Background: an optimization exercise with open tools, aiming at small area. Do not read the settings as production practice. RTL that was checked went through simulation tests only; none was proved equivalent to the original. Not every run is shown, and edits may drop behaviour that the tests do not exercise. Function not checked in runs 2 to 8: the RTL went through the layout flow alone.

$ cat flow/run.sh
#!/bin/bash
# synth_recipe.tcl (not shown) runs the flow's synth.tcl, then flattens the netlist and writes it again
# the make line also repeats each setting of config.mk as NAME=value (left out here)
make -C /OpenROAD-flow-scripts/flow DESIGN_CONFIG=/design/flow/config.mk WORK_HOME=/design/flow/orfs CLKGATE_MAP_FILE= SYNTH_SCRIPT=/design/flow/synth_recipe.tcl finish
$ cat flow/config.mk
export PLATFORM = sky130hd
export DESIGN_NAME = top
export DESIGN_NICKNAME = top
export VERILOG_FILES = /design/flow/design.v
export SDC_FILE = /design/flow/constraint.sdc
export NUM_CORES = 4
export LEC_CHECK = 0
export CAP_MARGIN = 20
export CORE_MARGIN = 2
export CORE_UTILIZATION = 40
export SLEW_MARGIN = 20
export SYNTH_HIERARCHICAL = 1
$ cat flow/constraint.sdc
create_clock -name core_clock -period 8.5 [get_ports {clk}]
set_input_delay 1.7000 -clock core_clock [delete_from_list [all_inputs] [get_ports {clk}]]
set_output_delay 1.7000 -clock core_clock [all_outputs]
set_load 0.01 [all_outputs]
$ cat flow/design.v
`timescale 1ns / 1ps
module alu (
    input wire [3:0] a,
    input wire [3:0] b,
    input wire [2:0] op,
    output reg [3:0] result,
    output wire zero,
    output wire negative,
    output reg carry,
    output reg overflow
);
    wire sub = op[0];
    wire [3:0] bx = b ^ {4{sub}};
    wire [4:0] sum = {1'b0, a} + {1'b0, bx} + {4'b0, sub};
    wire lt = ~sum[4];
    always @(*) begin
        result = 4'b0000;
        carry = 1'b0;
        overflow = 1'b0;
        case (op)
            3'b000, 3'b001: begin
                result = sum[3:0];
                carry = sum[4] ^ sub;
                overflow = (a[3] == bx[3]) && (sum[3] != a[3]);
            end
            3'b010: result = a & b;
            3'b011: result = a | b;
            3'b100: result = a ^ b;
            3'b101: begin
                result = a << b[1:0];
                case (b[1:0])
                    2'b01: carry = a[3];
                    2'b10: carry = a[2];
                    2'b11: carry = a[1];
                    default: carry = 1'b0;
                endcase
            end
            3'b110: begin
                result = a >> b[1:0];
                case (b[1:0])
                    2'b01: carry = a[0];
                    2'b10: carry = a[1];
                    2'b11: carry = a[2];
                    default: carry = 1'b0;
                endcase
            end
            default: result = {3'b000, lt};
        endcase
    end
    assign zero = (result == 4'b0000);
    assign negative = result[3];
endmodule
`timescale 1ns / 1ps
module control_unit (
    input wire [15:0] instruction,
    output wire [2:0] alu_op,
    output wire [1:0] dest_addr,
    output wire [1:0] src_a_addr,
    output wire [1:0] src_b_addr,
    output wire use_immediate,
    output wire [3:0] immediate
);
    assign alu_op = instruction[15:13];
    assign dest_addr = instruction[12:11];
    assign src_a_addr = instruction[10:9];
    assign src_b_addr = instruction[8:7];
    assign use_immediate = instruction[6];
    assign immediate = instruction[3:0];
endmodule
`timescale 1ns / 1ps
module instruction_memory (
    input wire clk,
    input wire reset,
    input wire write_enable,
    input wire [3:0] write_addr,
    input wire [15:0] write_data,
    input wire [3:0] read_addr,
    output wire [15:0] instruction
);
    reg [255:0] words;
    reg [15:0] valid;
    wire [255:0] next_words;
    wire [15:0] we;
    wire [15:0] hold;
    wire [15:0] sel;
    genvar w, b;
    generate
        for (w = 0; w < 16; w = w + 1) begin : g_word
            assign we[w] = write_enable & (write_addr == w);
            assign hold[w] = ~we[w];
            assign sel[w] = valid[w] & (read_addr == w);
            for (b = 0; b < 16; b = b + 1) begin : g_bit
                imem_bit_next u_next (
                    .load(we[w]),
                    .hold(hold[w]),
                    .new_bit(write_data[b]),
                    .old_bit(words[16*w + b]),
                    .next_bit(next_words[16*w + b])
                );
            end
            always @(posedge clk or posedge reset) begin
                if (reset)
                    valid[w] <= 1'b0;
                else if (we[w])
                    valid[w] <= 1'b1;
            end
        end
    endgenerate
    always @(posedge clk) begin
        words <= next_words;
    end
    generate
        for (b = 0; b < 16; b = b + 1) begin : g_read
            wire [5:0] part_n;
            for (w = 0; w < 5; w = w + 1) begin : g_grp
                imem_read3 u_read (
                    .sel0(sel[3*w]),     .bit0(words[16*(3*w) + b]),
                    .sel1(sel[3*w + 1]), .bit1(words[16*(3*w + 1) + b]),
                    .sel2(sel[3*w + 2]), .bit2(words[16*(3*w + 2) + b]),
                    .out_n(part_n[w])
                );
            end
            assign part_n[5] = ~(sel[15] & words[16*15 + b]);
            assign instruction[b] = ~&part_n;
        end
    endgenerate
endmodule
module imem_bit_next (
    input wire load,
    input wire hold,
    input wire new_bit,
    input wire old_bit,
    output wire next_bit
);
    assign next_bit = (load & new_bit) | (hold & old_bit);
endmodule
module imem_read3 (
    input wire sel0,
    input wire bit0,
    input wire sel1,
    input wire bit1,
    input wire sel2,
    input wire bit2,
    output wire out_n
);
    assign out_n = ~((sel0 & bit0) | (sel1 & bit1) | (sel2 & bit2));
endmodule
`timescale 1ns / 1ps
module register_file (
    input wire clk,
    input wire reset,
    input wire write_enable,
    input wire [1:0] write_addr,
    input wire [3:0] write_data,
    input wire [1:0] read_addr_a,
    input wire [1:0] read_addr_b,
    output wire [3:0] reg_a,
    output wire [3:0] reg_b
);
    reg [3:0] registers [0:3];
    integer i;
    always @(posedge clk or posedge reset) begin
        if (reset) begin
            for (i = 0; i < 4; i = i + 1) begin
                registers[i] <= 4'b0000;
            end
        end else if (write_enable) begin
            registers[write_addr] <= write_data;
        end
    end
    assign reg_a = registers[read_addr_a];
    assign reg_b = registers[read_addr_b];
endmodule
`timescale 1ns / 1ps
module top (
    input wire clk,
    input wire reset,
    input wire run_enable,
    input wire reg_write_enable,
    input wire [1:0] reg_write_addr,
    input wire [3:0] reg_write_data,
    input wire instr_write_enable,
    input wire [3:0] instr_write_addr,
    input wire [15:0] instr_write_data,
    output reg [3:0] pc,
    output wire [15:0] instruction,
    output wire [3:0] result,
    output wire zero,
    output wire negative,
    output wire carry,
    output wire overflow
);
    wire [1:0] dest_addr, src_a_addr, src_b_addr;
    wire [2:0] alu_op;
    wire use_immediate;
    wire [3:0] immediate;
    wire [3:0] a, b, alu_b;
    wire cpu_step;
    wire rf_write_enable;
    wire [1:0] rf_write_addr;
    wire [3:0] rf_write_data;
    instruction_memory imem (
        .clk(clk),
        .reset(reset),
        .write_enable(instr_write_enable),
        .write_addr(instr_write_addr),
        .write_data(instr_write_data),
        .read_addr(pc),
        .instruction(instruction)
    );
    control_unit cu (
        .instruction(instruction),
        .alu_op(alu_op),
        .dest_addr(dest_addr),
        .src_a_addr(src_a_addr),
        .src_b_addr(src_b_addr),
        .use_immediate(use_immediate),
        .immediate(immediate)
    );
    assign cpu_step = run_enable & ~reg_write_enable & ~instr_write_enable;
    assign rf_write_enable = reg_write_enable | cpu_step;
    assign rf_write_addr = reg_write_enable ? reg_write_addr : dest_addr;
    assign rf_write_data = reg_write_enable ? reg_write_data : result;
    register_file rf (
        .clk(clk),
        .reset(reset),
        .write_enable(rf_write_enable),
        .write_addr(rf_write_addr),
        .write_data(rf_write_data),
        .read_addr_a(src_a_addr),
        .read_addr_b(src_b_addr),
        .reg_a(a),
        .reg_b(b)
    );
    assign alu_b = use_immediate ? immediate : b;
    alu alu_inst (
        .a(a),
        .b(alu_b),
        .op(alu_op),
        .result(result),
        .zero(zero),
        .negative(negative),
        .carry(carry),
        .overflow(overflow)
    );
    always @(posedge clk or posedge reset) begin
        if (reset) begin
            pc <= 4'b0000;
        end else if (cpu_step) begin
            pc <= pc + 4'b0001;
        end
    end
endmodule
Run 1, metal layers overlaid:
Scale bar: 50 microns. Only two layers are drawn.
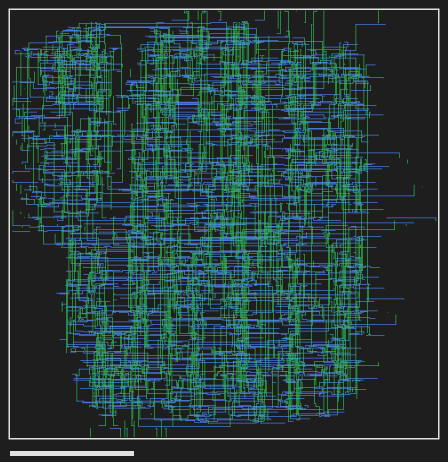
- blue: M1 (wire length 16300 microns)
- green: M2 (wire length 14300 microns)
Routed wire per std cell: 24.6 microns
WL final: 34.8 mm

Run 1, flops by top-level scope:
Scale bar: 50 microns.
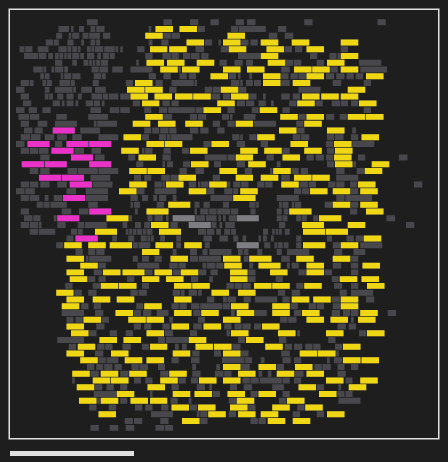
- yellow: imem (placed flops 272)
- magenta: rf (placed flops 16)
- not coloured: 4
fin cells: 1410
DIE AREA: 29700 sq um

Run 1, metal 1:
Cells faint in the background.
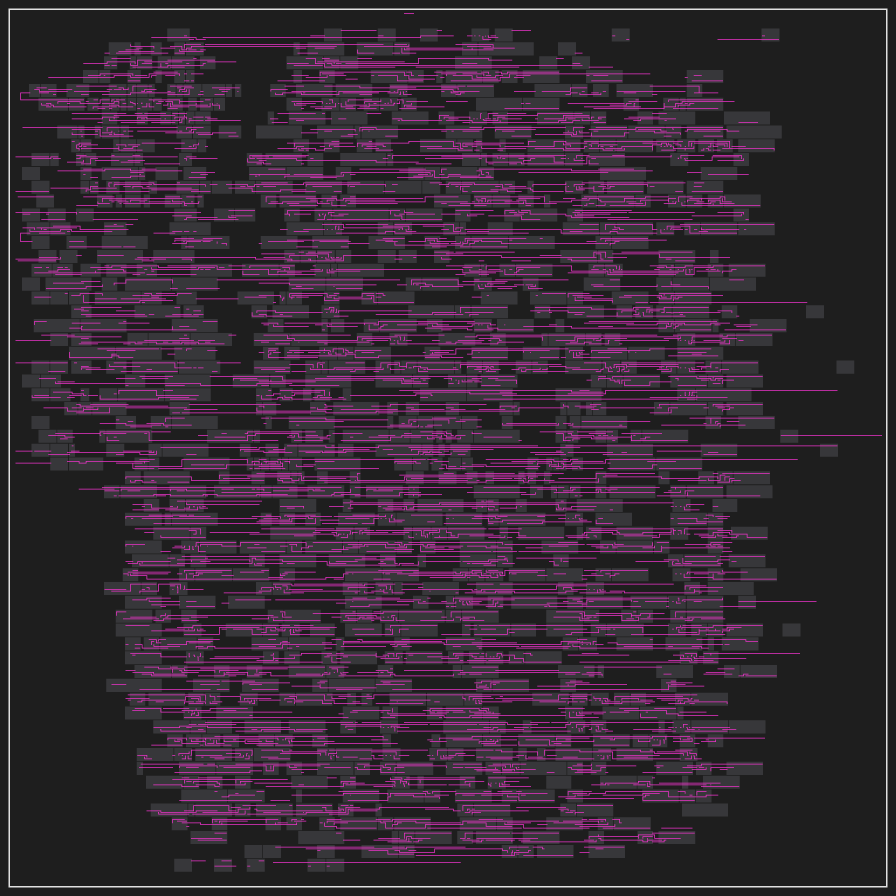
- main direction: horizontal
- longest straight run: 56.6 microns
- nets with wire on the layer: 1001
- wire length on this layer: 16300 microns
- share of all routed wire: 47%
routed vias: 8723
GR Layer Usage met1: 0.350

==> impl_metrics.yaml, run 1 <==
grt:
  grt_pass1_vias: 8413
  overflow: 0
  grt_pass1_wl_mm: 52.5
  antenna_found_initial: 0
clock_tree:
  holdBufCountCts: 0
  numCtsBuffers: 30
  post_cts_buffers: 0
  ctsHtreeMaxLevel: 1
  ctsLongestPathBuffers: 3
  clock_sinks: 292
sta:
  tightest_slew_ns: 0.983
  setup_viol: 0
  finalSetupTns_ns: 0
  finalCritPeriodShare: 0.902
layout:
  nNetsFinal: 1053
outcome:
  status: "no timing/DRC/antenna violations"
yosys:
  syn-num-nets: 976
  ys_types: 56
  ys_warn_count: 11
  avgSynthCellArea_sq_um: 12.2
  synth_edf_count: 0
  ys_ff_latch: 292
  netlist_area_sq_um: 11300
  seq_area_frac_synth: 0.532
floorplan:
  rows: 61
  chipHeight_microns: 172
worst_setup_path:
  path_delay_family: "simple AND/OR/NAND/NOR gates"
  worstPathMaxFanout: 16
  crit_chain: "nor2b_1 -> and3_1 -> a222oi_1 -> nand3_1 -> a211o_1 -> mux4_2 -> mux2_2 -> xor2_1 -> inv_1 -> fa_1 -> nor2b_1 -> o21ai_0 -> and2_1 -> o32a_1 -> nor4_2 -> clkdlybuf4s50_1"
  rrSetupSlack_ns: 3.20
  required_ns: 6.80
  cp_slowest_cell: "and3_1"
  worstRegToRegCells: 16
  worstPathArrival_ns: 5.96
  cpMostUsedCell: "nor2b_1"
hold_path:
  min_path_type: "flip-flop to flip-flop"
job:
  cap_viol_max_count: 0
detailed_routing:
  vias_per_cell: 6.19
-- run 1: how the worst min path moves through the flow --
stage,from,endpoint,cells past startpoint
after global placement,imem.words[96],imem.words[96],1
after CTS,imem.valid[9],imem.valid[9],1
after floorplan,imem.valid[0],imem.valid[0],1
after global routing,imem.valid[13],imem.valid[13],1
final,imem.words[161],imem.words[161],1
after detailed placement,imem.valid[9],imem.valid[9],1
-- run 1: per-layer routing --
metal,track usage,part of all wire,vias to the layer above
li1,-,-,3996
met4,0.0848,0.034,0
met3,0.0446,0.085,57
met1,0.350,0.47,4286
met5,0,0,-
met2,0.329,0.41,384
-- run 1: modules after synthesis, one instance, submodules excluded --
module | cell area (sq um) | flops+latches | cells
imem_bit_next | 8.76 | 0 | 1
control_unit | 105 | 0 | 14
alu | 758 | 0 | 102
imem_read3 | 10.0 | 0 | 1
register_file | 803 | 16 | 45
top | 319 | 4 | 26
instruction_memory | 6290 | 272 | 408
-- run 1: logic make-up after synthesis --
group,synth area share
xor gates and xnor gates,0.00774
AOI/OAI and AO/OA,0.301
buffers and inverters,0.0276
DFF,0.532
muxes,0.0473
and+or+nand+nor,0.0679
adders and majority gates,0.0161
-- run 1: cell type report --
class / count / area, sq um
clock inverter: 12 / 191
multi-input combinational: 582 / 4990
tap: 378 / 473
inverter: 31 / 116
fill: 2470 / 14400
timing repair buffer: 71 / 678
sequential: 292 / 6030
clock buffer: 44 / 937
-- run 1: registers in the layout, summed over array words and instances, names as in the netlist --
signal,count
imem.valid,16
imem.words,256
pc,4
rf.registers,16
-- run 1: metrics by stage --
stage | area [sq um] | instances | hold slack, ns | setup WS, ns
floorplan | 11300 | 931 | 0.425 | 1.61
global placement | 12300 | 1354 | 0.451 | 1.57
detailed placement | 12300 | 1354 | 0.447 | 1.46
CTS | 13400 | 1410 | 0.468 | 0.837
global route | 13400 | 1410 | 0.479 | 0.406
finish | 13400 | 1410 | 0.470 | 0.836
-- run 1: synthesized netlist by cell type, types with 2 or more instances --
library cell  instances
a22o_1              256
dfxtp_1             256
a222oi_1             80
dfrtp_1              36
nand2_1              33
inv_1                30
mux2_2               28
nand2b_1             23
nand3_1              22
buf_4                18
a211o_1              16
and3_1               15
ha_1                 13
a21oi_1               8
mux4_2                8
nor2_1                8
nor2b_1               8
xor2_1                6
nand3b_1              5
a221oi_1              4
buf_6                 4
mux2i_1               4
nor3_1                4
o21ai_0               4
xnor2_1               4
or2_2                 3
a21o_1                2
a22oi_1               2
clkbuf_1              2
nor3b_4               2
o221ai_1              2
Run 1, routing congestion:
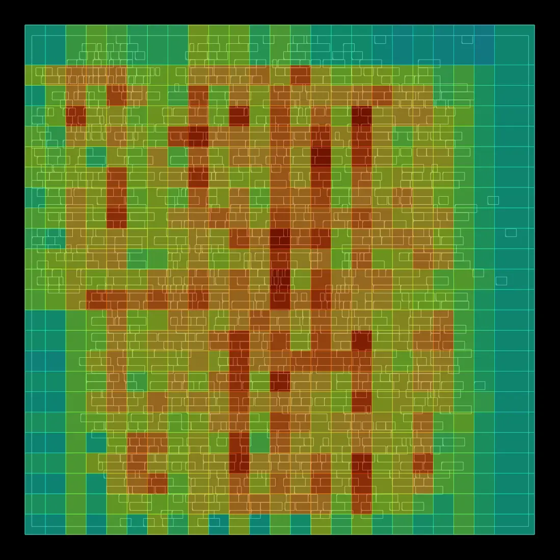

==> inputs of run 2 (changes only) <==
--- a/flow/design.v
+++ b/flow/design.v
@@ -79,24 +79,16 @@
 );
     reg [255:0] words;
     reg [15:0] valid;
-    wire [255:0] next_words;
     wire [15:0] we;
-    wire [15:0] hold;
     wire [15:0] sel;
-    genvar w, b;
+    genvar w;
     generate
         for (w = 0; w < 16; w = w + 1) begin : g_word
             assign we[w] = write_enable & (write_addr == w);
-            assign hold[w] = ~we[w];
             assign sel[w] = valid[w] & (read_addr == w);
-            for (b = 0; b < 16; b = b + 1) begin : g_bit
-                imem_bit_next u_next (
-                    .load(we[w]),
-                    .hold(hold[w]),
-                    .new_bit(write_data[b]),
-                    .old_bit(words[16*w + b]),
-                    .next_bit(next_words[16*w + b])
-                );
+            always @(posedge clk) begin
+                words[16*w +: 16] <= words[16*w +: 16] ^
+                    ({16{we[w]}} & (write_data ^ words[16*w +: 16]));
             end
             always @(posedge clk or posedge reset) begin
                 if (reset)
@@ -106,44 +98,14 @@
             end
         end
     endgenerate
-    always @(posedge clk) begin
-        words <= next_words;
-    end
-    generate
-        for (b = 0; b < 16; b = b + 1) begin : g_read
-            wire [5:0] part_n;
-            for (w = 0; w < 5; w = w + 1) begin : g_grp
-                imem_read3 u_read (
-                    .sel0(sel[3*w]),     .bit0(words[16*(3*w) + b]),
-                    .sel1(sel[3*w + 1]), .bit1(words[16*(3*w + 1) + b]),
-                    .sel2(sel[3*w + 2]), .bit2(words[16*(3*w + 2) + b]),
-                    .out_n(part_n[w])
-                );
-            end
-            assign part_n[5] = ~(sel[15] & words[16*15 + b]);
-            assign instruction[b] = ~&part_n;
-        end
-    endgenerate
-endmodule
-module imem_bit_next (
-    input wire load,
-    input wire hold,
-    input wire new_bit,
-    input wire old_bit,
-    output wire next_bit
-);
-    assign next_bit = (load & new_bit) | (hold & old_bit);
-endmodule
-module imem_read3 (
-    input wire sel0,
-    input wire bit0,
-    input wire sel1,
-    input wire bit1,
-    input wire sel2,
-    input wire bit2,
-    output wire out_n
-);
-    assign out_n = ~((sel0 & bit0) | (sel1 & bit1) | (sel2 & bit2));
+    reg [15:0] rd;
+    integer i;
+    always @(*) begin
+        rd = 16'b0;
+        for (i = 0; i < 16; i = i + 1)
+            rd = rd | ({16{sel[i]}} & words[16*i +: 16]);
+    end
+    assign instruction = rd;
 endmodule
 `timescale 1ns / 1ps
 module register_file (
--- a/flow/config.mk
+++ b/flow/config.mk
@@ -5,8 +5,8 @@
 export SDC_FILE = /design/flow/constraint.sdc
 export NUM_CORES = 4
 export LEC_CHECK = 0
+export ABC_AREA = 1
 export CAP_MARGIN = 20
 export CORE_MARGIN = 2
 export CORE_UTILIZATION = 40
 export SLEW_MARGIN = 20
-export SYNTH_HIERARCHICAL = 1
Run 2, routing congestion:
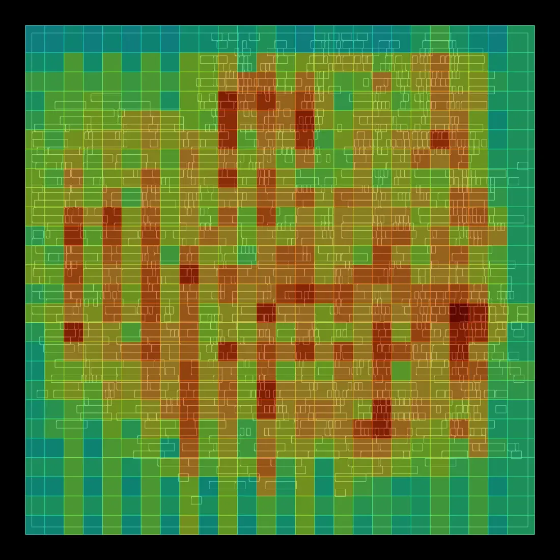
GR Layer Usage met1: 0.290
total track usage: 0.207

==> impl_metrics.yaml, run 2 <==
outcome:
  status: "no timing/DRC/antenna violations"
clock_tree:
  ctsHtreeMaxLevel: 1
  clock_sinks: 292
  numCtsBuffers: 29
yosys:
  ys_ff_latch: 292
  synth_edf_count: 256
  netlist_area_sq_um: 12700
  avgSynthCellArea_sq_um: 11.6
  ys_warn_count: 5
  synth_common_cells: "326 x nand2_1, 256 x edfxtp_1, 93 x nand3_1"
floorplan:
  rows: 65
  die-area_sq_um: 33200
  chipHeight_microns: 182
place:
  dp.cells: 1553
detailed_routing:
  vias_per_cell: 5.22
  avgRoutedWirePerCell_microns: 21.3
sta:
  finalSetupTns_ns: 0
  tightest_slew_ns: 1.09
  finalCritPeriodShare: 0.846
  setup_viol: 0
job:
  cap_viol_max_count: 0
worst_setup_path:
  path_delay_family: "simple AND/OR/NAND/NOR gates"
  worstPathArrival_ns: 5.49
  crit_chain: "nor2_2 -> buf_4 -> nand2_4 -> inv_2 -> nand2_1 -> nand2_1 -> nor2_1 -> nand3_1 -> inv_1 -> o21ai_0 -> nand3_1 -> nand2_1 -> inv_2 -> nand2_2 -> o21ai_0 -> fa_1 -> a21oi_1 -> nor2_1 -> nor2_1 -> xnor2_1 -> o22ai_1 -> a31oi_1 -> o21ai_0 -> clkdlybuf4s50_1"
  worstRegToRegCells: 24
  worstPathMaxFanout: 15
grt:
  grt_pass1_vias: 8103
  grtUsageMet3: 0.0295
  antenna_found_initial: 0
  grt_most_used_layer: "met2"
  overflow: 0
  grt_pass1_wl_mm: 50.9
hold_path:
  min_delay_path_depth: 1
layout:
  nNetsFinal: 1230
  stdcell_count: 1605
Run 2, metal 1:
Cells faint in the background.
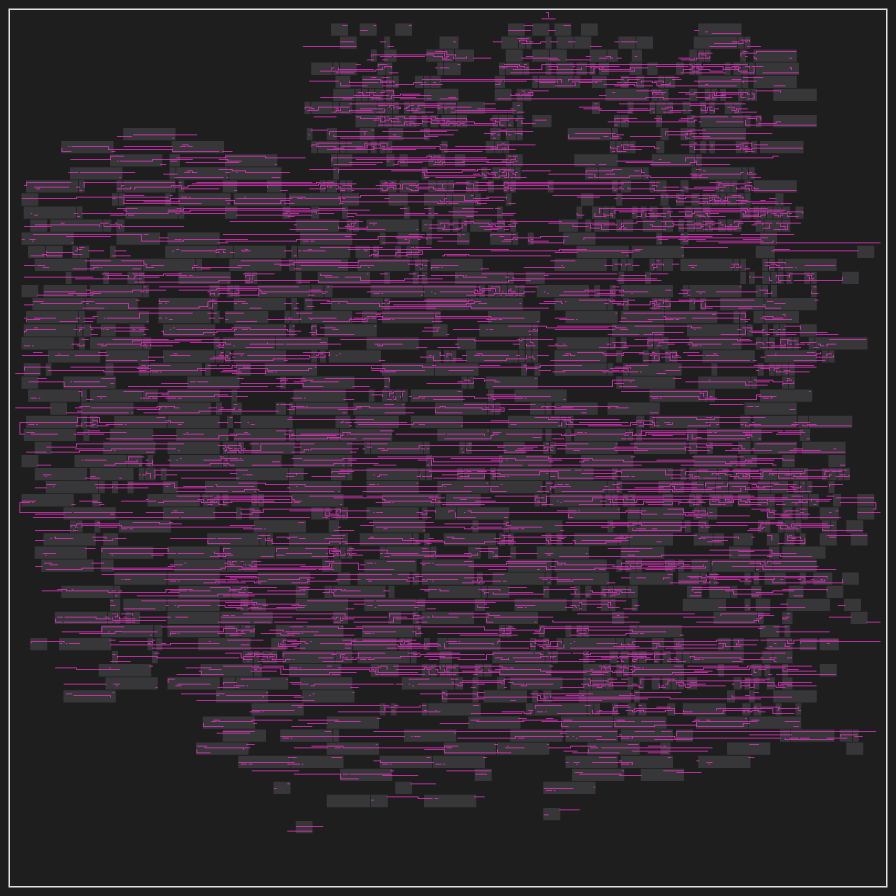
- longest straight run: 60.3 microns
- share of all routed wire: 44%
WL final: 34.2 mm
routed vias: 8382

[run 2: cell types whose count changed in the layout (fill, tap and decap cells not counted), moves of 71 or more]
cell	delta
edfxtp_1	+256
a22o_1	-240
nand3_1	+71
nand2_1	+293
a222oi_1	-80
dfxtp_1	-256
[run 2: worst max-delay path by stage]
stage                     start     to  slack, ns
after floorplan           pc[0]   zero       3.44
after detailed placement  pc[3]   zero       1.94
after CTS                 pc[3]   zero       1.32
after global routing      pc[2]   zero       0.83
after global placement    pc[2]   zero       2.05
final                     pc[3]  carry       1.31
[run 2: through the flow]
stage	setup WS, ns	hold WS (ns)	cell area, sq um	util
2_1_floorplan	3.44	0.439	12700	-
3_3_place_gp	2.05	0.452	13900	0.441
3_5_place_dp	1.94	0.456	13900	0.442
4_1_cts	1.32	0.470	14700	0.469
5_1_grt	0.834	0.481	14700	0.469
6_report	1.31	0.473	14700	0.469
[run 2: worst register-to-register path, cell delays in order (launching register included)]
cell	delay [ns]
dfrtp_1	0.51
nor2_2	0.56
buf_4	0.27
nand2_4	0.06
inv_2	0.27
nand2_1	0.09
nand2_1	0.08
nor2_1	0.05
nand3_1	0.34
inv_1	0.15
o21ai_0	0.11
nand3_1	0.09
nand2_1	0.18
inv_2	0.08
nand2_2	0.11
o21ai_0	0.13
fa_1	0.48
a21oi_1	0.16
nor2_1	0.05
nor2_1	0.17
nand3b_1	0.17
nand3_1	0.11
nand2_2	0.14
nand2_1	0.07
nand2_1	0.06
[run 2: cell type report]
class                      instances  area share
timing repair buffer              78      0.0496
clock buffer                      33      0.0503
multi-input combinational        700       0.254
tap                              402      0.0341
clock inverter                    19     0.00849
sequential                       292       0.583
inverter                          81      0.0206
[run 2: per-layer routing]
metal,wire [microns],vias up,part of all wire
met5,0,-,0
met4,730,0,0.021
met3,2100,45,0.061
met2,16300,266,0.48
met1,15000,4119,0.44
li1,-,3952,-
[run 2: cell families after synthesis]
kind of cell    count (synthesis)  share of synthesized area
flops                         292                      0.676
compound gates                 73                     0.0446
simple gates                  602                      0.221
xor+xnor                        8                    0.00552
buf+inv                       104                     0.0352
fa+ha+maj                      17                     0.0173
Run 2, clock wires, drivers and flops:
Scale bar: 50 microns.
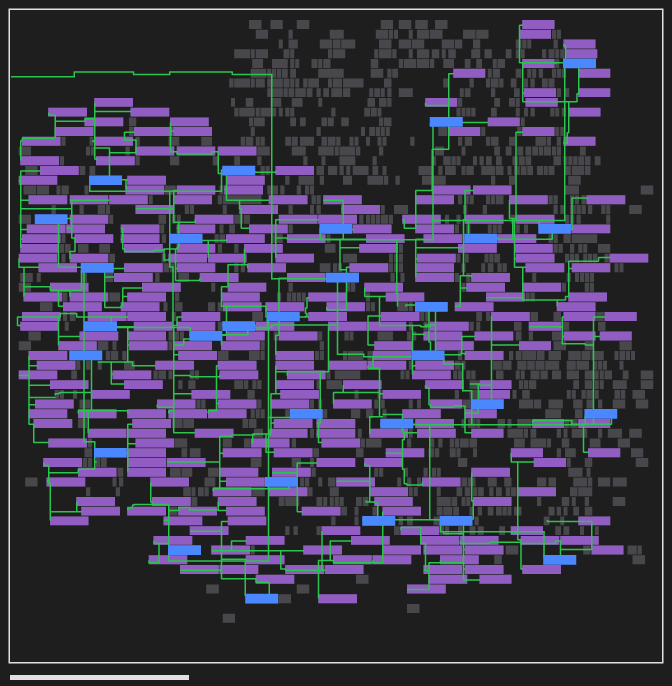

==> inputs of run 3 (changes only) <==
--- a/flow/config.mk
+++ b/flow/config.mk
@@ -9,4 +9,5 @@
 export CAP_MARGIN = 20
 export CORE_MARGIN = 2
 export CORE_UTILIZATION = 40
+export CTS_BUF_LIST = sky130_fd_sc_hd__clkbuf_2 sky130_fd_sc_hd__clkbuf_4 sky130_fd_sc_hd__clkbuf_8
 export SLEW_MARGIN = 20
Run 3, clock wires, drivers and flops:
Scale bar: 50 microns.
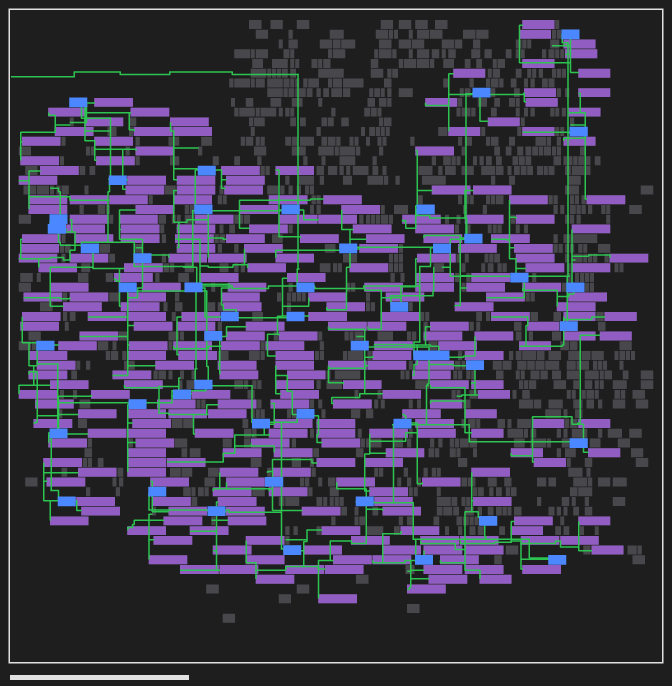
- green: clock wires (length 3600 microns)
- blue: clock-net drivers (count 48)
- purple: flip-flops (count 292)
- routed clock nets: 49

Run 3, routing congestion:
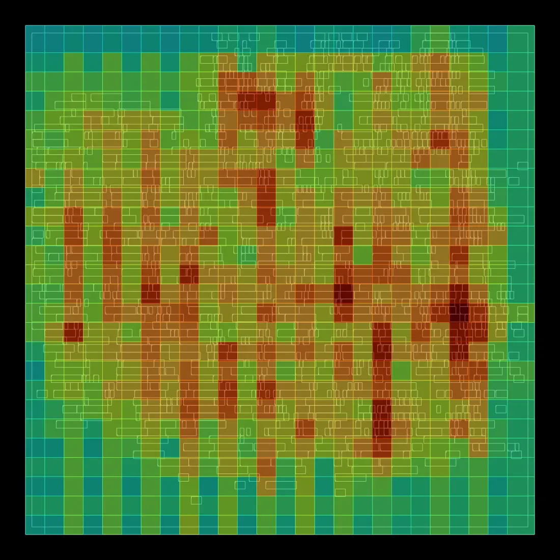
Most Crowded Layer GR: met2
Routed wire per std cell: 21.0 microns

==> impl_metrics.yaml, run 3 <==
outcome:
  status: "no timing/DRC/antenna violations"
place:
  post_dp_cell_area_sq_um: 13900
  dp.cells: 1553
  post-place-ws_ns: 1.94
yosys:
  ys_ff_latch: 292
  synth_common_cells: "326 x nand2_1, 256 x edfxtp_1, 93 x nand3_1"
  netlist_area_sq_um: 12700
  synth_simple_gate_area_share: 0.221
  synthAdderAreaFrac: 0.0173
  synth_top_family_by_area: "simple AND/OR/NAND/NOR gates"
  synth_compound_area_frac: 0.0446
  ys_types: 49
  seq_area_frac_synth: 0.676
  synth_most_common_cell: "nand2_1"
  synth_edf_count: 256
  synth-xor-area-share: 0.00552
  avgSynthCellArea_sq_um: 11.6
  syn-num-nets: 1144
  synthMuxAreaShare: 0
  ys_warn_count: 5
sta:
  tightest_slew_ns: 1.11
  setup_ws_ns: 1.33
  finalCritPeriodShare: 0.844
  setup_viol: 0
  hold_ws_ns: 0.472
clock_tree:
  holdBufCountCts: 0
  ctsLongestPathBuffers: 3
  post_cts_buffers: 0
  numCtsBuffers: 48
  clock_sinks: 292
  ctsHtreeMaxLevel: 2
worst_setup_path:
  required_ns: 6.80
  worstRegToRegCells: 24
  worstPathMaxFanout: 15
  cp_slowest_cell: "clkdlybuf4s50_1"
grt:
  track_usage: 0.210
  overflow: 0
  grt_pass1_wl_mm: 51.5
  grt_pass1_vias: 8325
job:
  cap_viol_max_count: 0
layout:
  seq_area_sq_um: 8590
  fillers: 2833
  nNetsFinal: 1249
  multi_input_area_sq_um: 3740
detailed_routing:
  wl_mm: 34.5
  vias_per_cell: 5.19
hold_path:
  min_delay_path_depth: 1
floorplan:
  rows: 65
[run 3: layout make-up]
type	instances	share of cell area
Tap cell	402	0.0341
Sequential cell	292	0.582
Clock inverter	22	0.00687
Inverter	81	0.0206
Multi-Input combinational cell	700	0.254
Clock buffer	64	0.0533
Timing Repair Buffer	78	0.0495
[run 3: kinds of logic after synthesis]
family,after synthesis
compound gates,73
xor+xnor,8
fa+ha+maj,17
buf+inv,104
flops,292
simple gates,602
[run 3: worst paths after layout]
check	slack, ns	startpoint	endpoint
setup / recovery	1.33	pc[3]	carry
hold / removal	0.47	imem.valid[0]	imem.valid[0]
setup reg to reg	3.97	pc[3]	rf.registers[3][0]
hold reg to reg	0.47	imem.valid[0]	imem.valid[0]
max in group asynchronous	6.57	reset	rf.registers[1][0]
min in group asynchronous	1.56	reset	imem.valid[3]
[run 3: worst max-delay path: cells and delay by family, from the launching register on]
family | cells | cell delay [ns]
flip-flops | 1 | 0.51
AO/OA/AOI/OAI | 6 | 0.73
AND/OR/NAND/NOR | 11 | 1.76
buffers and inverters | 5 | 1.35
XOR/XNOR | 1 | 0.09
adder cells (fa/ha/maj) | 1 | 0.48
[run 3: per-layer routing]
metal | vias to the layer above | wire length, microns | GRT usage | share of wire
met1 | 4116 | 15100 | 0.292 | 0.44
met2 | 334 | 16100 | 0.341 | 0.47
met4 | 0 | 864 | 0.0623 | 0.025
met3 | 62 | 2440 | 0.0349 | 0.071
li1 | 3999 | - | - | -
met5 | - | 0 | 0 | 0
[run 3: through the flow]
| stage | util |
|---|---|
| global route | 0.470 |
| finish | 0.470 |
| detailed placement | 0.442 |
| global placement | 0.441 |
| CTS | 0.470 |
| floorplan | - |
Run 3, gate families picked out:
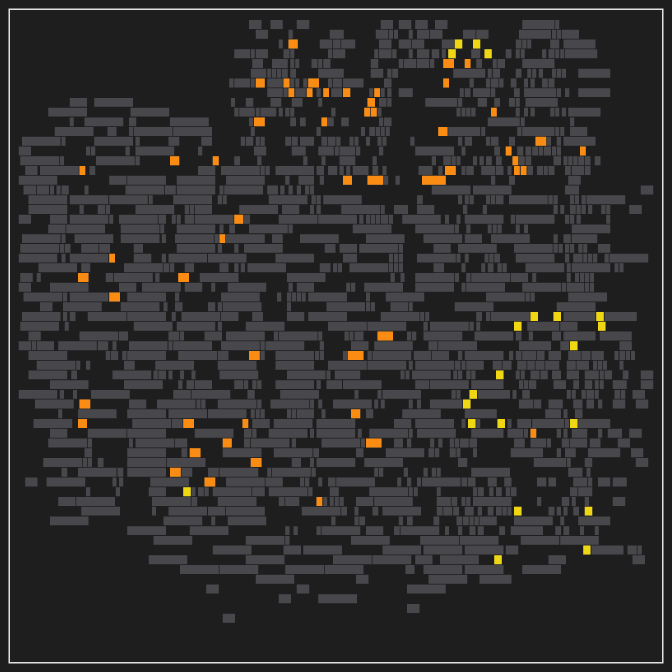

==> inputs of run 4 (changes only) <==
--- a/flow/config.mk
+++ b/flow/config.mk
@@ -9,5 +9,7 @@
 export CAP_MARGIN = 20
 export CORE_MARGIN = 2
 export CORE_UTILIZATION = 40
-export CTS_BUF_LIST = sky130_fd_sc_hd__clkbuf_2 sky130_fd_sc_hd__clkbuf_4 sky130_fd_sc_hd__clkbuf_8
+export CTS_BUF_LIST = sky130_fd_sc_hd__clkbuf_16
+export CTS_CLUSTER_DIAMETER = 80
+export CTS_CLUSTER_SIZE = 30
 export SLEW_MARGIN = 20
Run 4, gate families picked out:
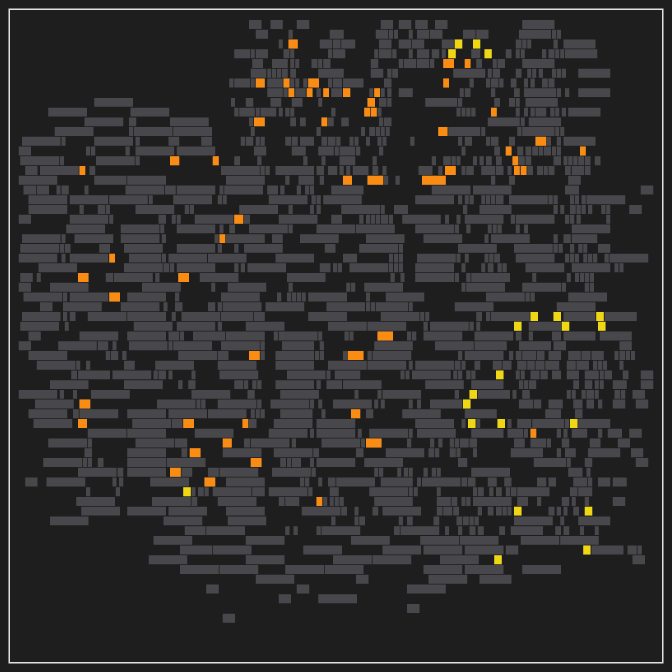
- yellow: and/or cells (cells 21; most used or2_2)
- orange: aoi and oai cells (cells 54; most used o21ai_0)
multi-input combinational area share: 0.262
fin cells: 1576
most common cell after layout, fill and taps aside: nand2_1

==> impl_metrics.yaml, run 4 <==
clock_tree:
  ctsHtreeMaxLevel: 1
  post_cts_buffers: 0
  holdBufCountCts: 0
  numCtsBuffers: 15
yosys:
  ys_types: 49
  synth_common_cells: "326 x nand2_1, 256 x edfxtp_1, 93 x nand3_1"
  syn-num-nets: 1144
  synth_most_common_cell: "nand2_1"
  ys_ff_latch: 292
  synth_edf_count: 256
  seq_area_frac_synth: 0.676
outcome:
  status: "no timing/DRC/antenna violations"
floorplan:
  rows: 65
  die-area_sq_um: 33200
  chipHeight_microns: 182
detailed_routing:
  avgRoutedWirePerCell_microns: 21.5
  vias_per_cell: 5.28
  num_vias: 8326
job:
  cap_viol_max_count: 0
worst_setup_path:
  worstPathArrival_ns: 5.44
  worstPathMaxFanout: 15
hold_path:
  min_path_type: "flip-flop to flip-flop"
sta:
  tightest_slew_ns: 1.12
  finalCritPeriodShare: 0.840
  finalSetupTns_ns: 0
  hold_ws_ns: 0.482
layout:
  nNetsFinal: 1216
  multi_input_area_sq_um: 3740
grt:
  overflow: 0
  track_usage: 0.205
  antenna_found_initial: 0
  grt_pass1_wl_mm: 50.4
Run 4, metal 1:
Cells faint in the background.
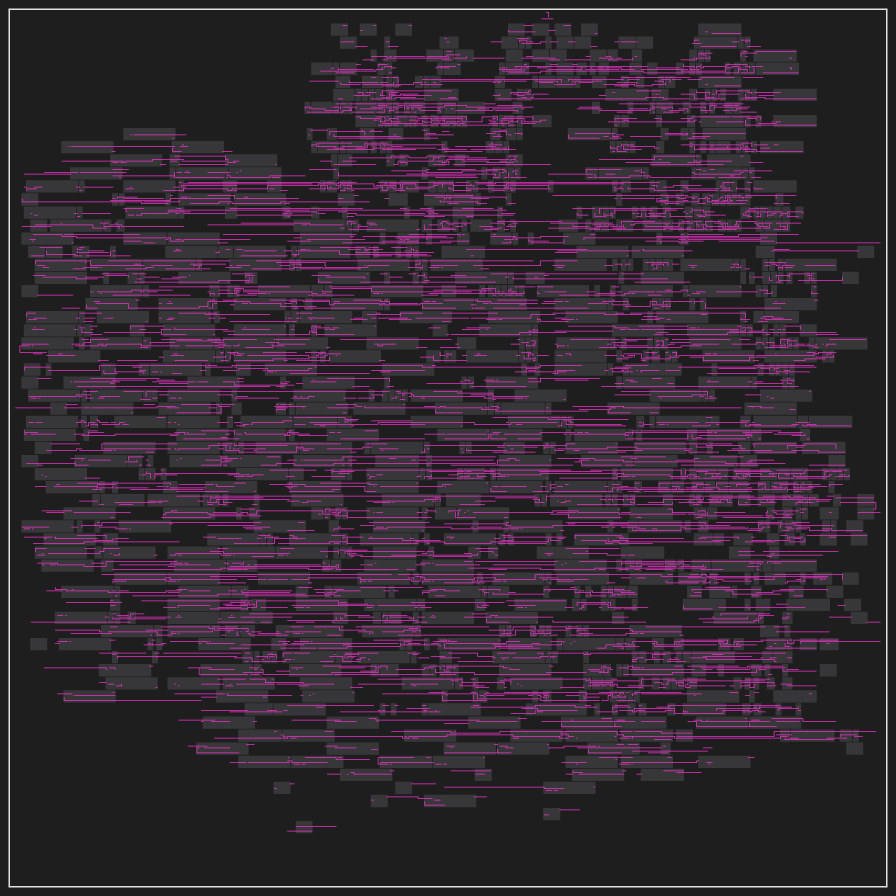
- wire length on this layer: 14700 microns
- nets with wire on the layer: 1123
- main direction: horizontal
- longest straight run: 66.7 microns

[run 4: per-stage QoR]
| step | setup WS (ns) | cell area, sq um | cells | util |
|---|---|---|---|---|
| global placement | 2.05 | 13900 | 1553 | 0.441 |
| floorplan | 3.44 | 12700 | 1096 | - |
| global route | 0.886 | 14300 | 1576 | 0.456 |
| finish | 1.36 | 14300 | 1576 | 0.456 |
| CTS | 1.38 | 14300 | 1576 | 0.455 |
| detailed placement | 1.94 | 13900 | 1553 | 0.442 |
[run 4: worst paths after layout]
path / cells past startpoint / slack [ns] / to / start
worst min-delay path: 1 / 0.48 / imem.valid[0] / imem.valid[0]
worst max-delay path: 24 / 1.36 / carry / pc[3]
worst max register to register: 24 / 3.93 / rf.registers[3][0] / pc[3]
min in group asynchronous: 3 / 1.62 / imem.valid[3] / reset
worst min register to register: 1 / 0.48 / imem.valid[0] / imem.valid[0]
max in group asynchronous: 3 / 6.51 / rf.registers[3][0] / reset
[run 4: per-layer routing]
metal  track usage  wire length [microns]
met5             0                      0
met4        0.0468                    786
met3        0.0269                   2400
met2         0.339                  15900
met1         0.288                  14700
[run 4: layout make-up]
class                      instances  share of cell area
multi-input combinational        700               0.262
clock inverter                     8             0.00429
timing repair buffer              78              0.0511
sequential                       292               0.600
tap                              402              0.0352
clock buffer                      15              0.0262
inverter                          81              0.0213
[run 4: logic make-up after synthesis]
group           share of synthesized area
buf+inv                            0.0352
flops                               0.676
compound gates                     0.0446
fa+ha+maj                          0.0173
simple gates                        0.221
xor+xnor                          0.00552
[run 4: worst max-delay path, stage by stage, from the launching register on]
cell and delay (ns):
dfrtp_1 0.52, nor2_2 0.54, buf_4 0.26, nand2_4 0.06
inv_2 0.27, nand2_1 0.09, nand2_1 0.08, nor2_1 0.05
nand3_1 0.36, inv_1 0.16, o21ai_0 0.11, nand3_1 0.09
nand2_1 0.18, inv_2 0.08, nand2_2 0.11, o21ai_0 0.14
fa_1 0.48, a21oi_1 0.16, nor2_1 0.05, nor2_1 0.16
xnor2_1 0.10, o22ai_1 0.17, a31oi_1 0.06, o21ai_0 0.10
clkdlybuf4s50_1 0.58
Run 4, routing congestion:
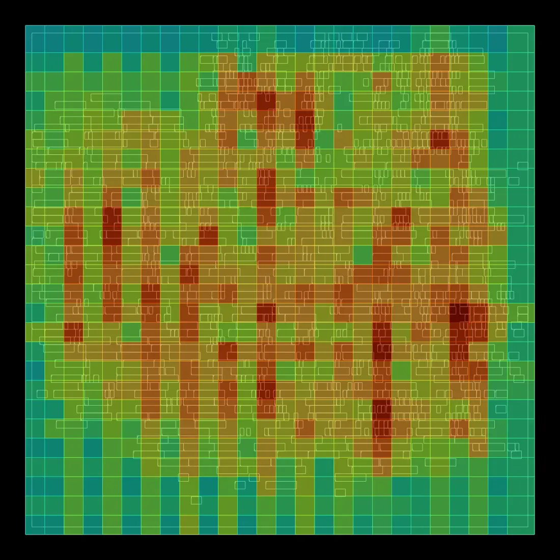

==> inputs of run 5 (changes only) <==
--- a/flow/design.v
+++ b/flow/design.v
@@ -9,24 +9,29 @@
     output reg carry,
     output reg overflow
 );
-    wire sub = op[0];
-    wire [3:0] bx = b ^ {4{sub}};
-    wire [4:0] sum = {1'b0, a} + {1'b0, bx} + {4'b0, sub};
-    wire lt = ~sum[4];
+    reg [4:0] extended_result;
     always @(*) begin
         result = 4'b0000;
         carry = 1'b0;
         overflow = 1'b0;
+        extended_result = 5'b00000;
         case (op)
-            3'b000, 3'b001: begin
-                result = sum[3:0];
-                carry = sum[4] ^ sub;
-                overflow = (a[3] == bx[3]) && (sum[3] != a[3]);
-            end
-            3'b010: result = a & b;
-            3'b011: result = a | b;
-            3'b100: result = a ^ b;
-            3'b101: begin
+            3'b000: begin  
+                extended_result = {1'b0, a} + {1'b0, b};
+                result = extended_result[3:0];
+                carry = extended_result[4];
+                overflow = (a[3] == b[3]) && (result[3] != a[3]);
+            end
+            3'b001: begin  
+                extended_result = {1'b0, a} - {1'b0, b};
+                result = extended_result[3:0];
+                carry = (a < b);
+                overflow = (a[3] != b[3]) && (result[3] != a[3]);
+            end
+            3'b010: result = a & b;  
+            3'b011: result = a | b;  
+            3'b100: result = a ^ b;  
+            3'b101: begin  
                 result = a << b[1:0];
                 case (b[1:0])
                     2'b01: carry = a[3];
@@ -35,7 +40,7 @@
                     default: carry = 1'b0;
                 endcase
             end
-            3'b110: begin
+            3'b110: begin  
                 result = a >> b[1:0];
                 case (b[1:0])
                     2'b01: carry = a[0];
@@ -44,7 +49,8 @@
                     default: carry = 1'b0;
                 endcase
             end
-            default: result = {3'b000, lt};
+            3'b111: result = (a < b) ? 4'b0001 : 4'b0000;  
+            default: result = 4'b0000;
         endcase
     end
     assign zero = (result == 4'b0000);
@@ -77,35 +83,18 @@
     input wire [3:0] read_addr,
     output wire [15:0] instruction
 );
-    reg [255:0] words;
-    reg [15:0] valid;
-    wire [15:0] we;
-    wire [15:0] sel;
-    genvar w;
-    generate
-        for (w = 0; w < 16; w = w + 1) begin : g_word
-            assign we[w] = write_enable & (write_addr == w);
-            assign sel[w] = valid[w] & (read_addr == w);
-            always @(posedge clk) begin
-                words[16*w +: 16] <= words[16*w +: 16] ^
-                    ({16{we[w]}} & (write_data ^ words[16*w +: 16]));
-            end
-            always @(posedge clk or posedge reset) begin
-                if (reset)
-                    valid[w] <= 1'b0;
-                else if (we[w])
-                    valid[w] <= 1'b1;
-            end
+    reg [15:0] memory [0:15];
+    integer i;
+    always @(posedge clk or posedge reset) begin
+        if (reset) begin
+            for (i = 0; i < 16; i = i + 1) begin
+                memory[i] <= 16'b0000_0000_0000_0000;
+            end
+        end else if (write_enable) begin
+            memory[write_addr] <= write_data;
         end
-    endgenerate
-    reg [15:0] rd;
-    integer i;
-    always @(*) begin
-        rd = 16'b0;
-        for (i = 0; i < 16; i = i + 1)
-            rd = rd | ({16{sel[i]}} & words[16*i +: 16]);
-    end
-    assign instruction = rd;
+    end
+    assign instruction = memory[read_addr];
 endmodule
 `timescale 1ns / 1ps
 module register_file (
==> flow/config.mk (replaced) <==
export PLATFORM = sky130hd
export DESIGN_NAME = top
export DESIGN_NICKNAME = top
export VERILOG_FILES = /design/flow/design.v
export SDC_FILE = /design/flow/constraint.sdc
export NUM_CORES = 4
export LEC_CHECK = 0
export CAP_MARGIN = 20
export CORE_MARGIN = 2
export CORE_UTILIZATION = 40
export SLEW_MARGIN = 20
Run 5, routing congestion:
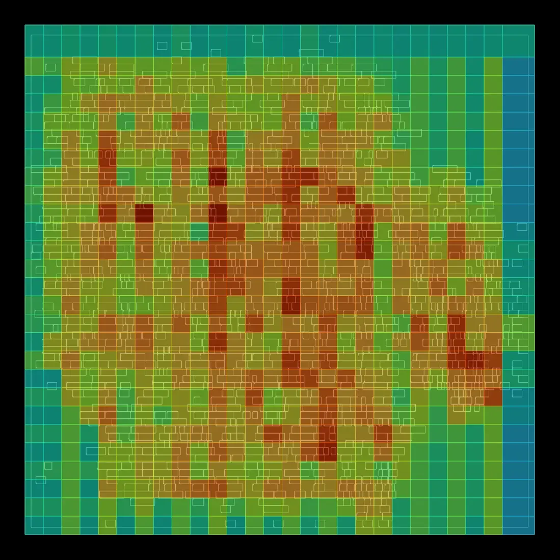
Routed wire per std cell: 23.6 microns
met3 GRT Util: 0.0299
GR Layer Usage met1: 0.303
M2 GR Usage: 0.356

Run 5, metal layers overlaid:
Scale bar: 50 microns. Only two layers are drawn.
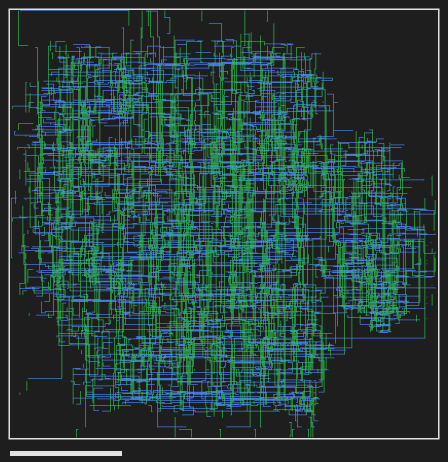
- blue: M1 (wire length 17600 microns)
- green: M2 (wire length 18700 microns)
WL final: 39.2 mm
total track usage: 0.216
routed vias: 9780

==> impl_metrics.yaml, run 5 <==
detailed_routing:
  vias_per_cell: 5.88
  wl_met2_mm: 18.7
  top_layer: "met4"
  dr_wl_met3_mm: 2.11
clock_tree:
  ctsLongestPathBuffers: 3
  holdBufCountCts: 0
  clock_sinks: 276
  ctsHtreeMaxLevel: 1
grt:
  grt_pass1_vias: 9719
  grt_pass1_wl_mm: 60.4
  antenna_found_initial: 0
  overflow: 0
layout:
  nNetsFinal: 1231
  stdcell_count: 1662
  top_register: "imem.memory"
  largestRegisters: "imem.memory (256), rf.registers (16), pc (4)"
  largest_reg_flops: 256
  fillers: 3204
worst_setup_path:
  cp-startpoint: "pc[0]"
  crit_chain: "inv_1 -> ha_2 -> buf_4 -> a222oi_1 -> nand3_1 -> nand3_1 -> o211ai_2 -> nand2b_1 -> o221a_1 -> inv_4 -> ha_1 -> fa_1 -> o21bai_1 -> nand2_1 -> a2bb2oi_1 -> o21a_1 -> o21ai_2 -> a2111oi_4 -> clkdlybuf4s50_1"
  required_ns: 6.80
  worstPathMaxFanout: 38
  timing.critical_path.buf_inv: 4
  worstRegToRegCells: 19
  timing.rr.end: "rf.registers[2][2]"
  r2r-start: "pc[0]"
  cp_slowest_cell: "ha_2"
  cpPeakStageDelay_ns: 0.81
floorplan:
  chipHeight_microns: 191
  rows: 68
hold_path:
  min_delay_path_depth: 1
  min_path_type: "flip-flop to flip-flop"
place:
  dp.cells: 1606
sta:
  tightest_slew_ns: 1.14
  finalCritPeriodShare: 0.932
  setup_viol: 0
yosys:
  avgSynthCellArea_sq_um: 12.2
  ys_types: 86
  netlist_area_sq_um: 14100
  seq_area_frac_synth: 0.491
job:
  cap_viol_max_count: 0
outcome:
  status: "no timing/DRC/antenna violations"
==> run 5: how the worst max path moves through the flow <==
stage	slack [ns]	end	cells after the start
6_report	0.58	zero	19
4_1_cts	0.59	zero	19
2_1_floorplan	2.47	result[3]	24
3_3_place_gp	1.33	zero	19
3_5_place_dp	1.24	zero	19
5_1_grt	0.16	zero	19
==> run 5: cell families (layout without fill, tap and decap cells) <==
kind of cell    Yosys count  after routing  synth area share
simple gates            184            184            0.0660
xor+xnor                  7              7           0.00436
mux                     314            314             0.252
compound gates          234            234             0.128
fa+ha+maj                17             17            0.0162
flops                   276            276             0.491
buf+inv                 121            175            0.0424
==> run 5: cell type report <==
class,instances,area [sq um],share of cell area
repair buffers,92,848,0.0527
clock buffers,42,876,0.0544
clock inverters,14,198,0.0123
inverters,27,108,0.00668
well taps,455,569,0.0353
flip-flops and latches,276,6910,0.429
multi-input cells,756,6600,0.410
==> run 5: worst reg2reg max path: stages (launching register included) <==
cell and delay (ns):
dfrtp_1 0.43, inv_1 0.15, ha_2 0.81, buf_4 0.45, a222oi_1 0.14, nand3_1 0.15
nand3_1 0.11, o211ai_2 0.23, nand2b_1 0.20, o221a_1 0.48, inv_4 0.11, ha_1 0.26
fa_1 0.47, nand2_1 0.09, o22ai_1 0.05, or4_1 0.41, o311ai_1 0.12, a221oi_2 0.08
o31ai_2 0.39, mux2_2 0.24
==> run 5: stage by stage <==
| stage | hold slack, ns | setup slack [ns] | utilization | area [sq um] |
|---|---|---|---|---|
| 4_1_cts | 0.499 | 0.595 | 0.466 | 16100 |
| 3_3_place_gp | 0.479 | 1.33 | 0.435 | 15000 |
| 3_5_place_dp | 0.486 | 1.24 | 0.435 | 15000 |
| 5_1_grt | 0.510 | 0.162 | 0.466 | 16100 |
| 2_1_floorplan | 0.464 | 2.47 | - | 14100 |
| 6_report | 0.500 | 0.579 | 0.466 | 16100 |
==> run 5: routing by layer <==
layer | GRT usage | up-vias
met1 | 0.303 | 5091
met5 | 0 | -
met3 | 0.0299 | 54
met2 | 0.356 | 286
li1 | - | 4349
met4 | 0.0462 | 0
Run 5, register map, names as in the netlist:
Scale bar: 50 microns.
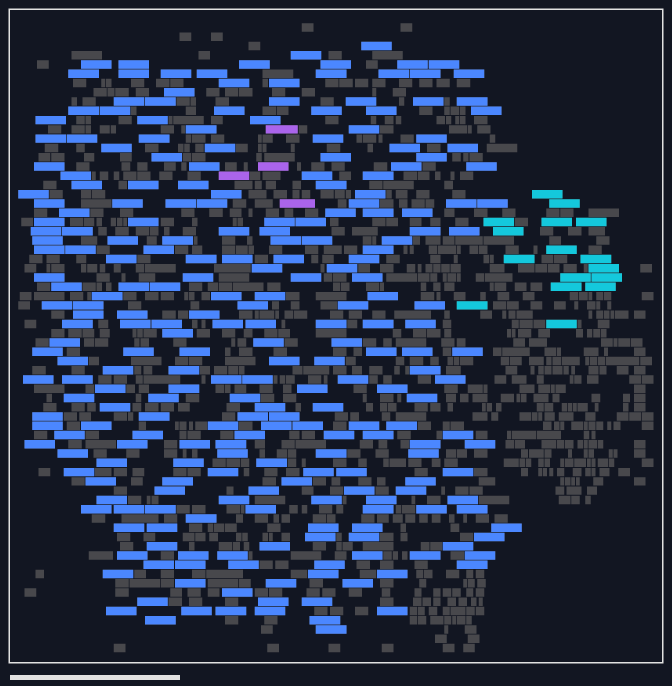

--- run 6 (changed files replaced; the others as in run 5) ---
removed: flow/run.sh
==> flow/design.v <==
`timescale 1ns / 1ps
module alu (
    input wire [3:0] a,
    input wire [3:0] b,
    input wire [2:0] op,
    output reg [3:0] result,
    output wire zero,
    output wire negative,
    output reg carry,
    output reg overflow
);
    wire sub = op[0];
    wire [3:0] bx = b ^ {4{sub}};
    wire [4:0] c;
    wire [3:0] sum;
    assign c[0] = sub;
    genvar i;
    generate for (i = 0; i < 4; i = i + 1) begin : g_add
        assign sum[i] = a[i] ^ bx[i] ^ c[i];
        assign c[i+1] = (a[i] & bx[i]) | (c[i] & (a[i] ^ bx[i]));
    end endgenerate
    wire lt = ~c[4];
    always @(*) begin
        result = 4'b0000;
        carry = 1'b0;
        overflow = 1'b0;
        case (op)
            3'b000, 3'b001: begin
                result = sum;
                carry = c[4] ^ sub;
                overflow = (a[3] == bx[3]) && (sum[3] != a[3]);
            end
            3'b010: result = a & b;
            3'b011: result = a | b;
            3'b100: result = a ^ b;
            3'b101: begin
                result = a << b[1:0];
                case (b[1:0])
                    2'b01: carry = a[3];
                    2'b10: carry = a[2];
                    2'b11: carry = a[1];
                    default: carry = 1'b0;
                endcase
            end
            3'b110: begin
                result = a >> b[1:0];
                case (b[1:0])
                    2'b01: carry = a[0];
                    2'b10: carry = a[1];
                    2'b11: carry = a[2];
                    default: carry = 1'b0;
                endcase
            end
            default: result = {3'b000, lt};
        endcase
    end
    assign zero = (result == 4'b0000);
    assign negative = result[3];
endmodule
`timescale 1ns / 1ps
module control_unit (
    input wire [15:0] instruction,
    output wire [2:0] alu_op,
    output wire [1:0] dest_addr,
    output wire [1:0] src_a_addr,
    output wire [1:0] src_b_addr,
    output wire use_immediate,
    output wire [3:0] immediate
);
    assign alu_op = instruction[15:13];
    assign dest_addr = instruction[12:11];
    assign src_a_addr = instruction[10:9];
    assign src_b_addr = instruction[8:7];
    assign use_immediate = instruction[6];
    assign immediate = instruction[3:0];
endmodule
`timescale 1ns / 1ps
module instruction_memory (
    input wire clk,
    input wire reset,
    input wire write_enable,
    input wire [3:0] write_addr,
    input wire [15:0] write_data,
    input wire [3:0] read_addr,
    output wire [15:0] instruction
);
    reg [255:0] words;
    reg [15:0] valid;
    wire [255:0] next_words;
    wire [15:0] we;
    wire [15:0] hold;
    wire [15:0] sel;
    genvar w, b;
    generate
        for (w = 0; w < 16; w = w + 1) begin : g_word
            assign we[w] = write_enable & (write_addr == w);
            assign hold[w] = ~we[w];
            assign sel[w] = valid[w] & (read_addr == w);
            for (b = 0; b < 16; b = b + 1) begin : g_bit
                imem_bit_next u_next (
                    .load(we[w]),
                    .hold(hold[w]),
                    .new_bit(write_data[b]),
                    .old_bit(words[16*w + b]),
                    .next_bit(next_words[16*w + b])
                );
            end
            always @(posedge clk or posedge reset) begin
                if (reset)
                    valid[w] <= 1'b0;
                else if (we[w])
                    valid[w] <= 1'b1;
            end
        end
    endgenerate
    always @(posedge clk) begin
        words <= next_words;
    end
    generate
        for (b = 0; b < 16; b = b + 1) begin : g_read
            wire [5:0] part_n;
            for (w = 0; w < 5; w = w + 1) begin : g_grp
                imem_read3 u_read (
                    .sel0(sel[3*w]),     .bit0(words[16*(3*w) + b]),
                    .sel1(sel[3*w + 1]), .bit1(words[16*(3*w + 1) + b]),
                    .sel2(sel[3*w + 2]), .bit2(words[16*(3*w + 2) + b]),
                    .out_n(part_n[w])
                );
            end
            assign part_n[5] = ~(sel[15] & words[16*15 + b]);
            assign instruction[b] = ~&part_n;
        end
    endgenerate
endmodule
module imem_bit_next (
    input wire load,
    input wire hold,
    input wire new_bit,
    input wire old_bit,
    output wire next_bit
);
    assign next_bit = (load & new_bit) | (hold & old_bit);
endmodule
module imem_read3 (
    input wire sel0,
    input wire bit0,
    input wire sel1,
    input wire bit1,
    input wire sel2,
    input wire bit2,
    output wire out_n
);
    assign out_n = ~((sel0 & bit0) | (sel1 & bit1) | (sel2 & bit2));
endmodule
`timescale 1ns / 1ps
module register_file (
    input wire clk,
    input wire reset,
    input wire write_enable,
    input wire [1:0] write_addr,
    input wire [3:0] write_data,
    input wire [1:0] read_addr_a,
    input wire [1:0] read_addr_b,
    output wire [3:0] reg_a,
    output wire [3:0] reg_b
);
    reg [15:0] registers;
    wire [15:0] next_registers;
    genvar r, b;
    generate
        for (r = 0; r < 4; r = r + 1) begin : g_reg
            wire load = write_enable & (write_addr == r);
            for (b = 0; b < 4; b = b + 1) begin : g_bit
                imem_bit_next u_next (
                    .load(load),
                    .hold(~load),
                    .new_bit(write_data[b]),
                    .old_bit(registers[4*r + b]),
                    .next_bit(next_registers[4*r + b])
                );
            end
        end
    endgenerate
    always @(posedge clk or posedge reset) begin
        if (reset)
            registers <= 16'b0;
        else
            registers <= next_registers;
    end
    assign reg_a = registers[4*read_addr_a +: 4];
    assign reg_b = registers[4*read_addr_b +: 4];
endmodule
`timescale 1ns / 1ps
module top (
    input wire clk,
    input wire reset,
    input wire run_enable,
    input wire reg_write_enable,
    input wire [1:0] reg_write_addr,
    input wire [3:0] reg_write_data,
    input wire instr_write_enable,
    input wire [3:0] instr_write_addr,
    input wire [15:0] instr_write_data,
    output reg [3:0] pc,
    output wire [15:0] instruction,
    output wire [3:0] result,
    output wire zero,
    output wire negative,
    output wire carry,
    output wire overflow
);
    wire [1:0] dest_addr, src_a_addr, src_b_addr;
    wire [2:0] alu_op;
    wire use_immediate;
    wire [3:0] immediate;
    wire [3:0] a, b, alu_b;
    wire cpu_step;
    wire rf_write_enable;
    wire [1:0] rf_write_addr;
    wire [3:0] rf_write_data;
    instruction_memory imem (
        .clk(clk),
        .reset(reset),
        .write_enable(instr_write_enable),
        .write_addr(instr_write_addr),
        .write_data(instr_write_data),
        .read_addr(pc),
        .instruction(instruction)
    );
    control_unit cu (
        .instruction(instruction),
        .alu_op(alu_op),
        .dest_addr(dest_addr),
        .src_a_addr(src_a_addr),
        .src_b_addr(src_b_addr),
        .use_immediate(use_immediate),
        .immediate(immediate)
    );
    assign cpu_step = run_enable & ~reg_write_enable & ~instr_write_enable;
    assign rf_write_enable = reg_write_enable | cpu_step;
    assign rf_write_addr = reg_write_enable ? reg_write_addr : dest_addr;
    assign rf_write_data = reg_write_enable ? reg_write_data : result;
    register_file rf (
        .clk(clk),
        .reset(reset),
        .write_enable(rf_write_enable),
        .write_addr(rf_write_addr),
        .write_data(rf_write_data),
        .read_addr_a(src_a_addr),
        .read_addr_b(src_b_addr),
        .reg_a(a),
        .reg_b(b)
    );
    assign alu_b = use_immediate ? immediate : b;
    alu alu_inst (
        .a(a),
        .b(alu_b),
        .op(alu_op),
        .result(result),
        .zero(zero),
        .negative(negative),
        .carry(carry),
        .overflow(overflow)
    );
    always @(posedge clk or posedge reset) begin
        if (reset) begin
            pc <= 4'b0000;
        end else if (cpu_step) begin
            pc <= pc + 4'b0001;
        end
    end
endmodule
==> flow/flow/run.sh <==
#!/bin/bash
# The standard layout (standard.sh: the standard flow's synthesis and ORFS flow) with
# changes that only affect sizing and buffering:
#  - every port gets the smallest buffer (buf_1) rather than the default pick;
#  - after floorplan, synthesis buffers are removed and logic cells are set to
#    their smallest drive strength (flow/downsize.tcl); the resizer buffers and
#    upsizes where needed later on;
#  - the clock tree uses larger sink clusters of clkbuf_16 leaf buffers and no
#    dummy loads.
set -euo pipefail
here=$(pwd)
bash standard.sh \
  "BUFFER_PORTS_ARGS=-buffer_cell sky130_fd_sc_hd__buf_1" \
  "POST_FLOORPLAN_TCL=$here/flow/downsize.tcl" \
  "CTS_ARGS=-sink_clustering_enable -repair_clock_nets -sink_clustering_size 28 -sink_clustering_max_diameter 60 -buf_list sky130_fd_sc_hd__clkbuf_16 -dont_use_dummy_load" \
  finish > "$here/standard_sh.log" 2>&1
==> flow/flow/downsize.tcl <==
# Remove the buffers synthesis inserted; repair_design re-buffers where needed.
remove_buffers
# Run after floorplan (POST_FLOORPLAN_TCL): give every logic cell the smallest
# drive strength of its family. Synthesis sizes cells for loads it can only
# guess; the resizer's repair_design and repair_timing steps that follow in
# placement, CTS and routing upsize or buffer wherever slew, capacitance or
# timing need it.
set n_down 0
foreach inst [get_cells *] {
  set lc [get_lib_cells -of_objects $inst]
  set name [get_name $lc]
  if {![regexp {^(sky130_fd_sc_hd__[a-z0-9]+)_([0-9]+)$} $name -> base size]} { continue }
  set best $name
  set best_area [get_property $lc area]
  foreach cand [get_lib_cells ${base}_*] {
    set cname [get_name $cand]
    if {![regexp "^${base}_\[0-9\]+\$" $cname]} { continue }
    if {[get_property $cand dont_use]} { continue }
    set a [get_property $cand area]
    if {$a < $best_area} { set best $cname; set best_area $a }
  }
  if {$best ne $name} {
    replace_cell $inst $best
    incr n_down
  }
}
puts "downsize.tcl: downsized $n_down cells"
==> flow/standard.sh <==
#!/bin/bash
# synth_recipe.tcl (not shown) runs the flow's synth.tcl, then flattens the netlist and writes it again
# the make line also repeats each setting of config.mk as NAME=value (left out here)
make -C /OpenROAD-flow-scripts/flow DESIGN_CONFIG=/design/flow/config.mk WORK_HOME=/design/flow/orfs CLKGATE_MAP_FILE= SYNTH_SCRIPT=/design/flow/synth_recipe.tcl "${@:-finish}"
==> flow/config.mk <==
export PLATFORM = sky130hd
export DESIGN_NAME = top
export DESIGN_NICKNAME = top
export VERILOG_FILES = /design/flow/design.v
export SDC_FILE = /design/flow/constraint.sdc
export NUM_CORES = 4
export LEC_CHECK = 0
export CAP_MARGIN = 20
export CORE_MARGIN = 2
export CORE_UTILIZATION = 40
export SLEW_MARGIN = 20
export SYNTH_HIERARCHICAL = 1
Run 6, register map, names as in the netlist:
Scale bar: 50 microns.
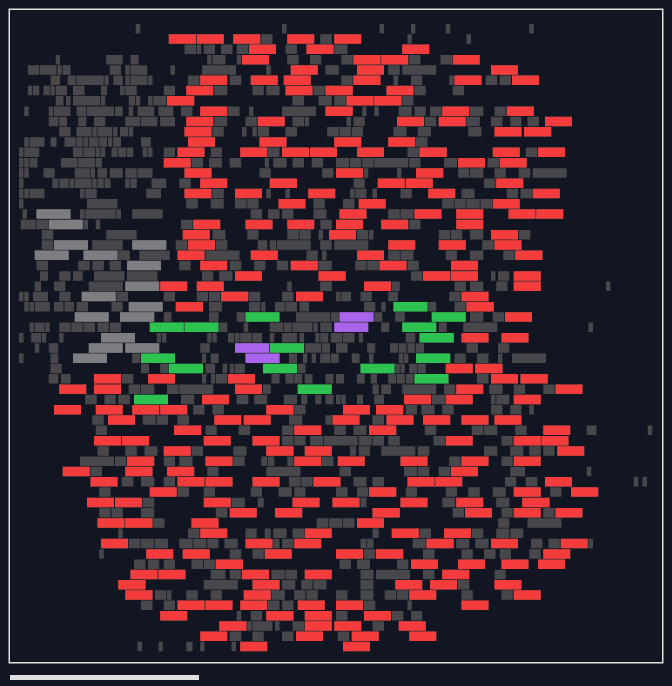
- purple: pc (placed flops 4; where centre)
- green: imem.valid (placed flops 16)
- red: imem.words (placed flops 256)
- not coloured: 16

Run 6, metal layers overlaid:
Scale bar: 50 microns. Only two layers are drawn.
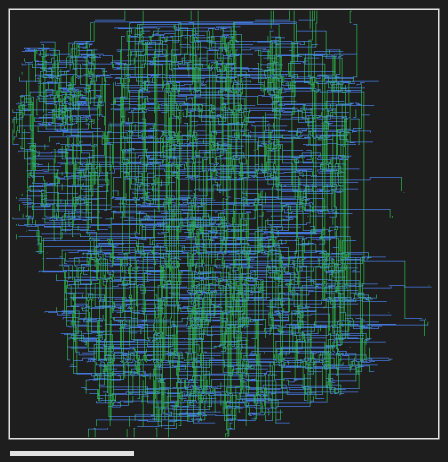
- blue: M1 (wire length 16100 microns)
- green: M2 (wire length 14600 microns)
routed vias: 8723
total track usage: 0.233
WL final: 34.5 mm
Routed wire per std cell: 24.9 microns

==> impl_metrics.yaml, run 6 <==
yosys:
  netlist_area_sq_um: 11300
  synth_compound_area_frac: 0.311
  syn-num-nets: 979
  ys_ff_latch: 292
  synth_top_family_by_area: "compound AO/OA/AOI/OAI gates"
  synth-xor-area-share: 0.00774
  seq_area_frac_synth: 0.532
  synth_common_cells: "272 x a22o_1, 256 x dfxtp_1, 80 x a222oi_1"
  ys_types: 56
  synth_edf_count: 0
layout:
  largest_reg_flops: 256
  top_register: "imem.words"
  largestRegisters: "imem.words (256), imem.valid (16), rf.registers (16)"
  fillers: 2580
  multi_input_area_sq_um: 4920
  seq_area_sq_um: 6030
  nNetsFinal: 1052
  fin_area_sq_um: 12400
outcome:
  status: "no timing/DRC/antenna violations"
worst_setup_path:
  worstRegToRegCells: 15
  rrSetupSlack_ns: 2.68
  worstPathMaxFanout: 17
floorplan:
  rows: 61
clock_tree:
  holdBufCountCts: 0
place:
  post_dp_cell_area_sq_um: 11900
hold_path:
  holdPathEnd: "imem.valid[2]"
  min_delay_path_depth: 1
grt:
  grt_pass1_vias: 8237
  antenna_found_initial: 0
sta:
  setup_viol: 0
detailed_routing:
  met1_length_mm: 16.1
-- run 6: per-layer routing --
layer  up-vias  track usage
met3        41       0.0435
li1       3975            -
met2       385        0.341
met4         0       0.0665
met1      4322        0.347
met5         -            0
-- run 6: area by class of cell --
type / instances / share of cell area
timing repair buffer: 76 / 0.0297
tap: 378 / 0.0380
inverter: 33 / 0.00996
sequential: 292 / 0.485
multi-input combinational: 583 / 0.395
clock buffer: 21 / 0.0423
-- run 6: metrics by stage --
step                      std cells  utilization
after floorplan                 934            -
after global routing           1383        0.446
after detailed placement       1362        0.427
after global placement         1359        0.426
final                          1383        0.446
after CTS                      1383        0.446
-- run 6: logic make-up after synthesis --
kind of cell | count (synthesis)
compound gates | 397
flops | 292
simple gates | 139
buf+inv | 59
mux | 23
fa+ha+maj | 14
xor+xnor | 10
-- run 6: worst max-delay path, cell delays in order (launching register included) --
cell	delay (ns)
dfrtp_1	0.52
nor2b_1	0.32
and3_1	0.63
a222oi_1	0.23
nand3_1	0.16
a211o_1	0.31
mux4_2	0.55
mux2_2	0.40
mux2_2	0.32
fa_1	0.38
fa_1	0.36
inv_1	0.08
fa_1	0.19
nor2_1	0.05
a21oi_1	0.13
nor2_1	0.06
a2111o_1	0.42
nor4_1	0.23
buf_1	0.18
-- run 6: how the worst max path moves through the flow --
stage / startpoint / to / cells past startpoint
2_1_floorplan: pc[2] / zero / 19
3_3_place_gp: pc[1] / zero / 18
3_5_place_dp: pc[1] / zero / 18
4_1_cts: pc[1] / zero / 18
5_1_grt: pc[0] / zero / 18
6_report: pc[1] / zero / 18
-- run 6: Yosys stat by module (local to each module, per instance) --
| module | cell area (sq um) | cells inside | flip-flops and latches |
|---|---|---|---|
| imem_read3 | 10.0 | 1 | 0 |
| top | 319 | 26 | 4 |
| imem_bit_next | 8.76 | 1 | 0 |
| alu | 752 | 101 | 0 |
| register_file | 674 | 33 | 16 |
| instruction_memory | 6290 | 408 | 272 |
| control_unit | 105 | 14 | 0 |
Run 6, routing congestion:
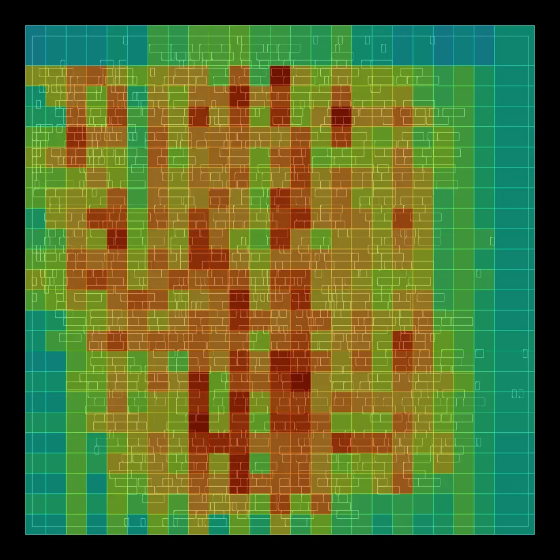

==> inputs of run 7 (changes only) <==
--- a/flow/flow/run.sh
+++ b/flow/flow/run.sh
@@ -12,5 +12,5 @@
 bash standard.sh \
   "BUFFER_PORTS_ARGS=-buffer_cell sky130_fd_sc_hd__buf_1" \
   "POST_FLOORPLAN_TCL=$here/flow/downsize.tcl" \
-  "CTS_ARGS=-sink_clustering_enable -repair_clock_nets -sink_clustering_size 28 -sink_clustering_max_diameter 60 -buf_list sky130_fd_sc_hd__clkbuf_16 -dont_use_dummy_load" \
+  "CTS_ARGS=-sink_clustering_enable -repair_clock_nets -sink_clustering_size 30 -sink_clustering_max_diameter 80 -buf_list sky130_fd_sc_hd__clkbuf_16 -dont_use_dummy_load" \
   finish > "$here/standard_sh.log" 2>&1
--- a/flow/config.mk
+++ b/flow/config.mk
@@ -7,6 +7,6 @@
 export LEC_CHECK = 0
 export CAP_MARGIN = 20
 export CORE_MARGIN = 2
-export CORE_UTILIZATION = 40
+export CORE_UTILIZATION = 65
 export SLEW_MARGIN = 20
 export SYNTH_HIERARCHICAL = 1
Run 7, routing congestion:
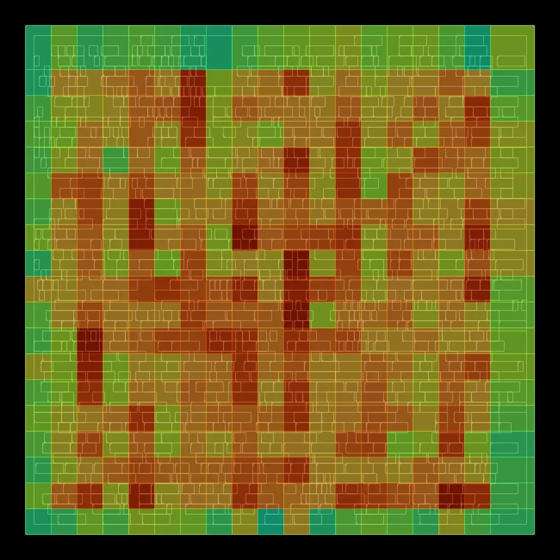
GR Layer Usage met1: 0.548
final core utilization: 0.697
Routed wire per std cell: 27.4 microns

==> impl_metrics.yaml, run 7 <==
hold_path:
  min_path_type: "flip-flop to flip-flop"
yosys:
  synth_edf_count: 0
  ys_warn_count: 10
  ys_ff_latch: 292
  netlist_area_sq_um: 11300
  avgSynthCellArea_sq_um: 12.1
  seq_area_frac_synth: 0.532
  ys_types: 56
floorplan:
  chipHeight_microns: 136
  rows: 48
layout:
  largestRegisters: "imem.words (256), imem.valid (16), rf.registers (16)"
  largest_reg_flops: 256
  final_common_cell: "a22o_1"
grt:
  track_usage: 0.355
  overflow: 0
  antenna_found_initial: 0
clock_tree:
  post_cts_buffers: 0
  clock_sinks: 292
  ctsHtreeMaxLevel: 1
worst_setup_path:
  cpMostUsedCell: "fa_1"
  required_ns: 6.80
outcome:
  status: "no timing/DRC/antenna violations"
job:
  cap_viol_max_count: 0
sta:
  setup_viol: 0
Run 7, metal 1:
Cells faint in the background.
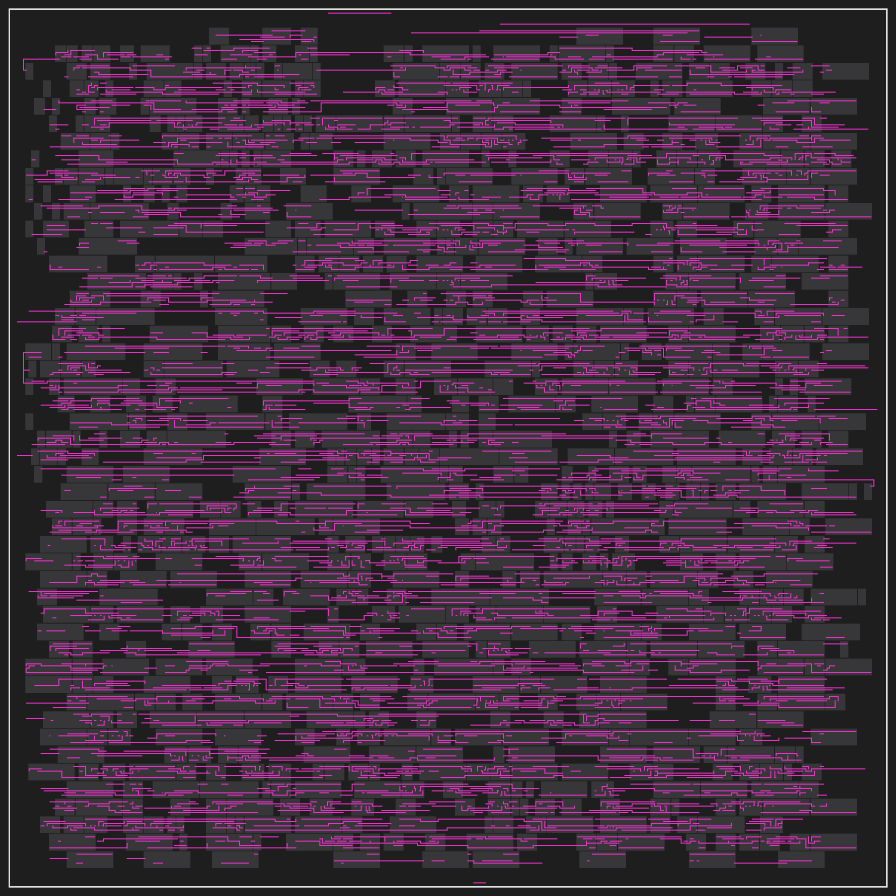
- wire length on this layer: 14500 microns
- longest straight run: 42.8 microns
routed vias: 9162
WL final: 33.2 mm

run 7: layout make-up:
cell class                      count  area [sq um]
Clock buffer                       14           350
Fill cell                        1301          5200
Inverter                           33           124
Multi-Input combinational cell    583          4920
Sequential cell                   292          6030
Tap cell                          225           282
Timing Repair Buffer               65           279
run 7: cell families after synthesis:
logic type / after synthesis / synth area share
XOR/XNOR: 10 / 0.00774
AND/OR/NAND/NOR: 139 / 0.0704
multiplexers: 23 / 0.0333
flip-flops: 292 / 0.532
adder cells (fa/ha/maj): 14 / 0.0175
buffers and inverters: 59 / 0.0281
AO/OA/AOI/OAI: 397 / 0.311
run 7: metrics by stage:
stage	hold slack, ns	instances	cell area, sq um	setup WS (ns)
after floorplan	0.425	934	11300	0.988
after detailed placement	0.444	1197	11600	1.26
final	0.476	1212	12000	0.608
after global routing	0.494	1212	12000	0.347
after global placement	0.445	1197	11600	1.41
after CTS	0.477	1211	12000	0.705
run 7: worst paths after layout:
check	slack [ns]	end	from	depth (start not counted)
worst max-delay path	0.61	zero	pc[1]	18
worst min-delay path	0.48	imem.words[124]	imem.words[124]	1
worst max register to register	2.52	rf.registers[10]	pc[1]	15
worst min register to register	0.48	imem.words[124]	imem.words[124]	1
max in group asynchronous	6.72	imem.valid[3]	reset	2
min in group asynchronous	1.10	pc[3]	reset	2
run 7: modules after synthesis, one instance, submodules excluded:
module	cell area, sq um	copies in the design
alu	752	1
control_unit	105	1
imem_bit_next	8.76	272
imem_read3	10.0	80
instruction_memory	6290	1
register_file	674	1
top	319	1
run 7: metal layers:
metal  vias to the layer above  GRT usage  wire length [microns]
li1                       3936          -                      -
met1                      4586      0.548                  14500
met2                       592      0.510                  14200
met3                        48     0.0656                   3680
met4                         0     0.0990                    882
met5                         -          0                      0
Run 7, register map, names as in the netlist:
Scale bar: 50 microns.
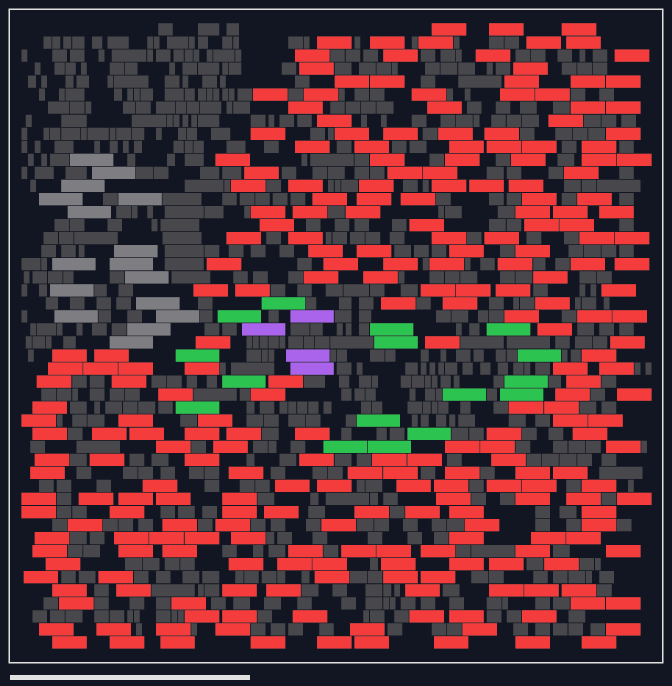

==> inputs of run 8 (changes only) <==
--- a/flow/flow/run.sh
+++ b/flow/flow/run.sh
@@ -12,5 +12,5 @@
 bash standard.sh \
   "BUFFER_PORTS_ARGS=-buffer_cell sky130_fd_sc_hd__buf_1" \
   "POST_FLOORPLAN_TCL=$here/flow/downsize.tcl" \
-  "CTS_ARGS=-sink_clustering_enable -repair_clock_nets -sink_clustering_size 30 -sink_clustering_max_diameter 80 -buf_list sky130_fd_sc_hd__clkbuf_16 -dont_use_dummy_load" \
+  "CTS_ARGS=-sink_clustering_enable -repair_clock_nets -sink_clustering_size 30 -sink_clustering_max_diameter 60 -buf_list sky130_fd_sc_hd__clkbuf_16 -dont_use_dummy_load" \
   finish > "$here/standard_sh.log" 2>&1
--- a/flow/config.mk
+++ b/flow/config.mk
@@ -8,5 +8,6 @@
 export CAP_MARGIN = 20
 export CORE_MARGIN = 2
 export CORE_UTILIZATION = 65
+export PLACE_DENSITY = 0.75
 export SLEW_MARGIN = 20
 export SYNTH_HIERARCHICAL = 1
Run 8, register map, names as in the netlist:
Scale bar: 50 microns.
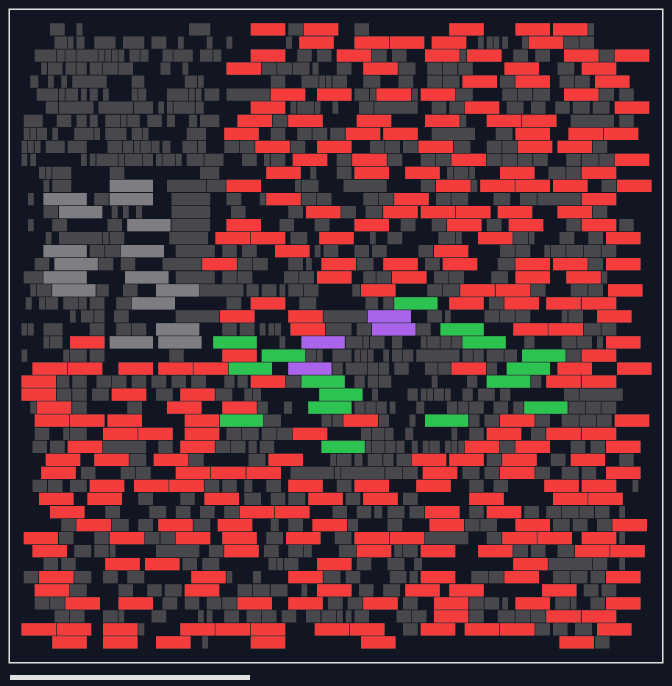
- green: imem.valid (placed flops 16)
- purple: pc (placed flops 4; where centre)
- red: imem.words (placed flops 256; where widely spread)
final core utilization: 0.702
Register Area: 6030 sq um
fraction of area in registers: 0.500

Run 8, routing congestion:
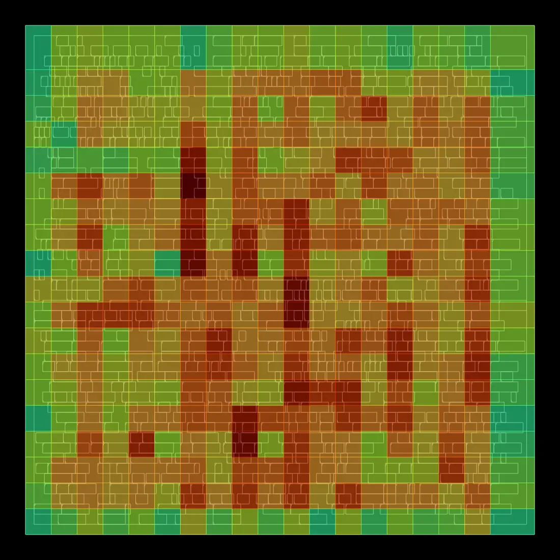
Routed wire per std cell: 27.1 microns
M2 GR Usage: 0.500
total track usage: 0.349
met3 GRT Util: 0.0839

==> impl_metrics.yaml, run 8 <==
worst_setup_path:
  crit_chain: "nor2_1 -> and3_1 -> a222oi_1 -> nand3_1 -> a211o_1 -> mux4_2 -> mux2_2 -> mux2_2 -> fa_1 -> fa_1 -> inv_1 -> fa_1 -> nor2_1 -> a21oi_1 -> nor2_1 -> a2111o_1 -> nor4_1 -> buf_1"
  path_delay_family: "compound AO/OA/AOI/OAI gates"
  timing.critical_path.buf_inv: 2
  worstRegToRegCells: 18
  required_ns: 6.80
  worstPathMaxFanout: 17
  rrSetupSlack_ns: 2.62
grt:
  antenna_found_initial: 0
  grt_pass1_vias: 8473
yosys:
  ys_ff_latch: 292
  synth_simple_gate_area_share: 0.0704
  synth_top_family_by_area: "compound AO/OA/AOI/OAI gates"
  ys_types: 56
  avgSynthCellArea_sq_um: 12.1
  synth-xor-area-share: 0.00774
  netlist_area_sq_um: 11300
  synth_edf_count: 0
  syn-num-nets: 979
  synth_common_cells: "272 x a22o_1, 256 x dfxtp_1, 80 x a222oi_1"
  synth_most_common_cell: "a22o_1"
  synthMuxAreaShare: 0.0333
clock_tree:
  clock_sinks: 292
  numCtsBuffers: 18
  holdBufCountCts: 0
layout:
  largest_reg_flops: 256
  nNetsFinal: 1037
  final_common_cell: "a22o_1"
place:
  post-place-ws_ns: 1.30
outcome:
  status: "no timing/DRC/antenna violations"
sta:
  tightest_slew_ns: 1.15
  setup_ws_ns: 0.713
  setup_viol: 0
  hold_ws_ns: 0.458
  finalSetupTns_ns: 0
job:
  cap_viol_max_count: 0
floorplan:
  rows: 48
detailed_routing:
  num_vias: 9064
hold_path:
  min_path_type: "flip-flop to flip-flop"
-- run 8: per-module statistics from Yosys, one instance, submodules excluded --
| module | flops+latches | cell area, sq um |
|---|---|---|
| top | 4 | 319 |
| imem_bit_next | 0 | 8.76 |
| instruction_memory | 272 | 6290 |
| control_unit | 0 | 105 |
| alu | 0 | 752 |
| imem_read3 | 0 | 10.0 |
| register_file | 16 | 674 |
-- run 8: metrics by stage --
step / cells / utilization / instance area, sq um
floorplan: 934 / - / 11300
global placement: 1197 / 0.676 / 11600
detailed placement: 1197 / 0.676 / 11600
CTS: 1215 / 0.702 / 12100
global route: 1215 / 0.702 / 12100
finish: 1215 / 0.702 / 12100
-- run 8: final cells by class --
| class | instances | area, sq um |
|---|---|---|
| timing repair buffer | 64 | 264 |
| inverter | 33 | 124 |
| fill | 1239 | 5110 |
| multi-input combinational | 583 | 4920 |
| sequential | 292 | 6030 |
| tap | 225 | 282 |
| clock buffer | 18 | 450 |
-- run 8: routing by layer --
layer / up-vias / GRT usage / share of wire
met5: - / 0 / 0
met4: 0 / 0.109 / 0.030
li1: 3949 / - / -
met1: 4459 / 0.522 / 0.42
met3: 63 / 0.0839 / 0.13
met2: 593 / 0.500 / 0.42
-- run 8: worst max path at each step --
stage           from    to  slack (ns)  depth (start not counted)
6_report       pc[0]  zero        0.71                         18
3_5_place_dp   pc[1]  zero        1.30                         18
2_1_floorplan  pc[2]  zero        0.99                         19
4_1_cts        pc[0]  zero        0.78                         18
5_1_grt        pc[0]  zero        0.44                         18
3_3_place_gp   pc[1]  zero        1.40                         18
-- run 8: kinds of logic after synthesis --
| family | count (synthesis) |
|---|---|
| adders and majority gates | 14 |
| xor gates and xnor gates | 10 |
| buffers and inverters | 59 |
| AOI/OAI and AO/OA | 397 |
| muxes | 23 |
| and+or+nand+nor | 139 |
| DFF | 292 |
Run 8, metal layers overlaid:
Scale bar: 50 microns. Only two layers are drawn.
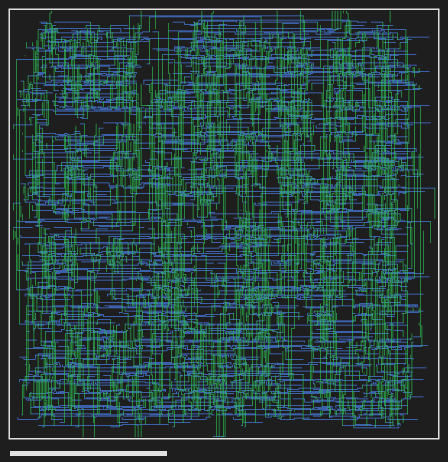

==> inputs of run 9 (changes only) <==
--- a/flow/design.v
+++ b/flow/design.v
@@ -11,23 +11,16 @@
 );
     wire sub = op[0];
     wire [3:0] bx = b ^ {4{sub}};
-    wire [4:0] c;
-    wire [3:0] sum;
-    assign c[0] = sub;
-    genvar i;
-    generate for (i = 0; i < 4; i = i + 1) begin : g_add
-        assign sum[i] = a[i] ^ bx[i] ^ c[i];
-        assign c[i+1] = (a[i] & bx[i]) | (c[i] & (a[i] ^ bx[i]));
-    end endgenerate
-    wire lt = ~c[4];
+    wire [4:0] sum = {1'b0, a} + {1'b0, bx} + {4'b0, sub};
+    wire lt = ~sum[4];
     always @(*) begin
         result = 4'b0000;
         carry = 1'b0;
         overflow = 1'b0;
         case (op)
             3'b000, 3'b001: begin
-                result = sum;
-                carry = c[4] ^ sub;
+                result = sum[3:0];
+                carry = sum[4] ^ sub;
                 overflow = (a[3] == bx[3]) && (sum[3] != a[3]);
             end
             3'b010: result = a & b;
@@ -164,31 +157,19 @@
     output wire [3:0] reg_a,
     output wire [3:0] reg_b
 );
-    reg [15:0] registers;
-    wire [15:0] next_registers;
-    genvar r, b;
-    generate
-        for (r = 0; r < 4; r = r + 1) begin : g_reg
-            wire load = write_enable & (write_addr == r);
-            for (b = 0; b < 4; b = b + 1) begin : g_bit
-                imem_bit_next u_next (
-                    .load(load),
-                    .hold(~load),
-                    .new_bit(write_data[b]),
-                    .old_bit(registers[4*r + b]),
-                    .next_bit(next_registers[4*r + b])
-                );
-            end
-        end
-    endgenerate
+    reg [3:0] registers [0:3];
+    integer i;
     always @(posedge clk or posedge reset) begin
-        if (reset)
-            registers <= 16'b0;
-        else
-            registers <= next_registers;
-    end
-    assign reg_a = registers[4*read_addr_a +: 4];
-    assign reg_b = registers[4*read_addr_b +: 4];
+        if (reset) begin
+            for (i = 0; i < 4; i = i + 1) begin
+                registers[i] <= 4'b0000;
+            end
+        end else if (write_enable) begin
+            registers[write_addr] <= write_data;
+        end
+    end
+    assign reg_a = registers[read_addr_a];
+    assign reg_b = registers[read_addr_b];
 endmodule
 `timescale 1ns / 1ps
 module top (
==> flow/flow/run.sh (replaced) <==
#!/bin/bash
# The standard layout (standard.sh: the standard flow's synthesis and ORFS flow) with three
# changes that only affect sizing and buffering:
#  - every port gets the smallest buffer (buf_1) rather than the default pick;
#  - after floorplan, logic cells are set to their smallest drive strength
#    (flow/downsize.tcl); the resizer upsizes where needed later on;
#  - the clock tree uses larger sink clusters of clkbuf_16 leaf buffers.
set -euo pipefail
here=$(pwd)
bash standard.sh \
  "BUFFER_PORTS_ARGS=-buffer_cell sky130_fd_sc_hd__buf_1" \
  "POST_FLOORPLAN_TCL=$here/flow/downsize.tcl" \
  "CTS_ARGS=-sink_clustering_enable -repair_clock_nets -sink_clustering_size 30 -sink_clustering_max_diameter 80 -buf_list sky130_fd_sc_hd__clkbuf_16" \
  finish > "$here/standard_sh.log" 2>&1
--- a/flow/flow/downsize.tcl
+++ b/flow/flow/downsize.tcl
@@ -1,5 +1,3 @@
-# Remove the buffers synthesis inserted; repair_design re-buffers where needed.
-remove_buffers
 # Run after floorplan (POST_FLOORPLAN_TCL): give every logic cell the smallest
 # drive strength of its family. Synthesis sizes cells for loads it can only
 # guess; the resizer's repair_design and repair_timing steps that follow in
--- a/flow/config.mk
+++ b/flow/config.mk
@@ -7,7 +7,6 @@
 export LEC_CHECK = 0
 export CAP_MARGIN = 20
 export CORE_MARGIN = 2
-export CORE_UTILIZATION = 65
-export PLACE_DENSITY = 0.75
+export CORE_UTILIZATION = 40
 export SLEW_MARGIN = 20
 export SYNTH_HIERARCHICAL = 1
Run 9, metal layers overlaid:
Scale bar: 50 microns. Only two layers are drawn.
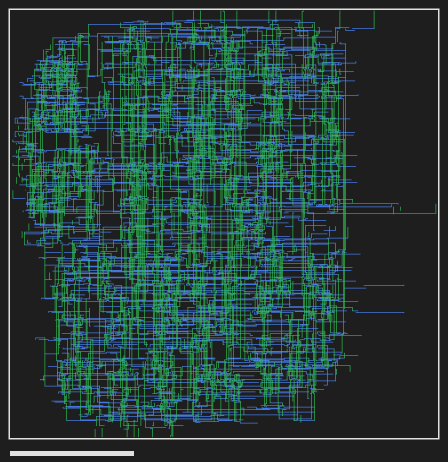
- blue: M1 (wire length 15700 microns)
- green: M2 (wire length 14500 microns)

Run 9, register map, names as in the netlist:
Scale bar: 50 microns.
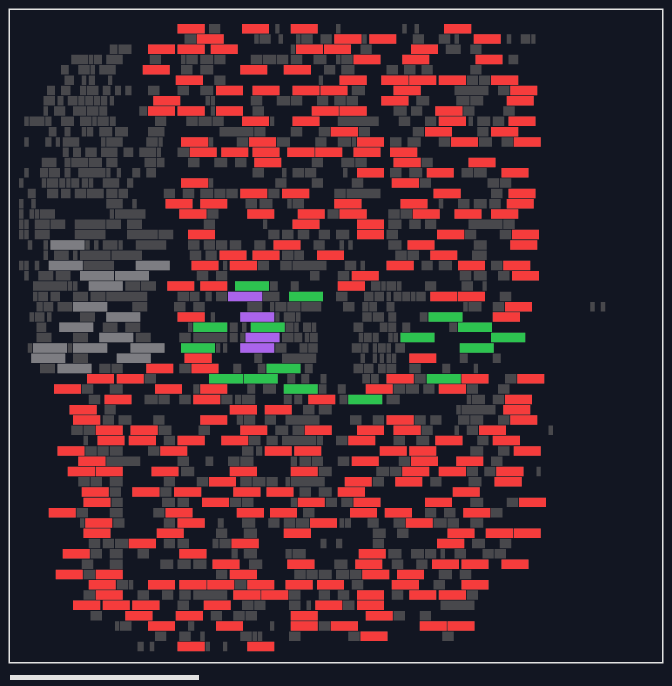
- green: imem.valid (placed flops 16)
- red: imem.words (placed flops 256)
- purple: pc (placed flops 4)
fraction of area in registers: 0.487
final core utilization: 0.444

==> impl_metrics.yaml, run 9 <==
layout:
  fin_area_sq_um: 12400
  largest_reg_flops: 256
  fillers: 2618
floorplan:
  rows: 61
  chipHeight_microns: 172
yosys:
  ys_warn_count: 11
  synthMuxAreaShare: 0.0473
  synth_top_family_by_area: "compound AO/OA/AOI/OAI gates"
  avgSynthCellArea_sq_um: 12.2
  ys_ff_latch: 292
  synth_simple_gate_area_share: 0.0679
  netlist_area_sq_um: 11300
  synth-xor-area-share: 0.00774
  ys_types: 56
sta:
  hold_ws_ns: 0.475
  setup_viol: 0
  finalSetupTns_ns: 0
grt:
  antenna_found_initial: 0
  grtUsageMet2: 0.334
  grt_most_used_layer: "met1"
  grtUsageMet3: 0.0346
  grt_pass1_wl_mm: 51.4
  grt_use_met1: 0.337
detailed_routing:
  wl_mm: 33.9
  vias_per_cell: 6.29
  avgRoutedWirePerCell_microns: 24.6
outcome:
  status: "no timing/DRC/antenna violations"
job:
  cap_viol_max_count: 0
clock_tree:
  numCtsBuffers: 14
  ctsLongestPathBuffers: 3
  clock_sinks: 292
  holdBufCountCts: 0
worst_setup_path:
  worstPathArrival_ns: 5.58
## run 9: changes by cell type after synthesis, moves of 3 or more
cell,previous run,this run
mux2_2,12,28
nor2_1,14,8
mux4_2,0,8
o21ai_0,1,4
a21oi_1,12,8
a221oi_1,1,4
nand2b_1,17,23
o22ai_1,3,0
nor3_1,1,4
and3b_1,4,1
a22o_1,272,256
mux4_1,8,0
## run 9: kinds of logic after synthesis
logic type | Yosys count
xor+xnor | 10
fa+ha+maj | 14
compound gates | 383
simple gates | 135
buf+inv | 57
mux | 40
flops | 292
## run 9: worst register-to-register path: stages (launching register included)
cell and delay [ns]:
dfrtp_1 0.54, nor2b_1 0.32, and3_1 0.64, a222oi_1 0.26, nand3_1 0.16, a211o_1 0.32
mux4_2 0.54, mux2_2 0.40, xor2_1 0.20, ha_1 0.32, nand2_1 0.05, o21ai_0 0.31
xnor2_1 0.10, o311ai_0 0.66, mux2_2 0.36, mux2_2 0.17
## run 9: final timing paths
path                                start            endpoint  slack (ns)  depth (start not counted)
max in group asynchronous           reset       imem.valid[4]        6.74                          2
max reg2reg                         pc[1]  rf.registers[2][3]        3.07                         15
max                                 pc[1]                zero        1.22                         15
min                        imem.valid[10]      imem.valid[10]        0.47                          1
min in group asynchronous           reset               pc[0]        1.13                          2
min reg2reg                imem.valid[10]      imem.valid[10]        0.47                          1
## run 9: Yosys stat by module (local to each module, per instance)
module / flops+latches / copies in the design
imem_read3: 0 / 80
alu: 0 / 1
top: 4 / 1
instruction_memory: 272 / 1
imem_bit_next: 0 / 256
control_unit: 0 / 1
register_file: 16 / 1
## run 9: cell type report
| cell class | count | area, sq um | share of cell area |
|---|---|---|---|
| inverter | 31 | 116 | 0.00941 |
| tap | 378 | 473 | 0.0383 |
| clock buffer | 15 | 375 | 0.0304 |
| timing repair buffer | 73 | 337 | 0.0272 |
| multi-input combinational | 582 | 4940 | 0.400 |
| clock inverter | 8 | 90.1 | 0.00729 |
| sequential | 292 | 6030 | 0.487 |
## run 9: stage by stage
stage	util	setup WS, ns	cells
floorplan	-	1.61	931
global placement	0.426	2.04	1355
detailed placement	0.427	1.82	1356
CTS	0.444	1.24	1379
global route	0.444	0.812	1379
finish	0.444	1.22	1379
## run 9: layer usage
layer | vias to the layer above | share of wire
met1 | 4347 | 0.46
met3 | 52 | 0.076
met5 | - | 0
met4 | 0 | 0.034
li1 | 3940 | -
met2 | 335 | 0.43
Run 9, metal 1:
Cells faint in the background.
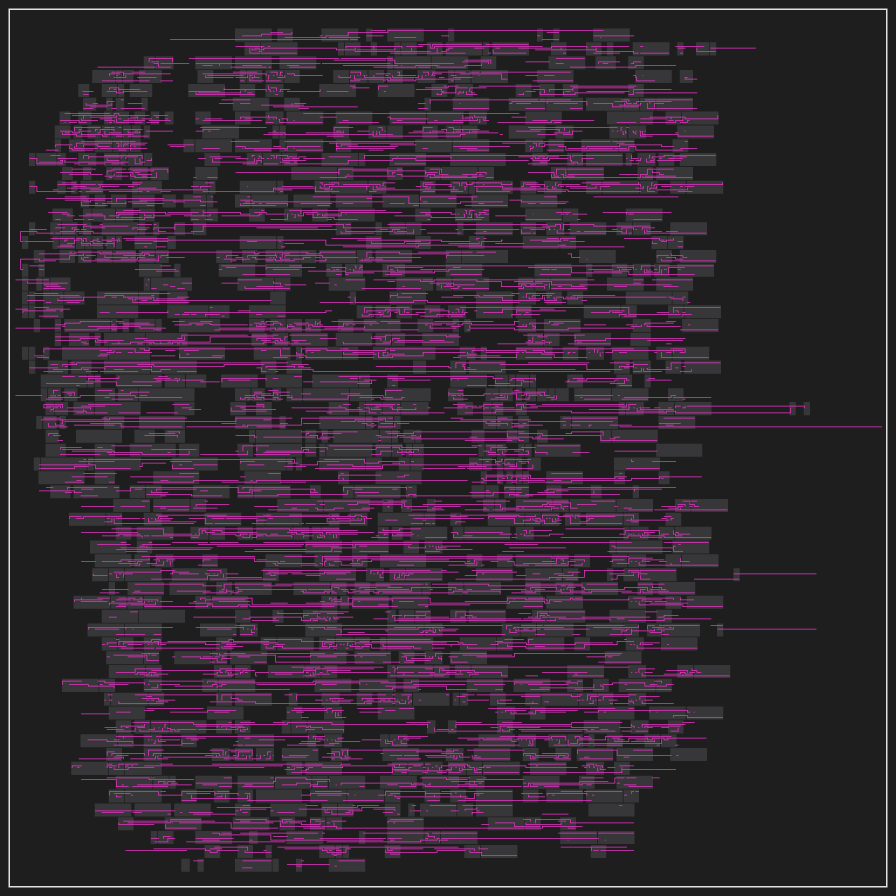

==> inputs of run 10 (changes only) <==
--- a/flow/design.v
+++ b/flow/design.v
@@ -3,50 +3,45 @@
     input wire [3:0] a,
     input wire [3:0] b,
     input wire [2:0] op,
-    output reg [3:0] result,
+    output wire [3:0] result,
     output wire zero,
     output wire negative,
-    output reg carry,
-    output reg overflow
+    output wire carry,
+    output wire overflow
 );
     wire sub = op[0];
     wire [3:0] bx = b ^ {4{sub}};
-    wire [4:0] sum = {1'b0, a} + {1'b0, bx} + {4'b0, sub};
-    wire lt = ~sum[4];
-    always @(*) begin
-        result = 4'b0000;
-        carry = 1'b0;
-        overflow = 1'b0;
-        case (op)
-            3'b000, 3'b001: begin
-                result = sum[3:0];
-                carry = sum[4] ^ sub;
-                overflow = (a[3] == bx[3]) && (sum[3] != a[3]);
-            end
-            3'b010: result = a & b;
-            3'b011: result = a | b;
-            3'b100: result = a ^ b;
-            3'b101: begin
-                result = a << b[1:0];
-                case (b[1:0])
-                    2'b01: carry = a[3];
-                    2'b10: carry = a[2];
-                    2'b11: carry = a[1];
-                    default: carry = 1'b0;
-                endcase
-            end
-            3'b110: begin
-                result = a >> b[1:0];
-                case (b[1:0])
-                    2'b01: carry = a[0];
-                    2'b10: carry = a[1];
-                    2'b11: carry = a[2];
-                    default: carry = 1'b0;
-                endcase
-            end
-            default: result = {3'b000, lt};
-        endcase
-    end
+    wire [4:0] c;
+    wire [3:0] sum;
+    assign c[0] = sub;
+    genvar i;
+    generate
+        for (i = 0; i < 4; i = i + 1) begin : g_add
+            assign sum[i] = a[i] ^ bx[i] ^ c[i];
+            assign c[i+1] = (a[i] & bx[i]) | (c[i] & (a[i] ^ bx[i]));
+        end
+    endgenerate
+    wire [1:0] s = b[1:0];
+    wire s0 = (s == 2'd0), s1 = (s == 2'd1), s2 = (s == 2'd2), s3 = (s == 2'd3);
+    wire [3:0] shl = {(s0 & a[3]) | (s1 & a[2]) | (s2 & a[1]) | (s3 & a[0]),
+                      (s0 & a[2]) | (s1 & a[1]) | (s2 & a[0]),
+                      (s0 & a[1]) | (s1 & a[0]),
+                      (s0 & a[0])};
+    wire [3:0] shr = {(s0 & a[3]),
+                      (s0 & a[2]) | (s1 & a[3]),
+                      (s0 & a[1]) | (s1 & a[2]) | (s2 & a[3]),
+                      (s0 & a[0]) | (s1 & a[1]) | (s2 & a[2]) | (s3 & a[3])};
+    wire shl_out = (s1 & a[3]) | (s2 & a[2]) | (s3 & a[1]);
+    wire shr_out = (s1 & a[0]) | (s2 & a[1]) | (s3 & a[2]);
+    wire o_arith = ~op[2] & ~op[1];
+    wire o_and = (op == 3'b010), o_or = (op == 3'b011), o_xor = (op == 3'b100);
+    wire o_sll = (op == 3'b101), o_srl = (op == 3'b110), o_slt = (op == 3'b111);
+    assign result = ({4{o_arith}} & sum) | ({4{o_and}} & (a & b)) |
+                    ({4{o_or}} & (a | b)) | ({4{o_xor}} & (a ^ b)) |
+                    ({4{o_sll}} & shl) | ({4{o_srl}} & shr) |
+                    {3'b000, o_slt & ~c[4]};
+    assign carry = (o_arith & (c[4] ^ sub)) | (o_sll & shl_out) | (o_srl & shr_out);
+    assign overflow = o_arith & (c[3] ^ c[4]);
     assign zero = (result == 4'b0000);
     assign negative = result[3];
 endmodule
@@ -157,19 +152,31 @@
     output wire [3:0] reg_a,
     output wire [3:0] reg_b
 );
-    reg [3:0] registers [0:3];
-    integer i;
+    reg [15:0] registers;
+    wire [15:0] next_registers;
+    genvar r, b;
+    generate
+        for (r = 0; r < 4; r = r + 1) begin : g_reg
+            wire load = write_enable & (write_addr == r);
+            for (b = 0; b < 4; b = b + 1) begin : g_bit
+                imem_bit_next u_next (
+                    .load(load),
+                    .hold(~load),
+                    .new_bit(write_data[b]),
+                    .old_bit(registers[4*r + b]),
+                    .next_bit(next_registers[4*r + b])
+                );
+            end
+        end
+    endgenerate
     always @(posedge clk or posedge reset) begin
-        if (reset) begin
-            for (i = 0; i < 4; i = i + 1) begin
-                registers[i] <= 4'b0000;
-            end
-        end else if (write_enable) begin
-            registers[write_addr] <= write_data;
-        end
+        if (reset)
+            registers <= 16'b0;
+        else
+            registers <= next_registers;
     end
-    assign reg_a = registers[read_addr_a];
-    assign reg_b = registers[read_addr_b];
+    assign reg_a = registers[4*read_addr_a +: 4];
+    assign reg_b = registers[4*read_addr_b +: 4];
 endmodule
 `timescale 1ns / 1ps
 module top (
==> flow/flow/run.sh (replaced) <==
#!/bin/bash
# The standard layout (standard.sh: the standard flow's synthesis and ORFS flow) with
# changes that only affect sizing and buffering:
#  - every port gets the smallest buffer (buf_1) rather than the default pick;
#  - after floorplan, synthesis buffers are removed and logic cells are set to
#    their smallest drive strength (flow/downsize.tcl); the resizer buffers and
#    upsizes where needed later on;
#  - the clock tree uses larger sink clusters of clkbuf_16 leaf buffers and no
#    dummy loads.
set -euo pipefail
here=$(pwd)
bash standard.sh \
  "BUFFER_PORTS_ARGS=-buffer_cell sky130_fd_sc_hd__buf_1" \
  "POST_FLOORPLAN_TCL=$here/flow/downsize.tcl" \
  "CTS_ARGS=-sink_clustering_enable -repair_clock_nets -sink_clustering_size 30 -sink_clustering_max_diameter 80 -buf_list sky130_fd_sc_hd__clkbuf_16 -dont_use_dummy_load" \
  finish > "$here/standard_sh.log" 2>&1
--- a/flow/flow/downsize.tcl
+++ b/flow/flow/downsize.tcl
@@ -1,3 +1,5 @@
+# Remove the buffers synthesis inserted; repair_design re-buffers where needed.
+remove_buffers
 # Run after floorplan (POST_FLOORPLAN_TCL): give every logic cell the smallest
 # drive strength of its family. Synthesis sizes cells for loads it can only
 # guess; the resizer's repair_design and repair_timing steps that follow in
==> flow/config.mk (replaced) <==
export PLATFORM = sky130hd
export DESIGN_NAME = top
export DESIGN_NICKNAME = top
export VERILOG_FILES = /design/flow/design.v
export SDC_FILE = /design/flow/constraint.sdc
export NUM_CORES = 4
export LEC_CHECK = 0
export CAP_MARGIN = 5
export CORE_MARGIN = 2
export CORE_UTILIZATION = 80
export PLACE_DENSITY = 0.85
export SLEW_MARGIN = 5
export SYNTH_HIERARCHICAL = 1
Run 10, metal 1:
Cells faint in the background.
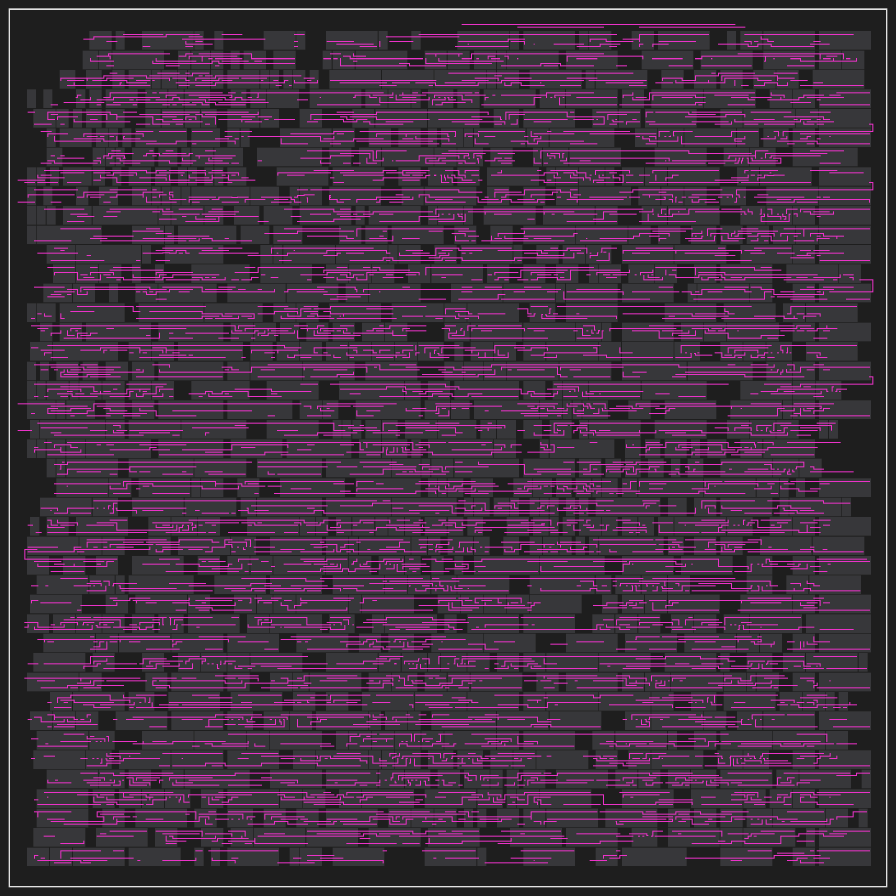
- longest straight run: 41.4 microns
- main direction: horizontal
GR Layer Usage met1: 0.637
routed vias: 9171

==> impl_metrics.yaml, run 10 <==
outcome:
  status: "no timing/DRC/antenna violations"
hold_path:
  min_delay_path_depth: 1
  holdPathEnd: "imem.valid[12]"
layout:
  final_util: 0.854
  largest_reg_flops: 256
  seq_area_sq_um: 6030
  final_common_cell: "a22o_1"
detailed_routing:
  vias_per_cell: 7.93
  wl_mm: 32.3
  avgRoutedWirePerCell_microns: 27.9
grt:
  grt_pass1_vias: 8502
  overflow: 0
  antenna_found_initial: 0
  grt_pass1_wl_mm: 48.8
clock_tree:
  numCtsBuffers: 13
  clock_sinks: 292
  ctsHtreeMaxLevel: 1
  ctsLongestPathBuffers: 3
  holdBufCountCts: 0
  post_cts_buffers: 0
worst_setup_path:
  r2r-start: "pc[1]"
  rrSetupSlack_ns: 2.52
  worstPathMaxFanout: 16
  worstPathArrival_ns: 6.27
  worstRegToRegCells: 18
yosys:
  ys_ff_latch: 292
  synth_most_common_cell: "a22o_1"
  netlist_area_sq_um: 11200
  ys_warn_count: 9
  avgSynthCellArea_sq_um: 12.1
sta:
  finalCritPeriodShare: 0.938
floorplan:
  chipHeight_microns: 123
  rows: 43
Run 10, metal layers overlaid:
Scale bar: 20 microns. Only two layers are drawn.
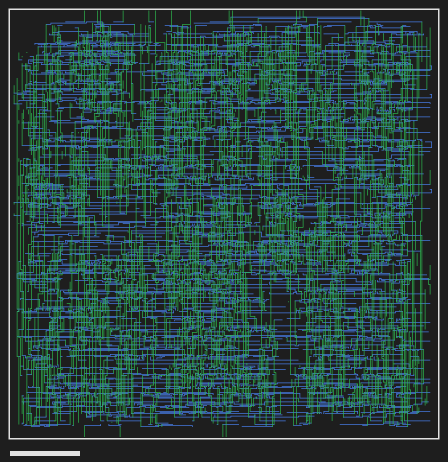
- blue: M1 (wire length 12600 microns)
- green: M2 (wire length 13400 microns)

run 10: Yosys stat by module, one instance, submodules excluded:
module | cells | area, sq um | flip-flops and latches | times used
alu | 94 | 679 | 0 | 1
control_unit | 14 | 105 | 0 | 1
imem_bit_next | 1 | 8.76 | 0 | 272
imem_read3 | 1 | 10.0 | 0 | 80
instruction_memory | 408 | 6290 | 272 | 1
register_file | 33 | 674 | 16 | 1
top | 26 | 319 | 4 | 1
run 10: how the worst max path moves through the flow:
stage                     startpoint  endpoint  slack, ns
after floorplan                pc[2]      zero       1.08
after global placement         pc[1]      zero       1.52
after detailed placement       pc[1]      zero       1.19
after CTS                      pc[1]      zero       0.64
after global routing           pc[1]      zero       0.29
final                          pc[1]      zero       0.53
run 10: metal layers:
metal	global-route usage	part of all wire	wire length (microns)	vias up
li1	-	-	-	3904
met1	0.637	0.39	12600	4410
met2	0.592	0.42	13400	748
met3	0.102	0.15	4710	109
met4	0.178	0.048	1560	0
met5	0	0	0	-
run 10: kinds of logic (layout without fill, tap and decap cells):
| family | Yosys count | after routing | synth area share |
|---|---|---|---|
| compound gates | 391 | 391 | 0.310 |
| xor+xnor | 7 | 7 | 0.00545 |
| fa+ha+maj | 12 | 12 | 0.0153 |
| buf+inv | 57 | 107 | 0.0272 |
| flops | 292 | 292 | 0.536 |
| mux | 23 | 23 | 0.0338 |
| simple gates | 145 | 145 | 0.0722 |
run 10: layout make-up:
type	instances	area share
clock buffers	13	0.0276
inverters	30	0.00954
multi-input cells	578	0.411
flip-flops and latches	292	0.510
well taps	180	0.0191
repair buffers	64	0.0223
run 10: critical path: stages (launching register included):
cell and delay, ns:
dfrtp_1 0.56, nor2b_1 0.40, and3_1 0.68, a222oi_1 0.28
nand3_1 0.19, a211o_1 0.29, mux4_2 0.54, mux2_2 0.37
nand2_1 0.16, a21boi_0 0.24, fa_1 0.21, inv_1 0.05
fa_1 0.41, fa_1 0.43, nor2b_1 0.14, a21oi_1 0.12
o221ai_1 0.22, nor4_1 0.32, buf_1 0.19
run 10: stage by stage:
step | instance area, sq um | hold slack, ns | instances | worst slack [ns]
global route | 11800 | 0.484 | 1157 | 0.291
global placement | 11500 | 0.443 | 1144 | 1.52
finish | 11800 | 0.479 | 1157 | 0.526
detailed placement | 11500 | 0.444 | 1144 | 1.19
floorplan | 11200 | 0.425 | 927 | 1.08
CTS | 11800 | 0.473 | 1157 | 0.640
Run 10, register map, names as in the netlist:
Scale bar: 20 microns.
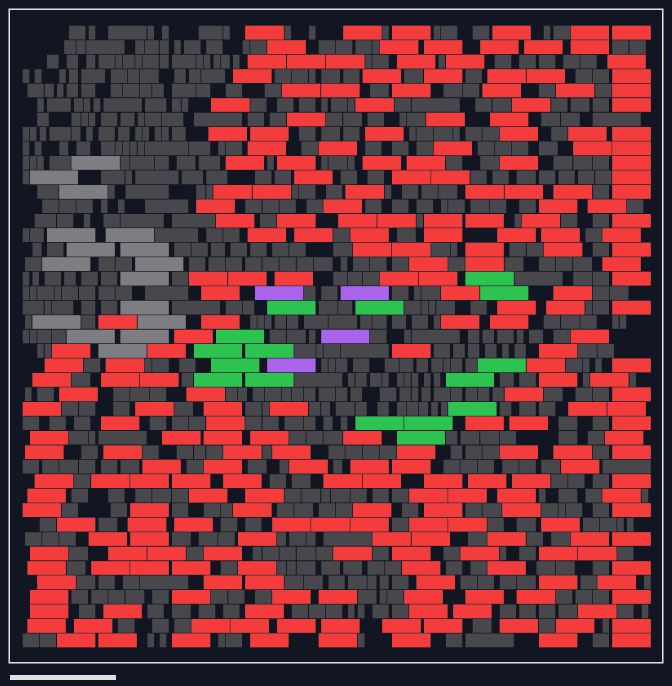

==> inputs of run 11 (changes only) <==
--- a/flow/config.mk
+++ b/flow/config.mk
@@ -7,7 +7,6 @@
 export LEC_CHECK = 0
 export CAP_MARGIN = 5
 export CORE_MARGIN = 2
-export CORE_UTILIZATION = 80
-export PLACE_DENSITY = 0.85
+export CORE_UTILIZATION = 65
 export SLEW_MARGIN = 5
 export SYNTH_HIERARCHICAL = 1
Run 11, register map, names as in the netlist:
Scale bar: 50 microns.
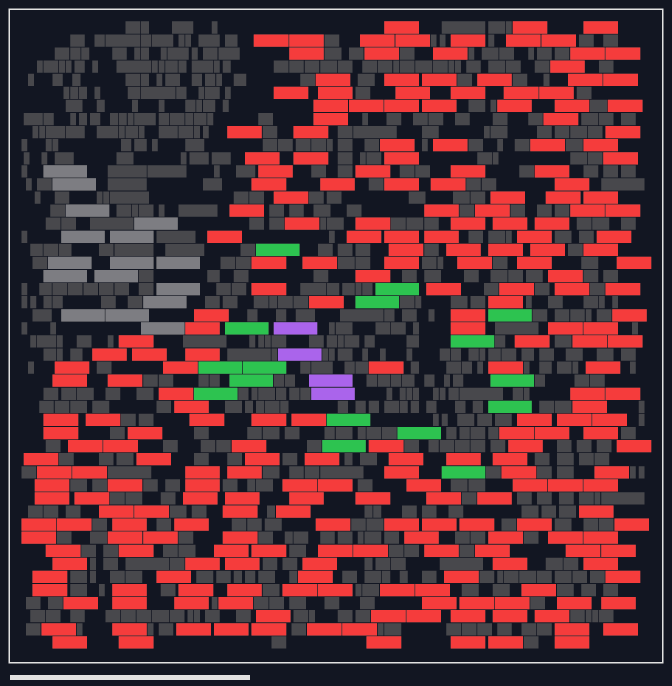
- green: imem.valid (placed flops 16)
- red: imem.words (placed flops 256; where widely spread)
- purple: pc (placed flops 4; where centre)
- not coloured: 16

Run 11, metal layers overlaid:
Scale bar: 50 microns. Only two layers are drawn.
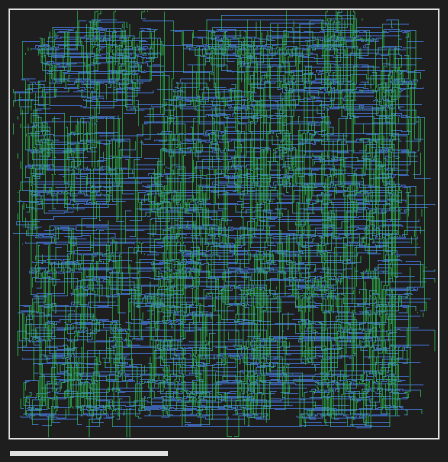
- green: M2 (wire length 14300 microns)
- blue: M1 (wire length 13900 microns)
routed vias: 9104
WL final: 33.7 mm
Routed wire per std cell: 28.0 microns

==> impl_metrics.yaml, run 11 <==
grt:
  grt_max_degree: 31
  grt_pass1_wl_mm: 51.0
  grt_pass1_vias: 8498
  overflow: 0
  track_usage: 0.361
  antenna_found_initial: 0
layout:
  largest_reg_flops: 256
  top_register: "imem.words"
  final_common_cell: "a22o_1"
  nNetsFinal: 1023
  layout_common_cells: "272 x a22o_1, 256 x dfxtp_1, 80 x a222oi_1"
  layout-drive-gt1-share: 0.0470
  largestRegisters: "imem.words (256), imem.valid (16), rf.registers (16)"
  antennaDiodeCount: 0
sta:
  tightest_slew_ns: 1.25
  setup_viol: 0
  finalCritPeriodShare: 0.933
  hold_violations: 0
  hold_ws_ns: 0.473
  finalSetupTns_ns: 0
  max_freq_ghz: 0.126
yosys:
  synth_most_common_cell: "a22o_1"
  ys_warn_count: 9
  netlist_area_sq_um: 11200
  ys_types: 54
  seq_area_frac_synth: 0.536
  yosys.area.top_type: "dfxtp_1"
  avgSynthCellArea_sq_um: 12.1
  synth_common_cells: "272 x a22o_1, 256 x dfxtp_1, 80 x a222oi_1"
  synth_edf_count: 0
  ys_ff_latch: 292
  syn-num-nets: 970
clock_tree:
  numCtsBuffers: 14
  ctsHtreeMaxLevel: 1
  ctsLongestPathBuffers: 3
  clock_sinks: 292
  post_cts_buffers: 0
  holdBufCountCts: 0
worst_setup_path:
  worstPathMaxFanout: 16
  endpoint_kind: "primary output"
  required_ns: 6.80
  start_kind: "flip-flop"
  worstPathArrival_ns: 6.23
job:
  cap_viol_max_count: 0
floorplan:
  rows: 48
  coreArea_sq_um: 17100
  chipHeight_microns: 136
  die-area_sq_um: 18400
hold_path:
  min_path_type: "flip-flop to flip-flop"
detailed_routing:
  drtIter0Drc: 1394
  vias_per_cell: 7.57
outcome:
  status: "no timing/DRC/antenna violations"
==> run 11: cell counts after synthesis <==
No cell type changed its count.
==> run 11: per-stage QoR <==
step	cells	cell area (sq um)	setup slack [ns]	util
after floorplan	927	11200	1.08	-
after global placement	1189	11500	1.39	0.674
after detailed placement	1189	11500	1.24	0.674
after CTS	1203	11900	0.668	0.694
after global routing	1203	11900	0.163	0.694
final	1203	11900	0.572	0.694
==> run 11: final timing paths <==
path	startpoint	to	slack, ns	cells past startpoint
max	pc[1]	zero	0.57	18
min	imem.words[241]	imem.words[241]	0.47	1
max reg2reg	pc[1]	rf.registers[7]	2.53	18
min reg2reg	imem.words[241]	imem.words[241]	0.47	1
max in group asynchronous	reset	imem.valid[0]	6.67	2
min in group asynchronous	reset	pc[0]	1.13	2
==> run 11: Yosys stat by module, one instance, submodules excluded <==
module | cell area (sq um) | times used
alu | 679 | 1
control_unit | 105 | 1
imem_bit_next | 8.76 | 272
imem_read3 | 10.0 | 80
instruction_memory | 6290 | 1
register_file | 674 | 1
top | 319 | 1
==> run 11: cell type report <==
cell class	count	area, sq um
Clock buffer	14	350
Fill cell	1263	5230
Inverter	30	113
Multi-Input combinational cell	578	4850
Sequential cell	292	6030
Tap cell	225	282
Timing Repair Buffer	64	263
==> run 11: worst max-delay path, stage by stage (launching register included) <==
cell,delay (ns)
dfrtp_1,0.55
nor2b_1,0.36
and3_1,0.65
a222oi_1,0.25
nand3_1,0.17
a211o_1,0.29
mux4_2,0.55
mux2_2,0.38
nand2_1,0.17
a21boi_0,0.25
fa_1,0.21
inv_1,0.05
fa_1,0.41
fa_1,0.42
nor2b_1,0.14
a21oi_1,0.12
o221ai_1,0.22
nor4_1,0.35
buf_1,0.18
==> run 11: cells by family after synthesis <==
logic type	share of synthesized area
XOR/XNOR	0.00545
AND/OR/NAND/NOR	0.0722
adder cells (fa/ha/maj)	0.0153
multiplexers	0.0338
buffers and inverters	0.0272
flip-flops	0.536
AO/OA/AOI/OAI	0.310
==> run 11: per-layer routing <==
layer | vias to the layer above | share of wire | global-route usage
met5 | - | 0 | 0
met4 | 0 | 0.028 | 0.0995
met3 | 57 | 0.13 | 0.112
met2 | 636 | 0.42 | 0.518
met1 | 4508 | 0.41 | 0.529
li1 | 3903 | - | -

==> layout pictures side by side <==
Metal 1.
Cells faint in the background.
picture 1
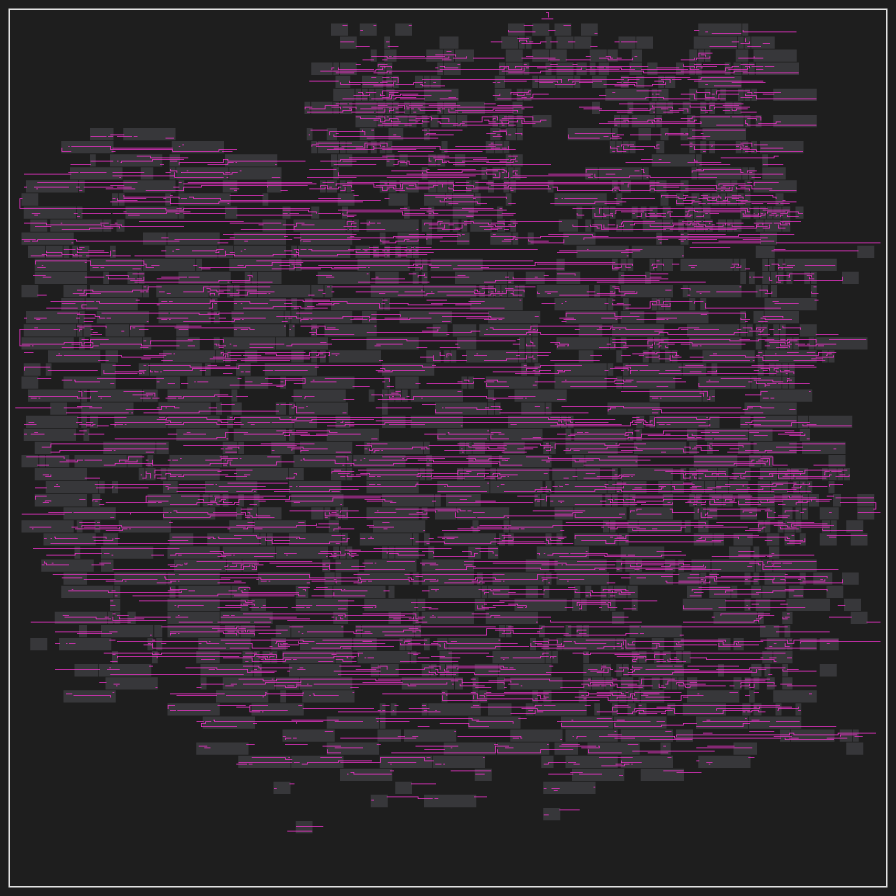
picture 2
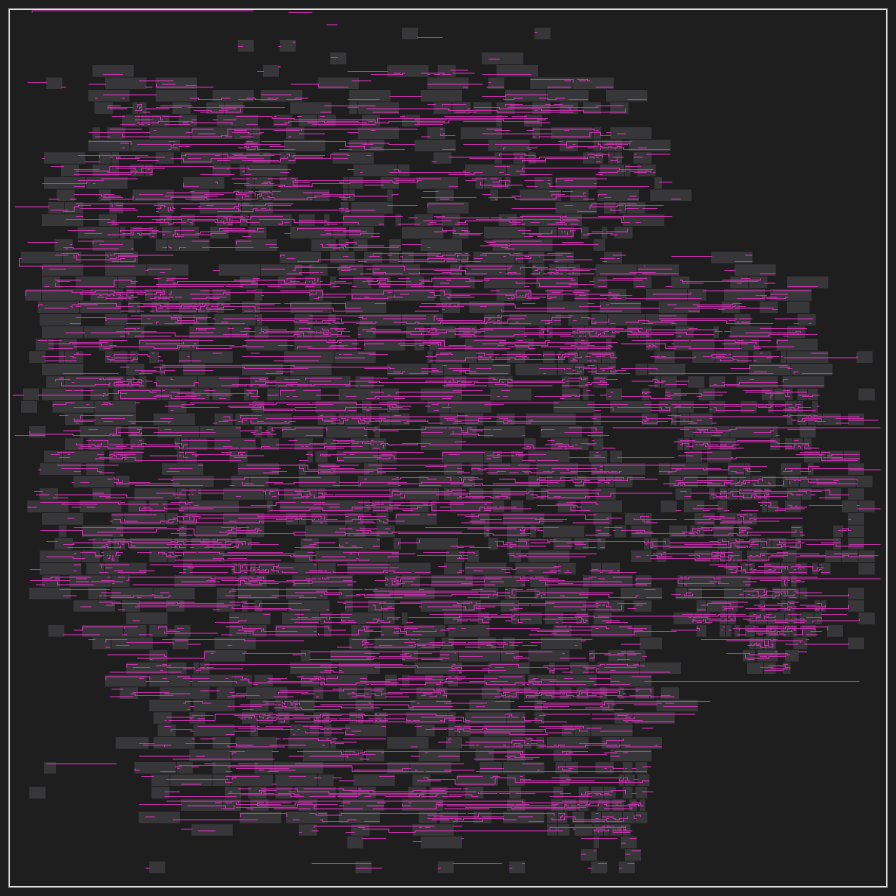
picture 3
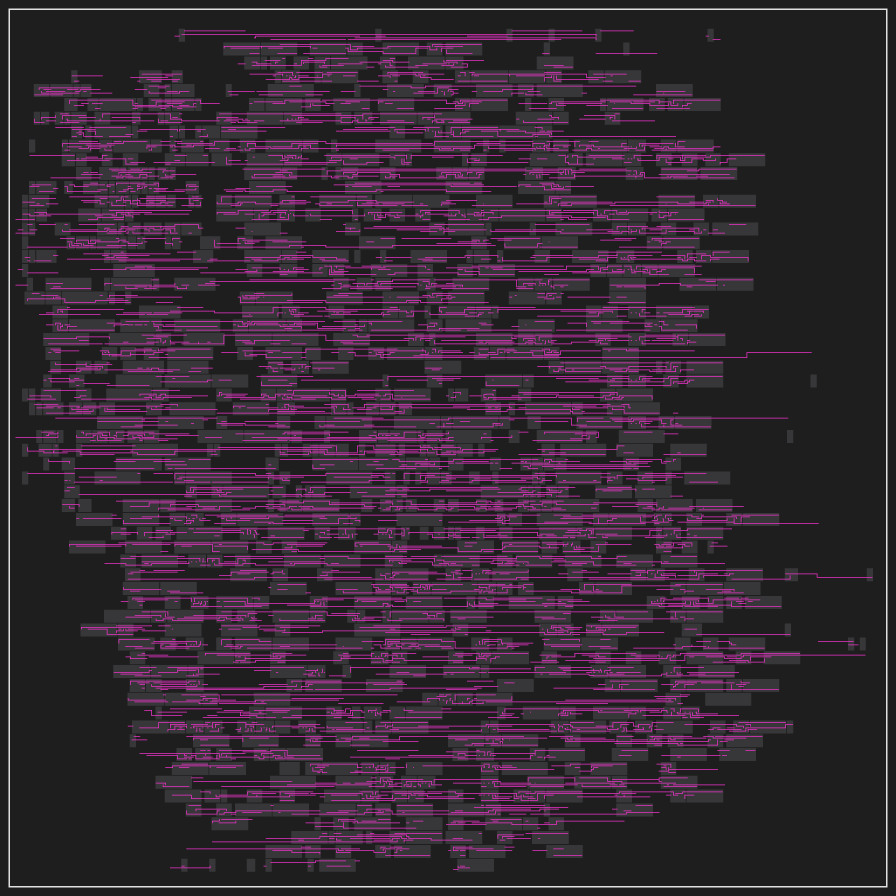
picture 4
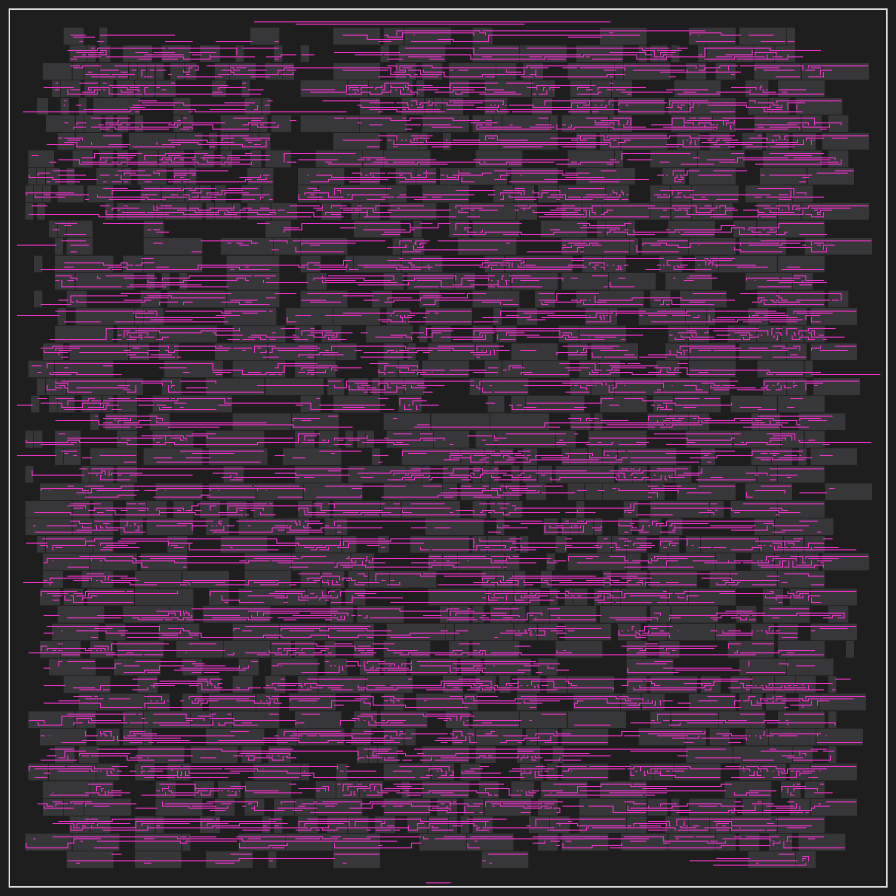
Picture 4 is run 8.
Picture 1 is run 3.
Picture 3 is run 6.
Picture 2 is run 5.

Key to picture 4:
- nets with wire on the layer: 986
- share of all routed wire: 42%

-- port drivers added, routing unchanged --
In the flow no input, the clock included, has a driving cell. The finished layouts below were timed again as built, in two steps. Step 1 assumes that a clkbuf_16 drives the clock port and a buf_2 every other input. Step 2 adds t to the input delays and takes it off the output delays; t is the mean of the earliest and latest rising clock arrival at the registers after step 1. Input paths then give back, and output paths get back, about the clock's delay inside the block. Slacks: no drivers / after step 1 / after step 2; pairs: no drivers / after step 1.
| run | t, ns | slack for setup (ns) | worst register clock-pin slew, ns |
|---|---|---|---|
| run 1 | 0.603 | 0.836 / 0.784 / 1.387 | 0.07 / 0.07 |
| run 2 | 0.596 | 1.309 / 1.262 / 1.858 | 0.06 / 0.06 |
| run 3 | 0.591 | 1.330 / 1.290 / 1.881 | 0.07 / 0.07 |
| run 4 | 0.535 | 1.359 / 1.312 / 1.847 | 0.11 / 0.11 |
| run 5 | 0.618 | 0.579 / 0.530 / 1.148 | 0.06 / 0.06 |
| run 6 | 0.548 | 0.755 / 0.706 / 1.255 | 0.09 / 0.09 |
| run 7 | 0.524 | 0.608 / 0.559 / 1.083 | 0.11 / 0.11 |
| run 8 | 0.533 | 0.713 / 0.667 / 1.200 | 0.10 / 0.10 |
| run 9 | 0.540 | 1.220 / 1.169 / 1.709 | 0.12 / 0.12 |
| run 10 | 0.520 | 0.526 / 0.480 / 1.000 | 0.11 / 0.11 |
| run 11 | 0.530 | 0.572 / 0.524 / 1.054 | 0.11 / 0.11 |
After both steps setup and hold are still met in every run listed.
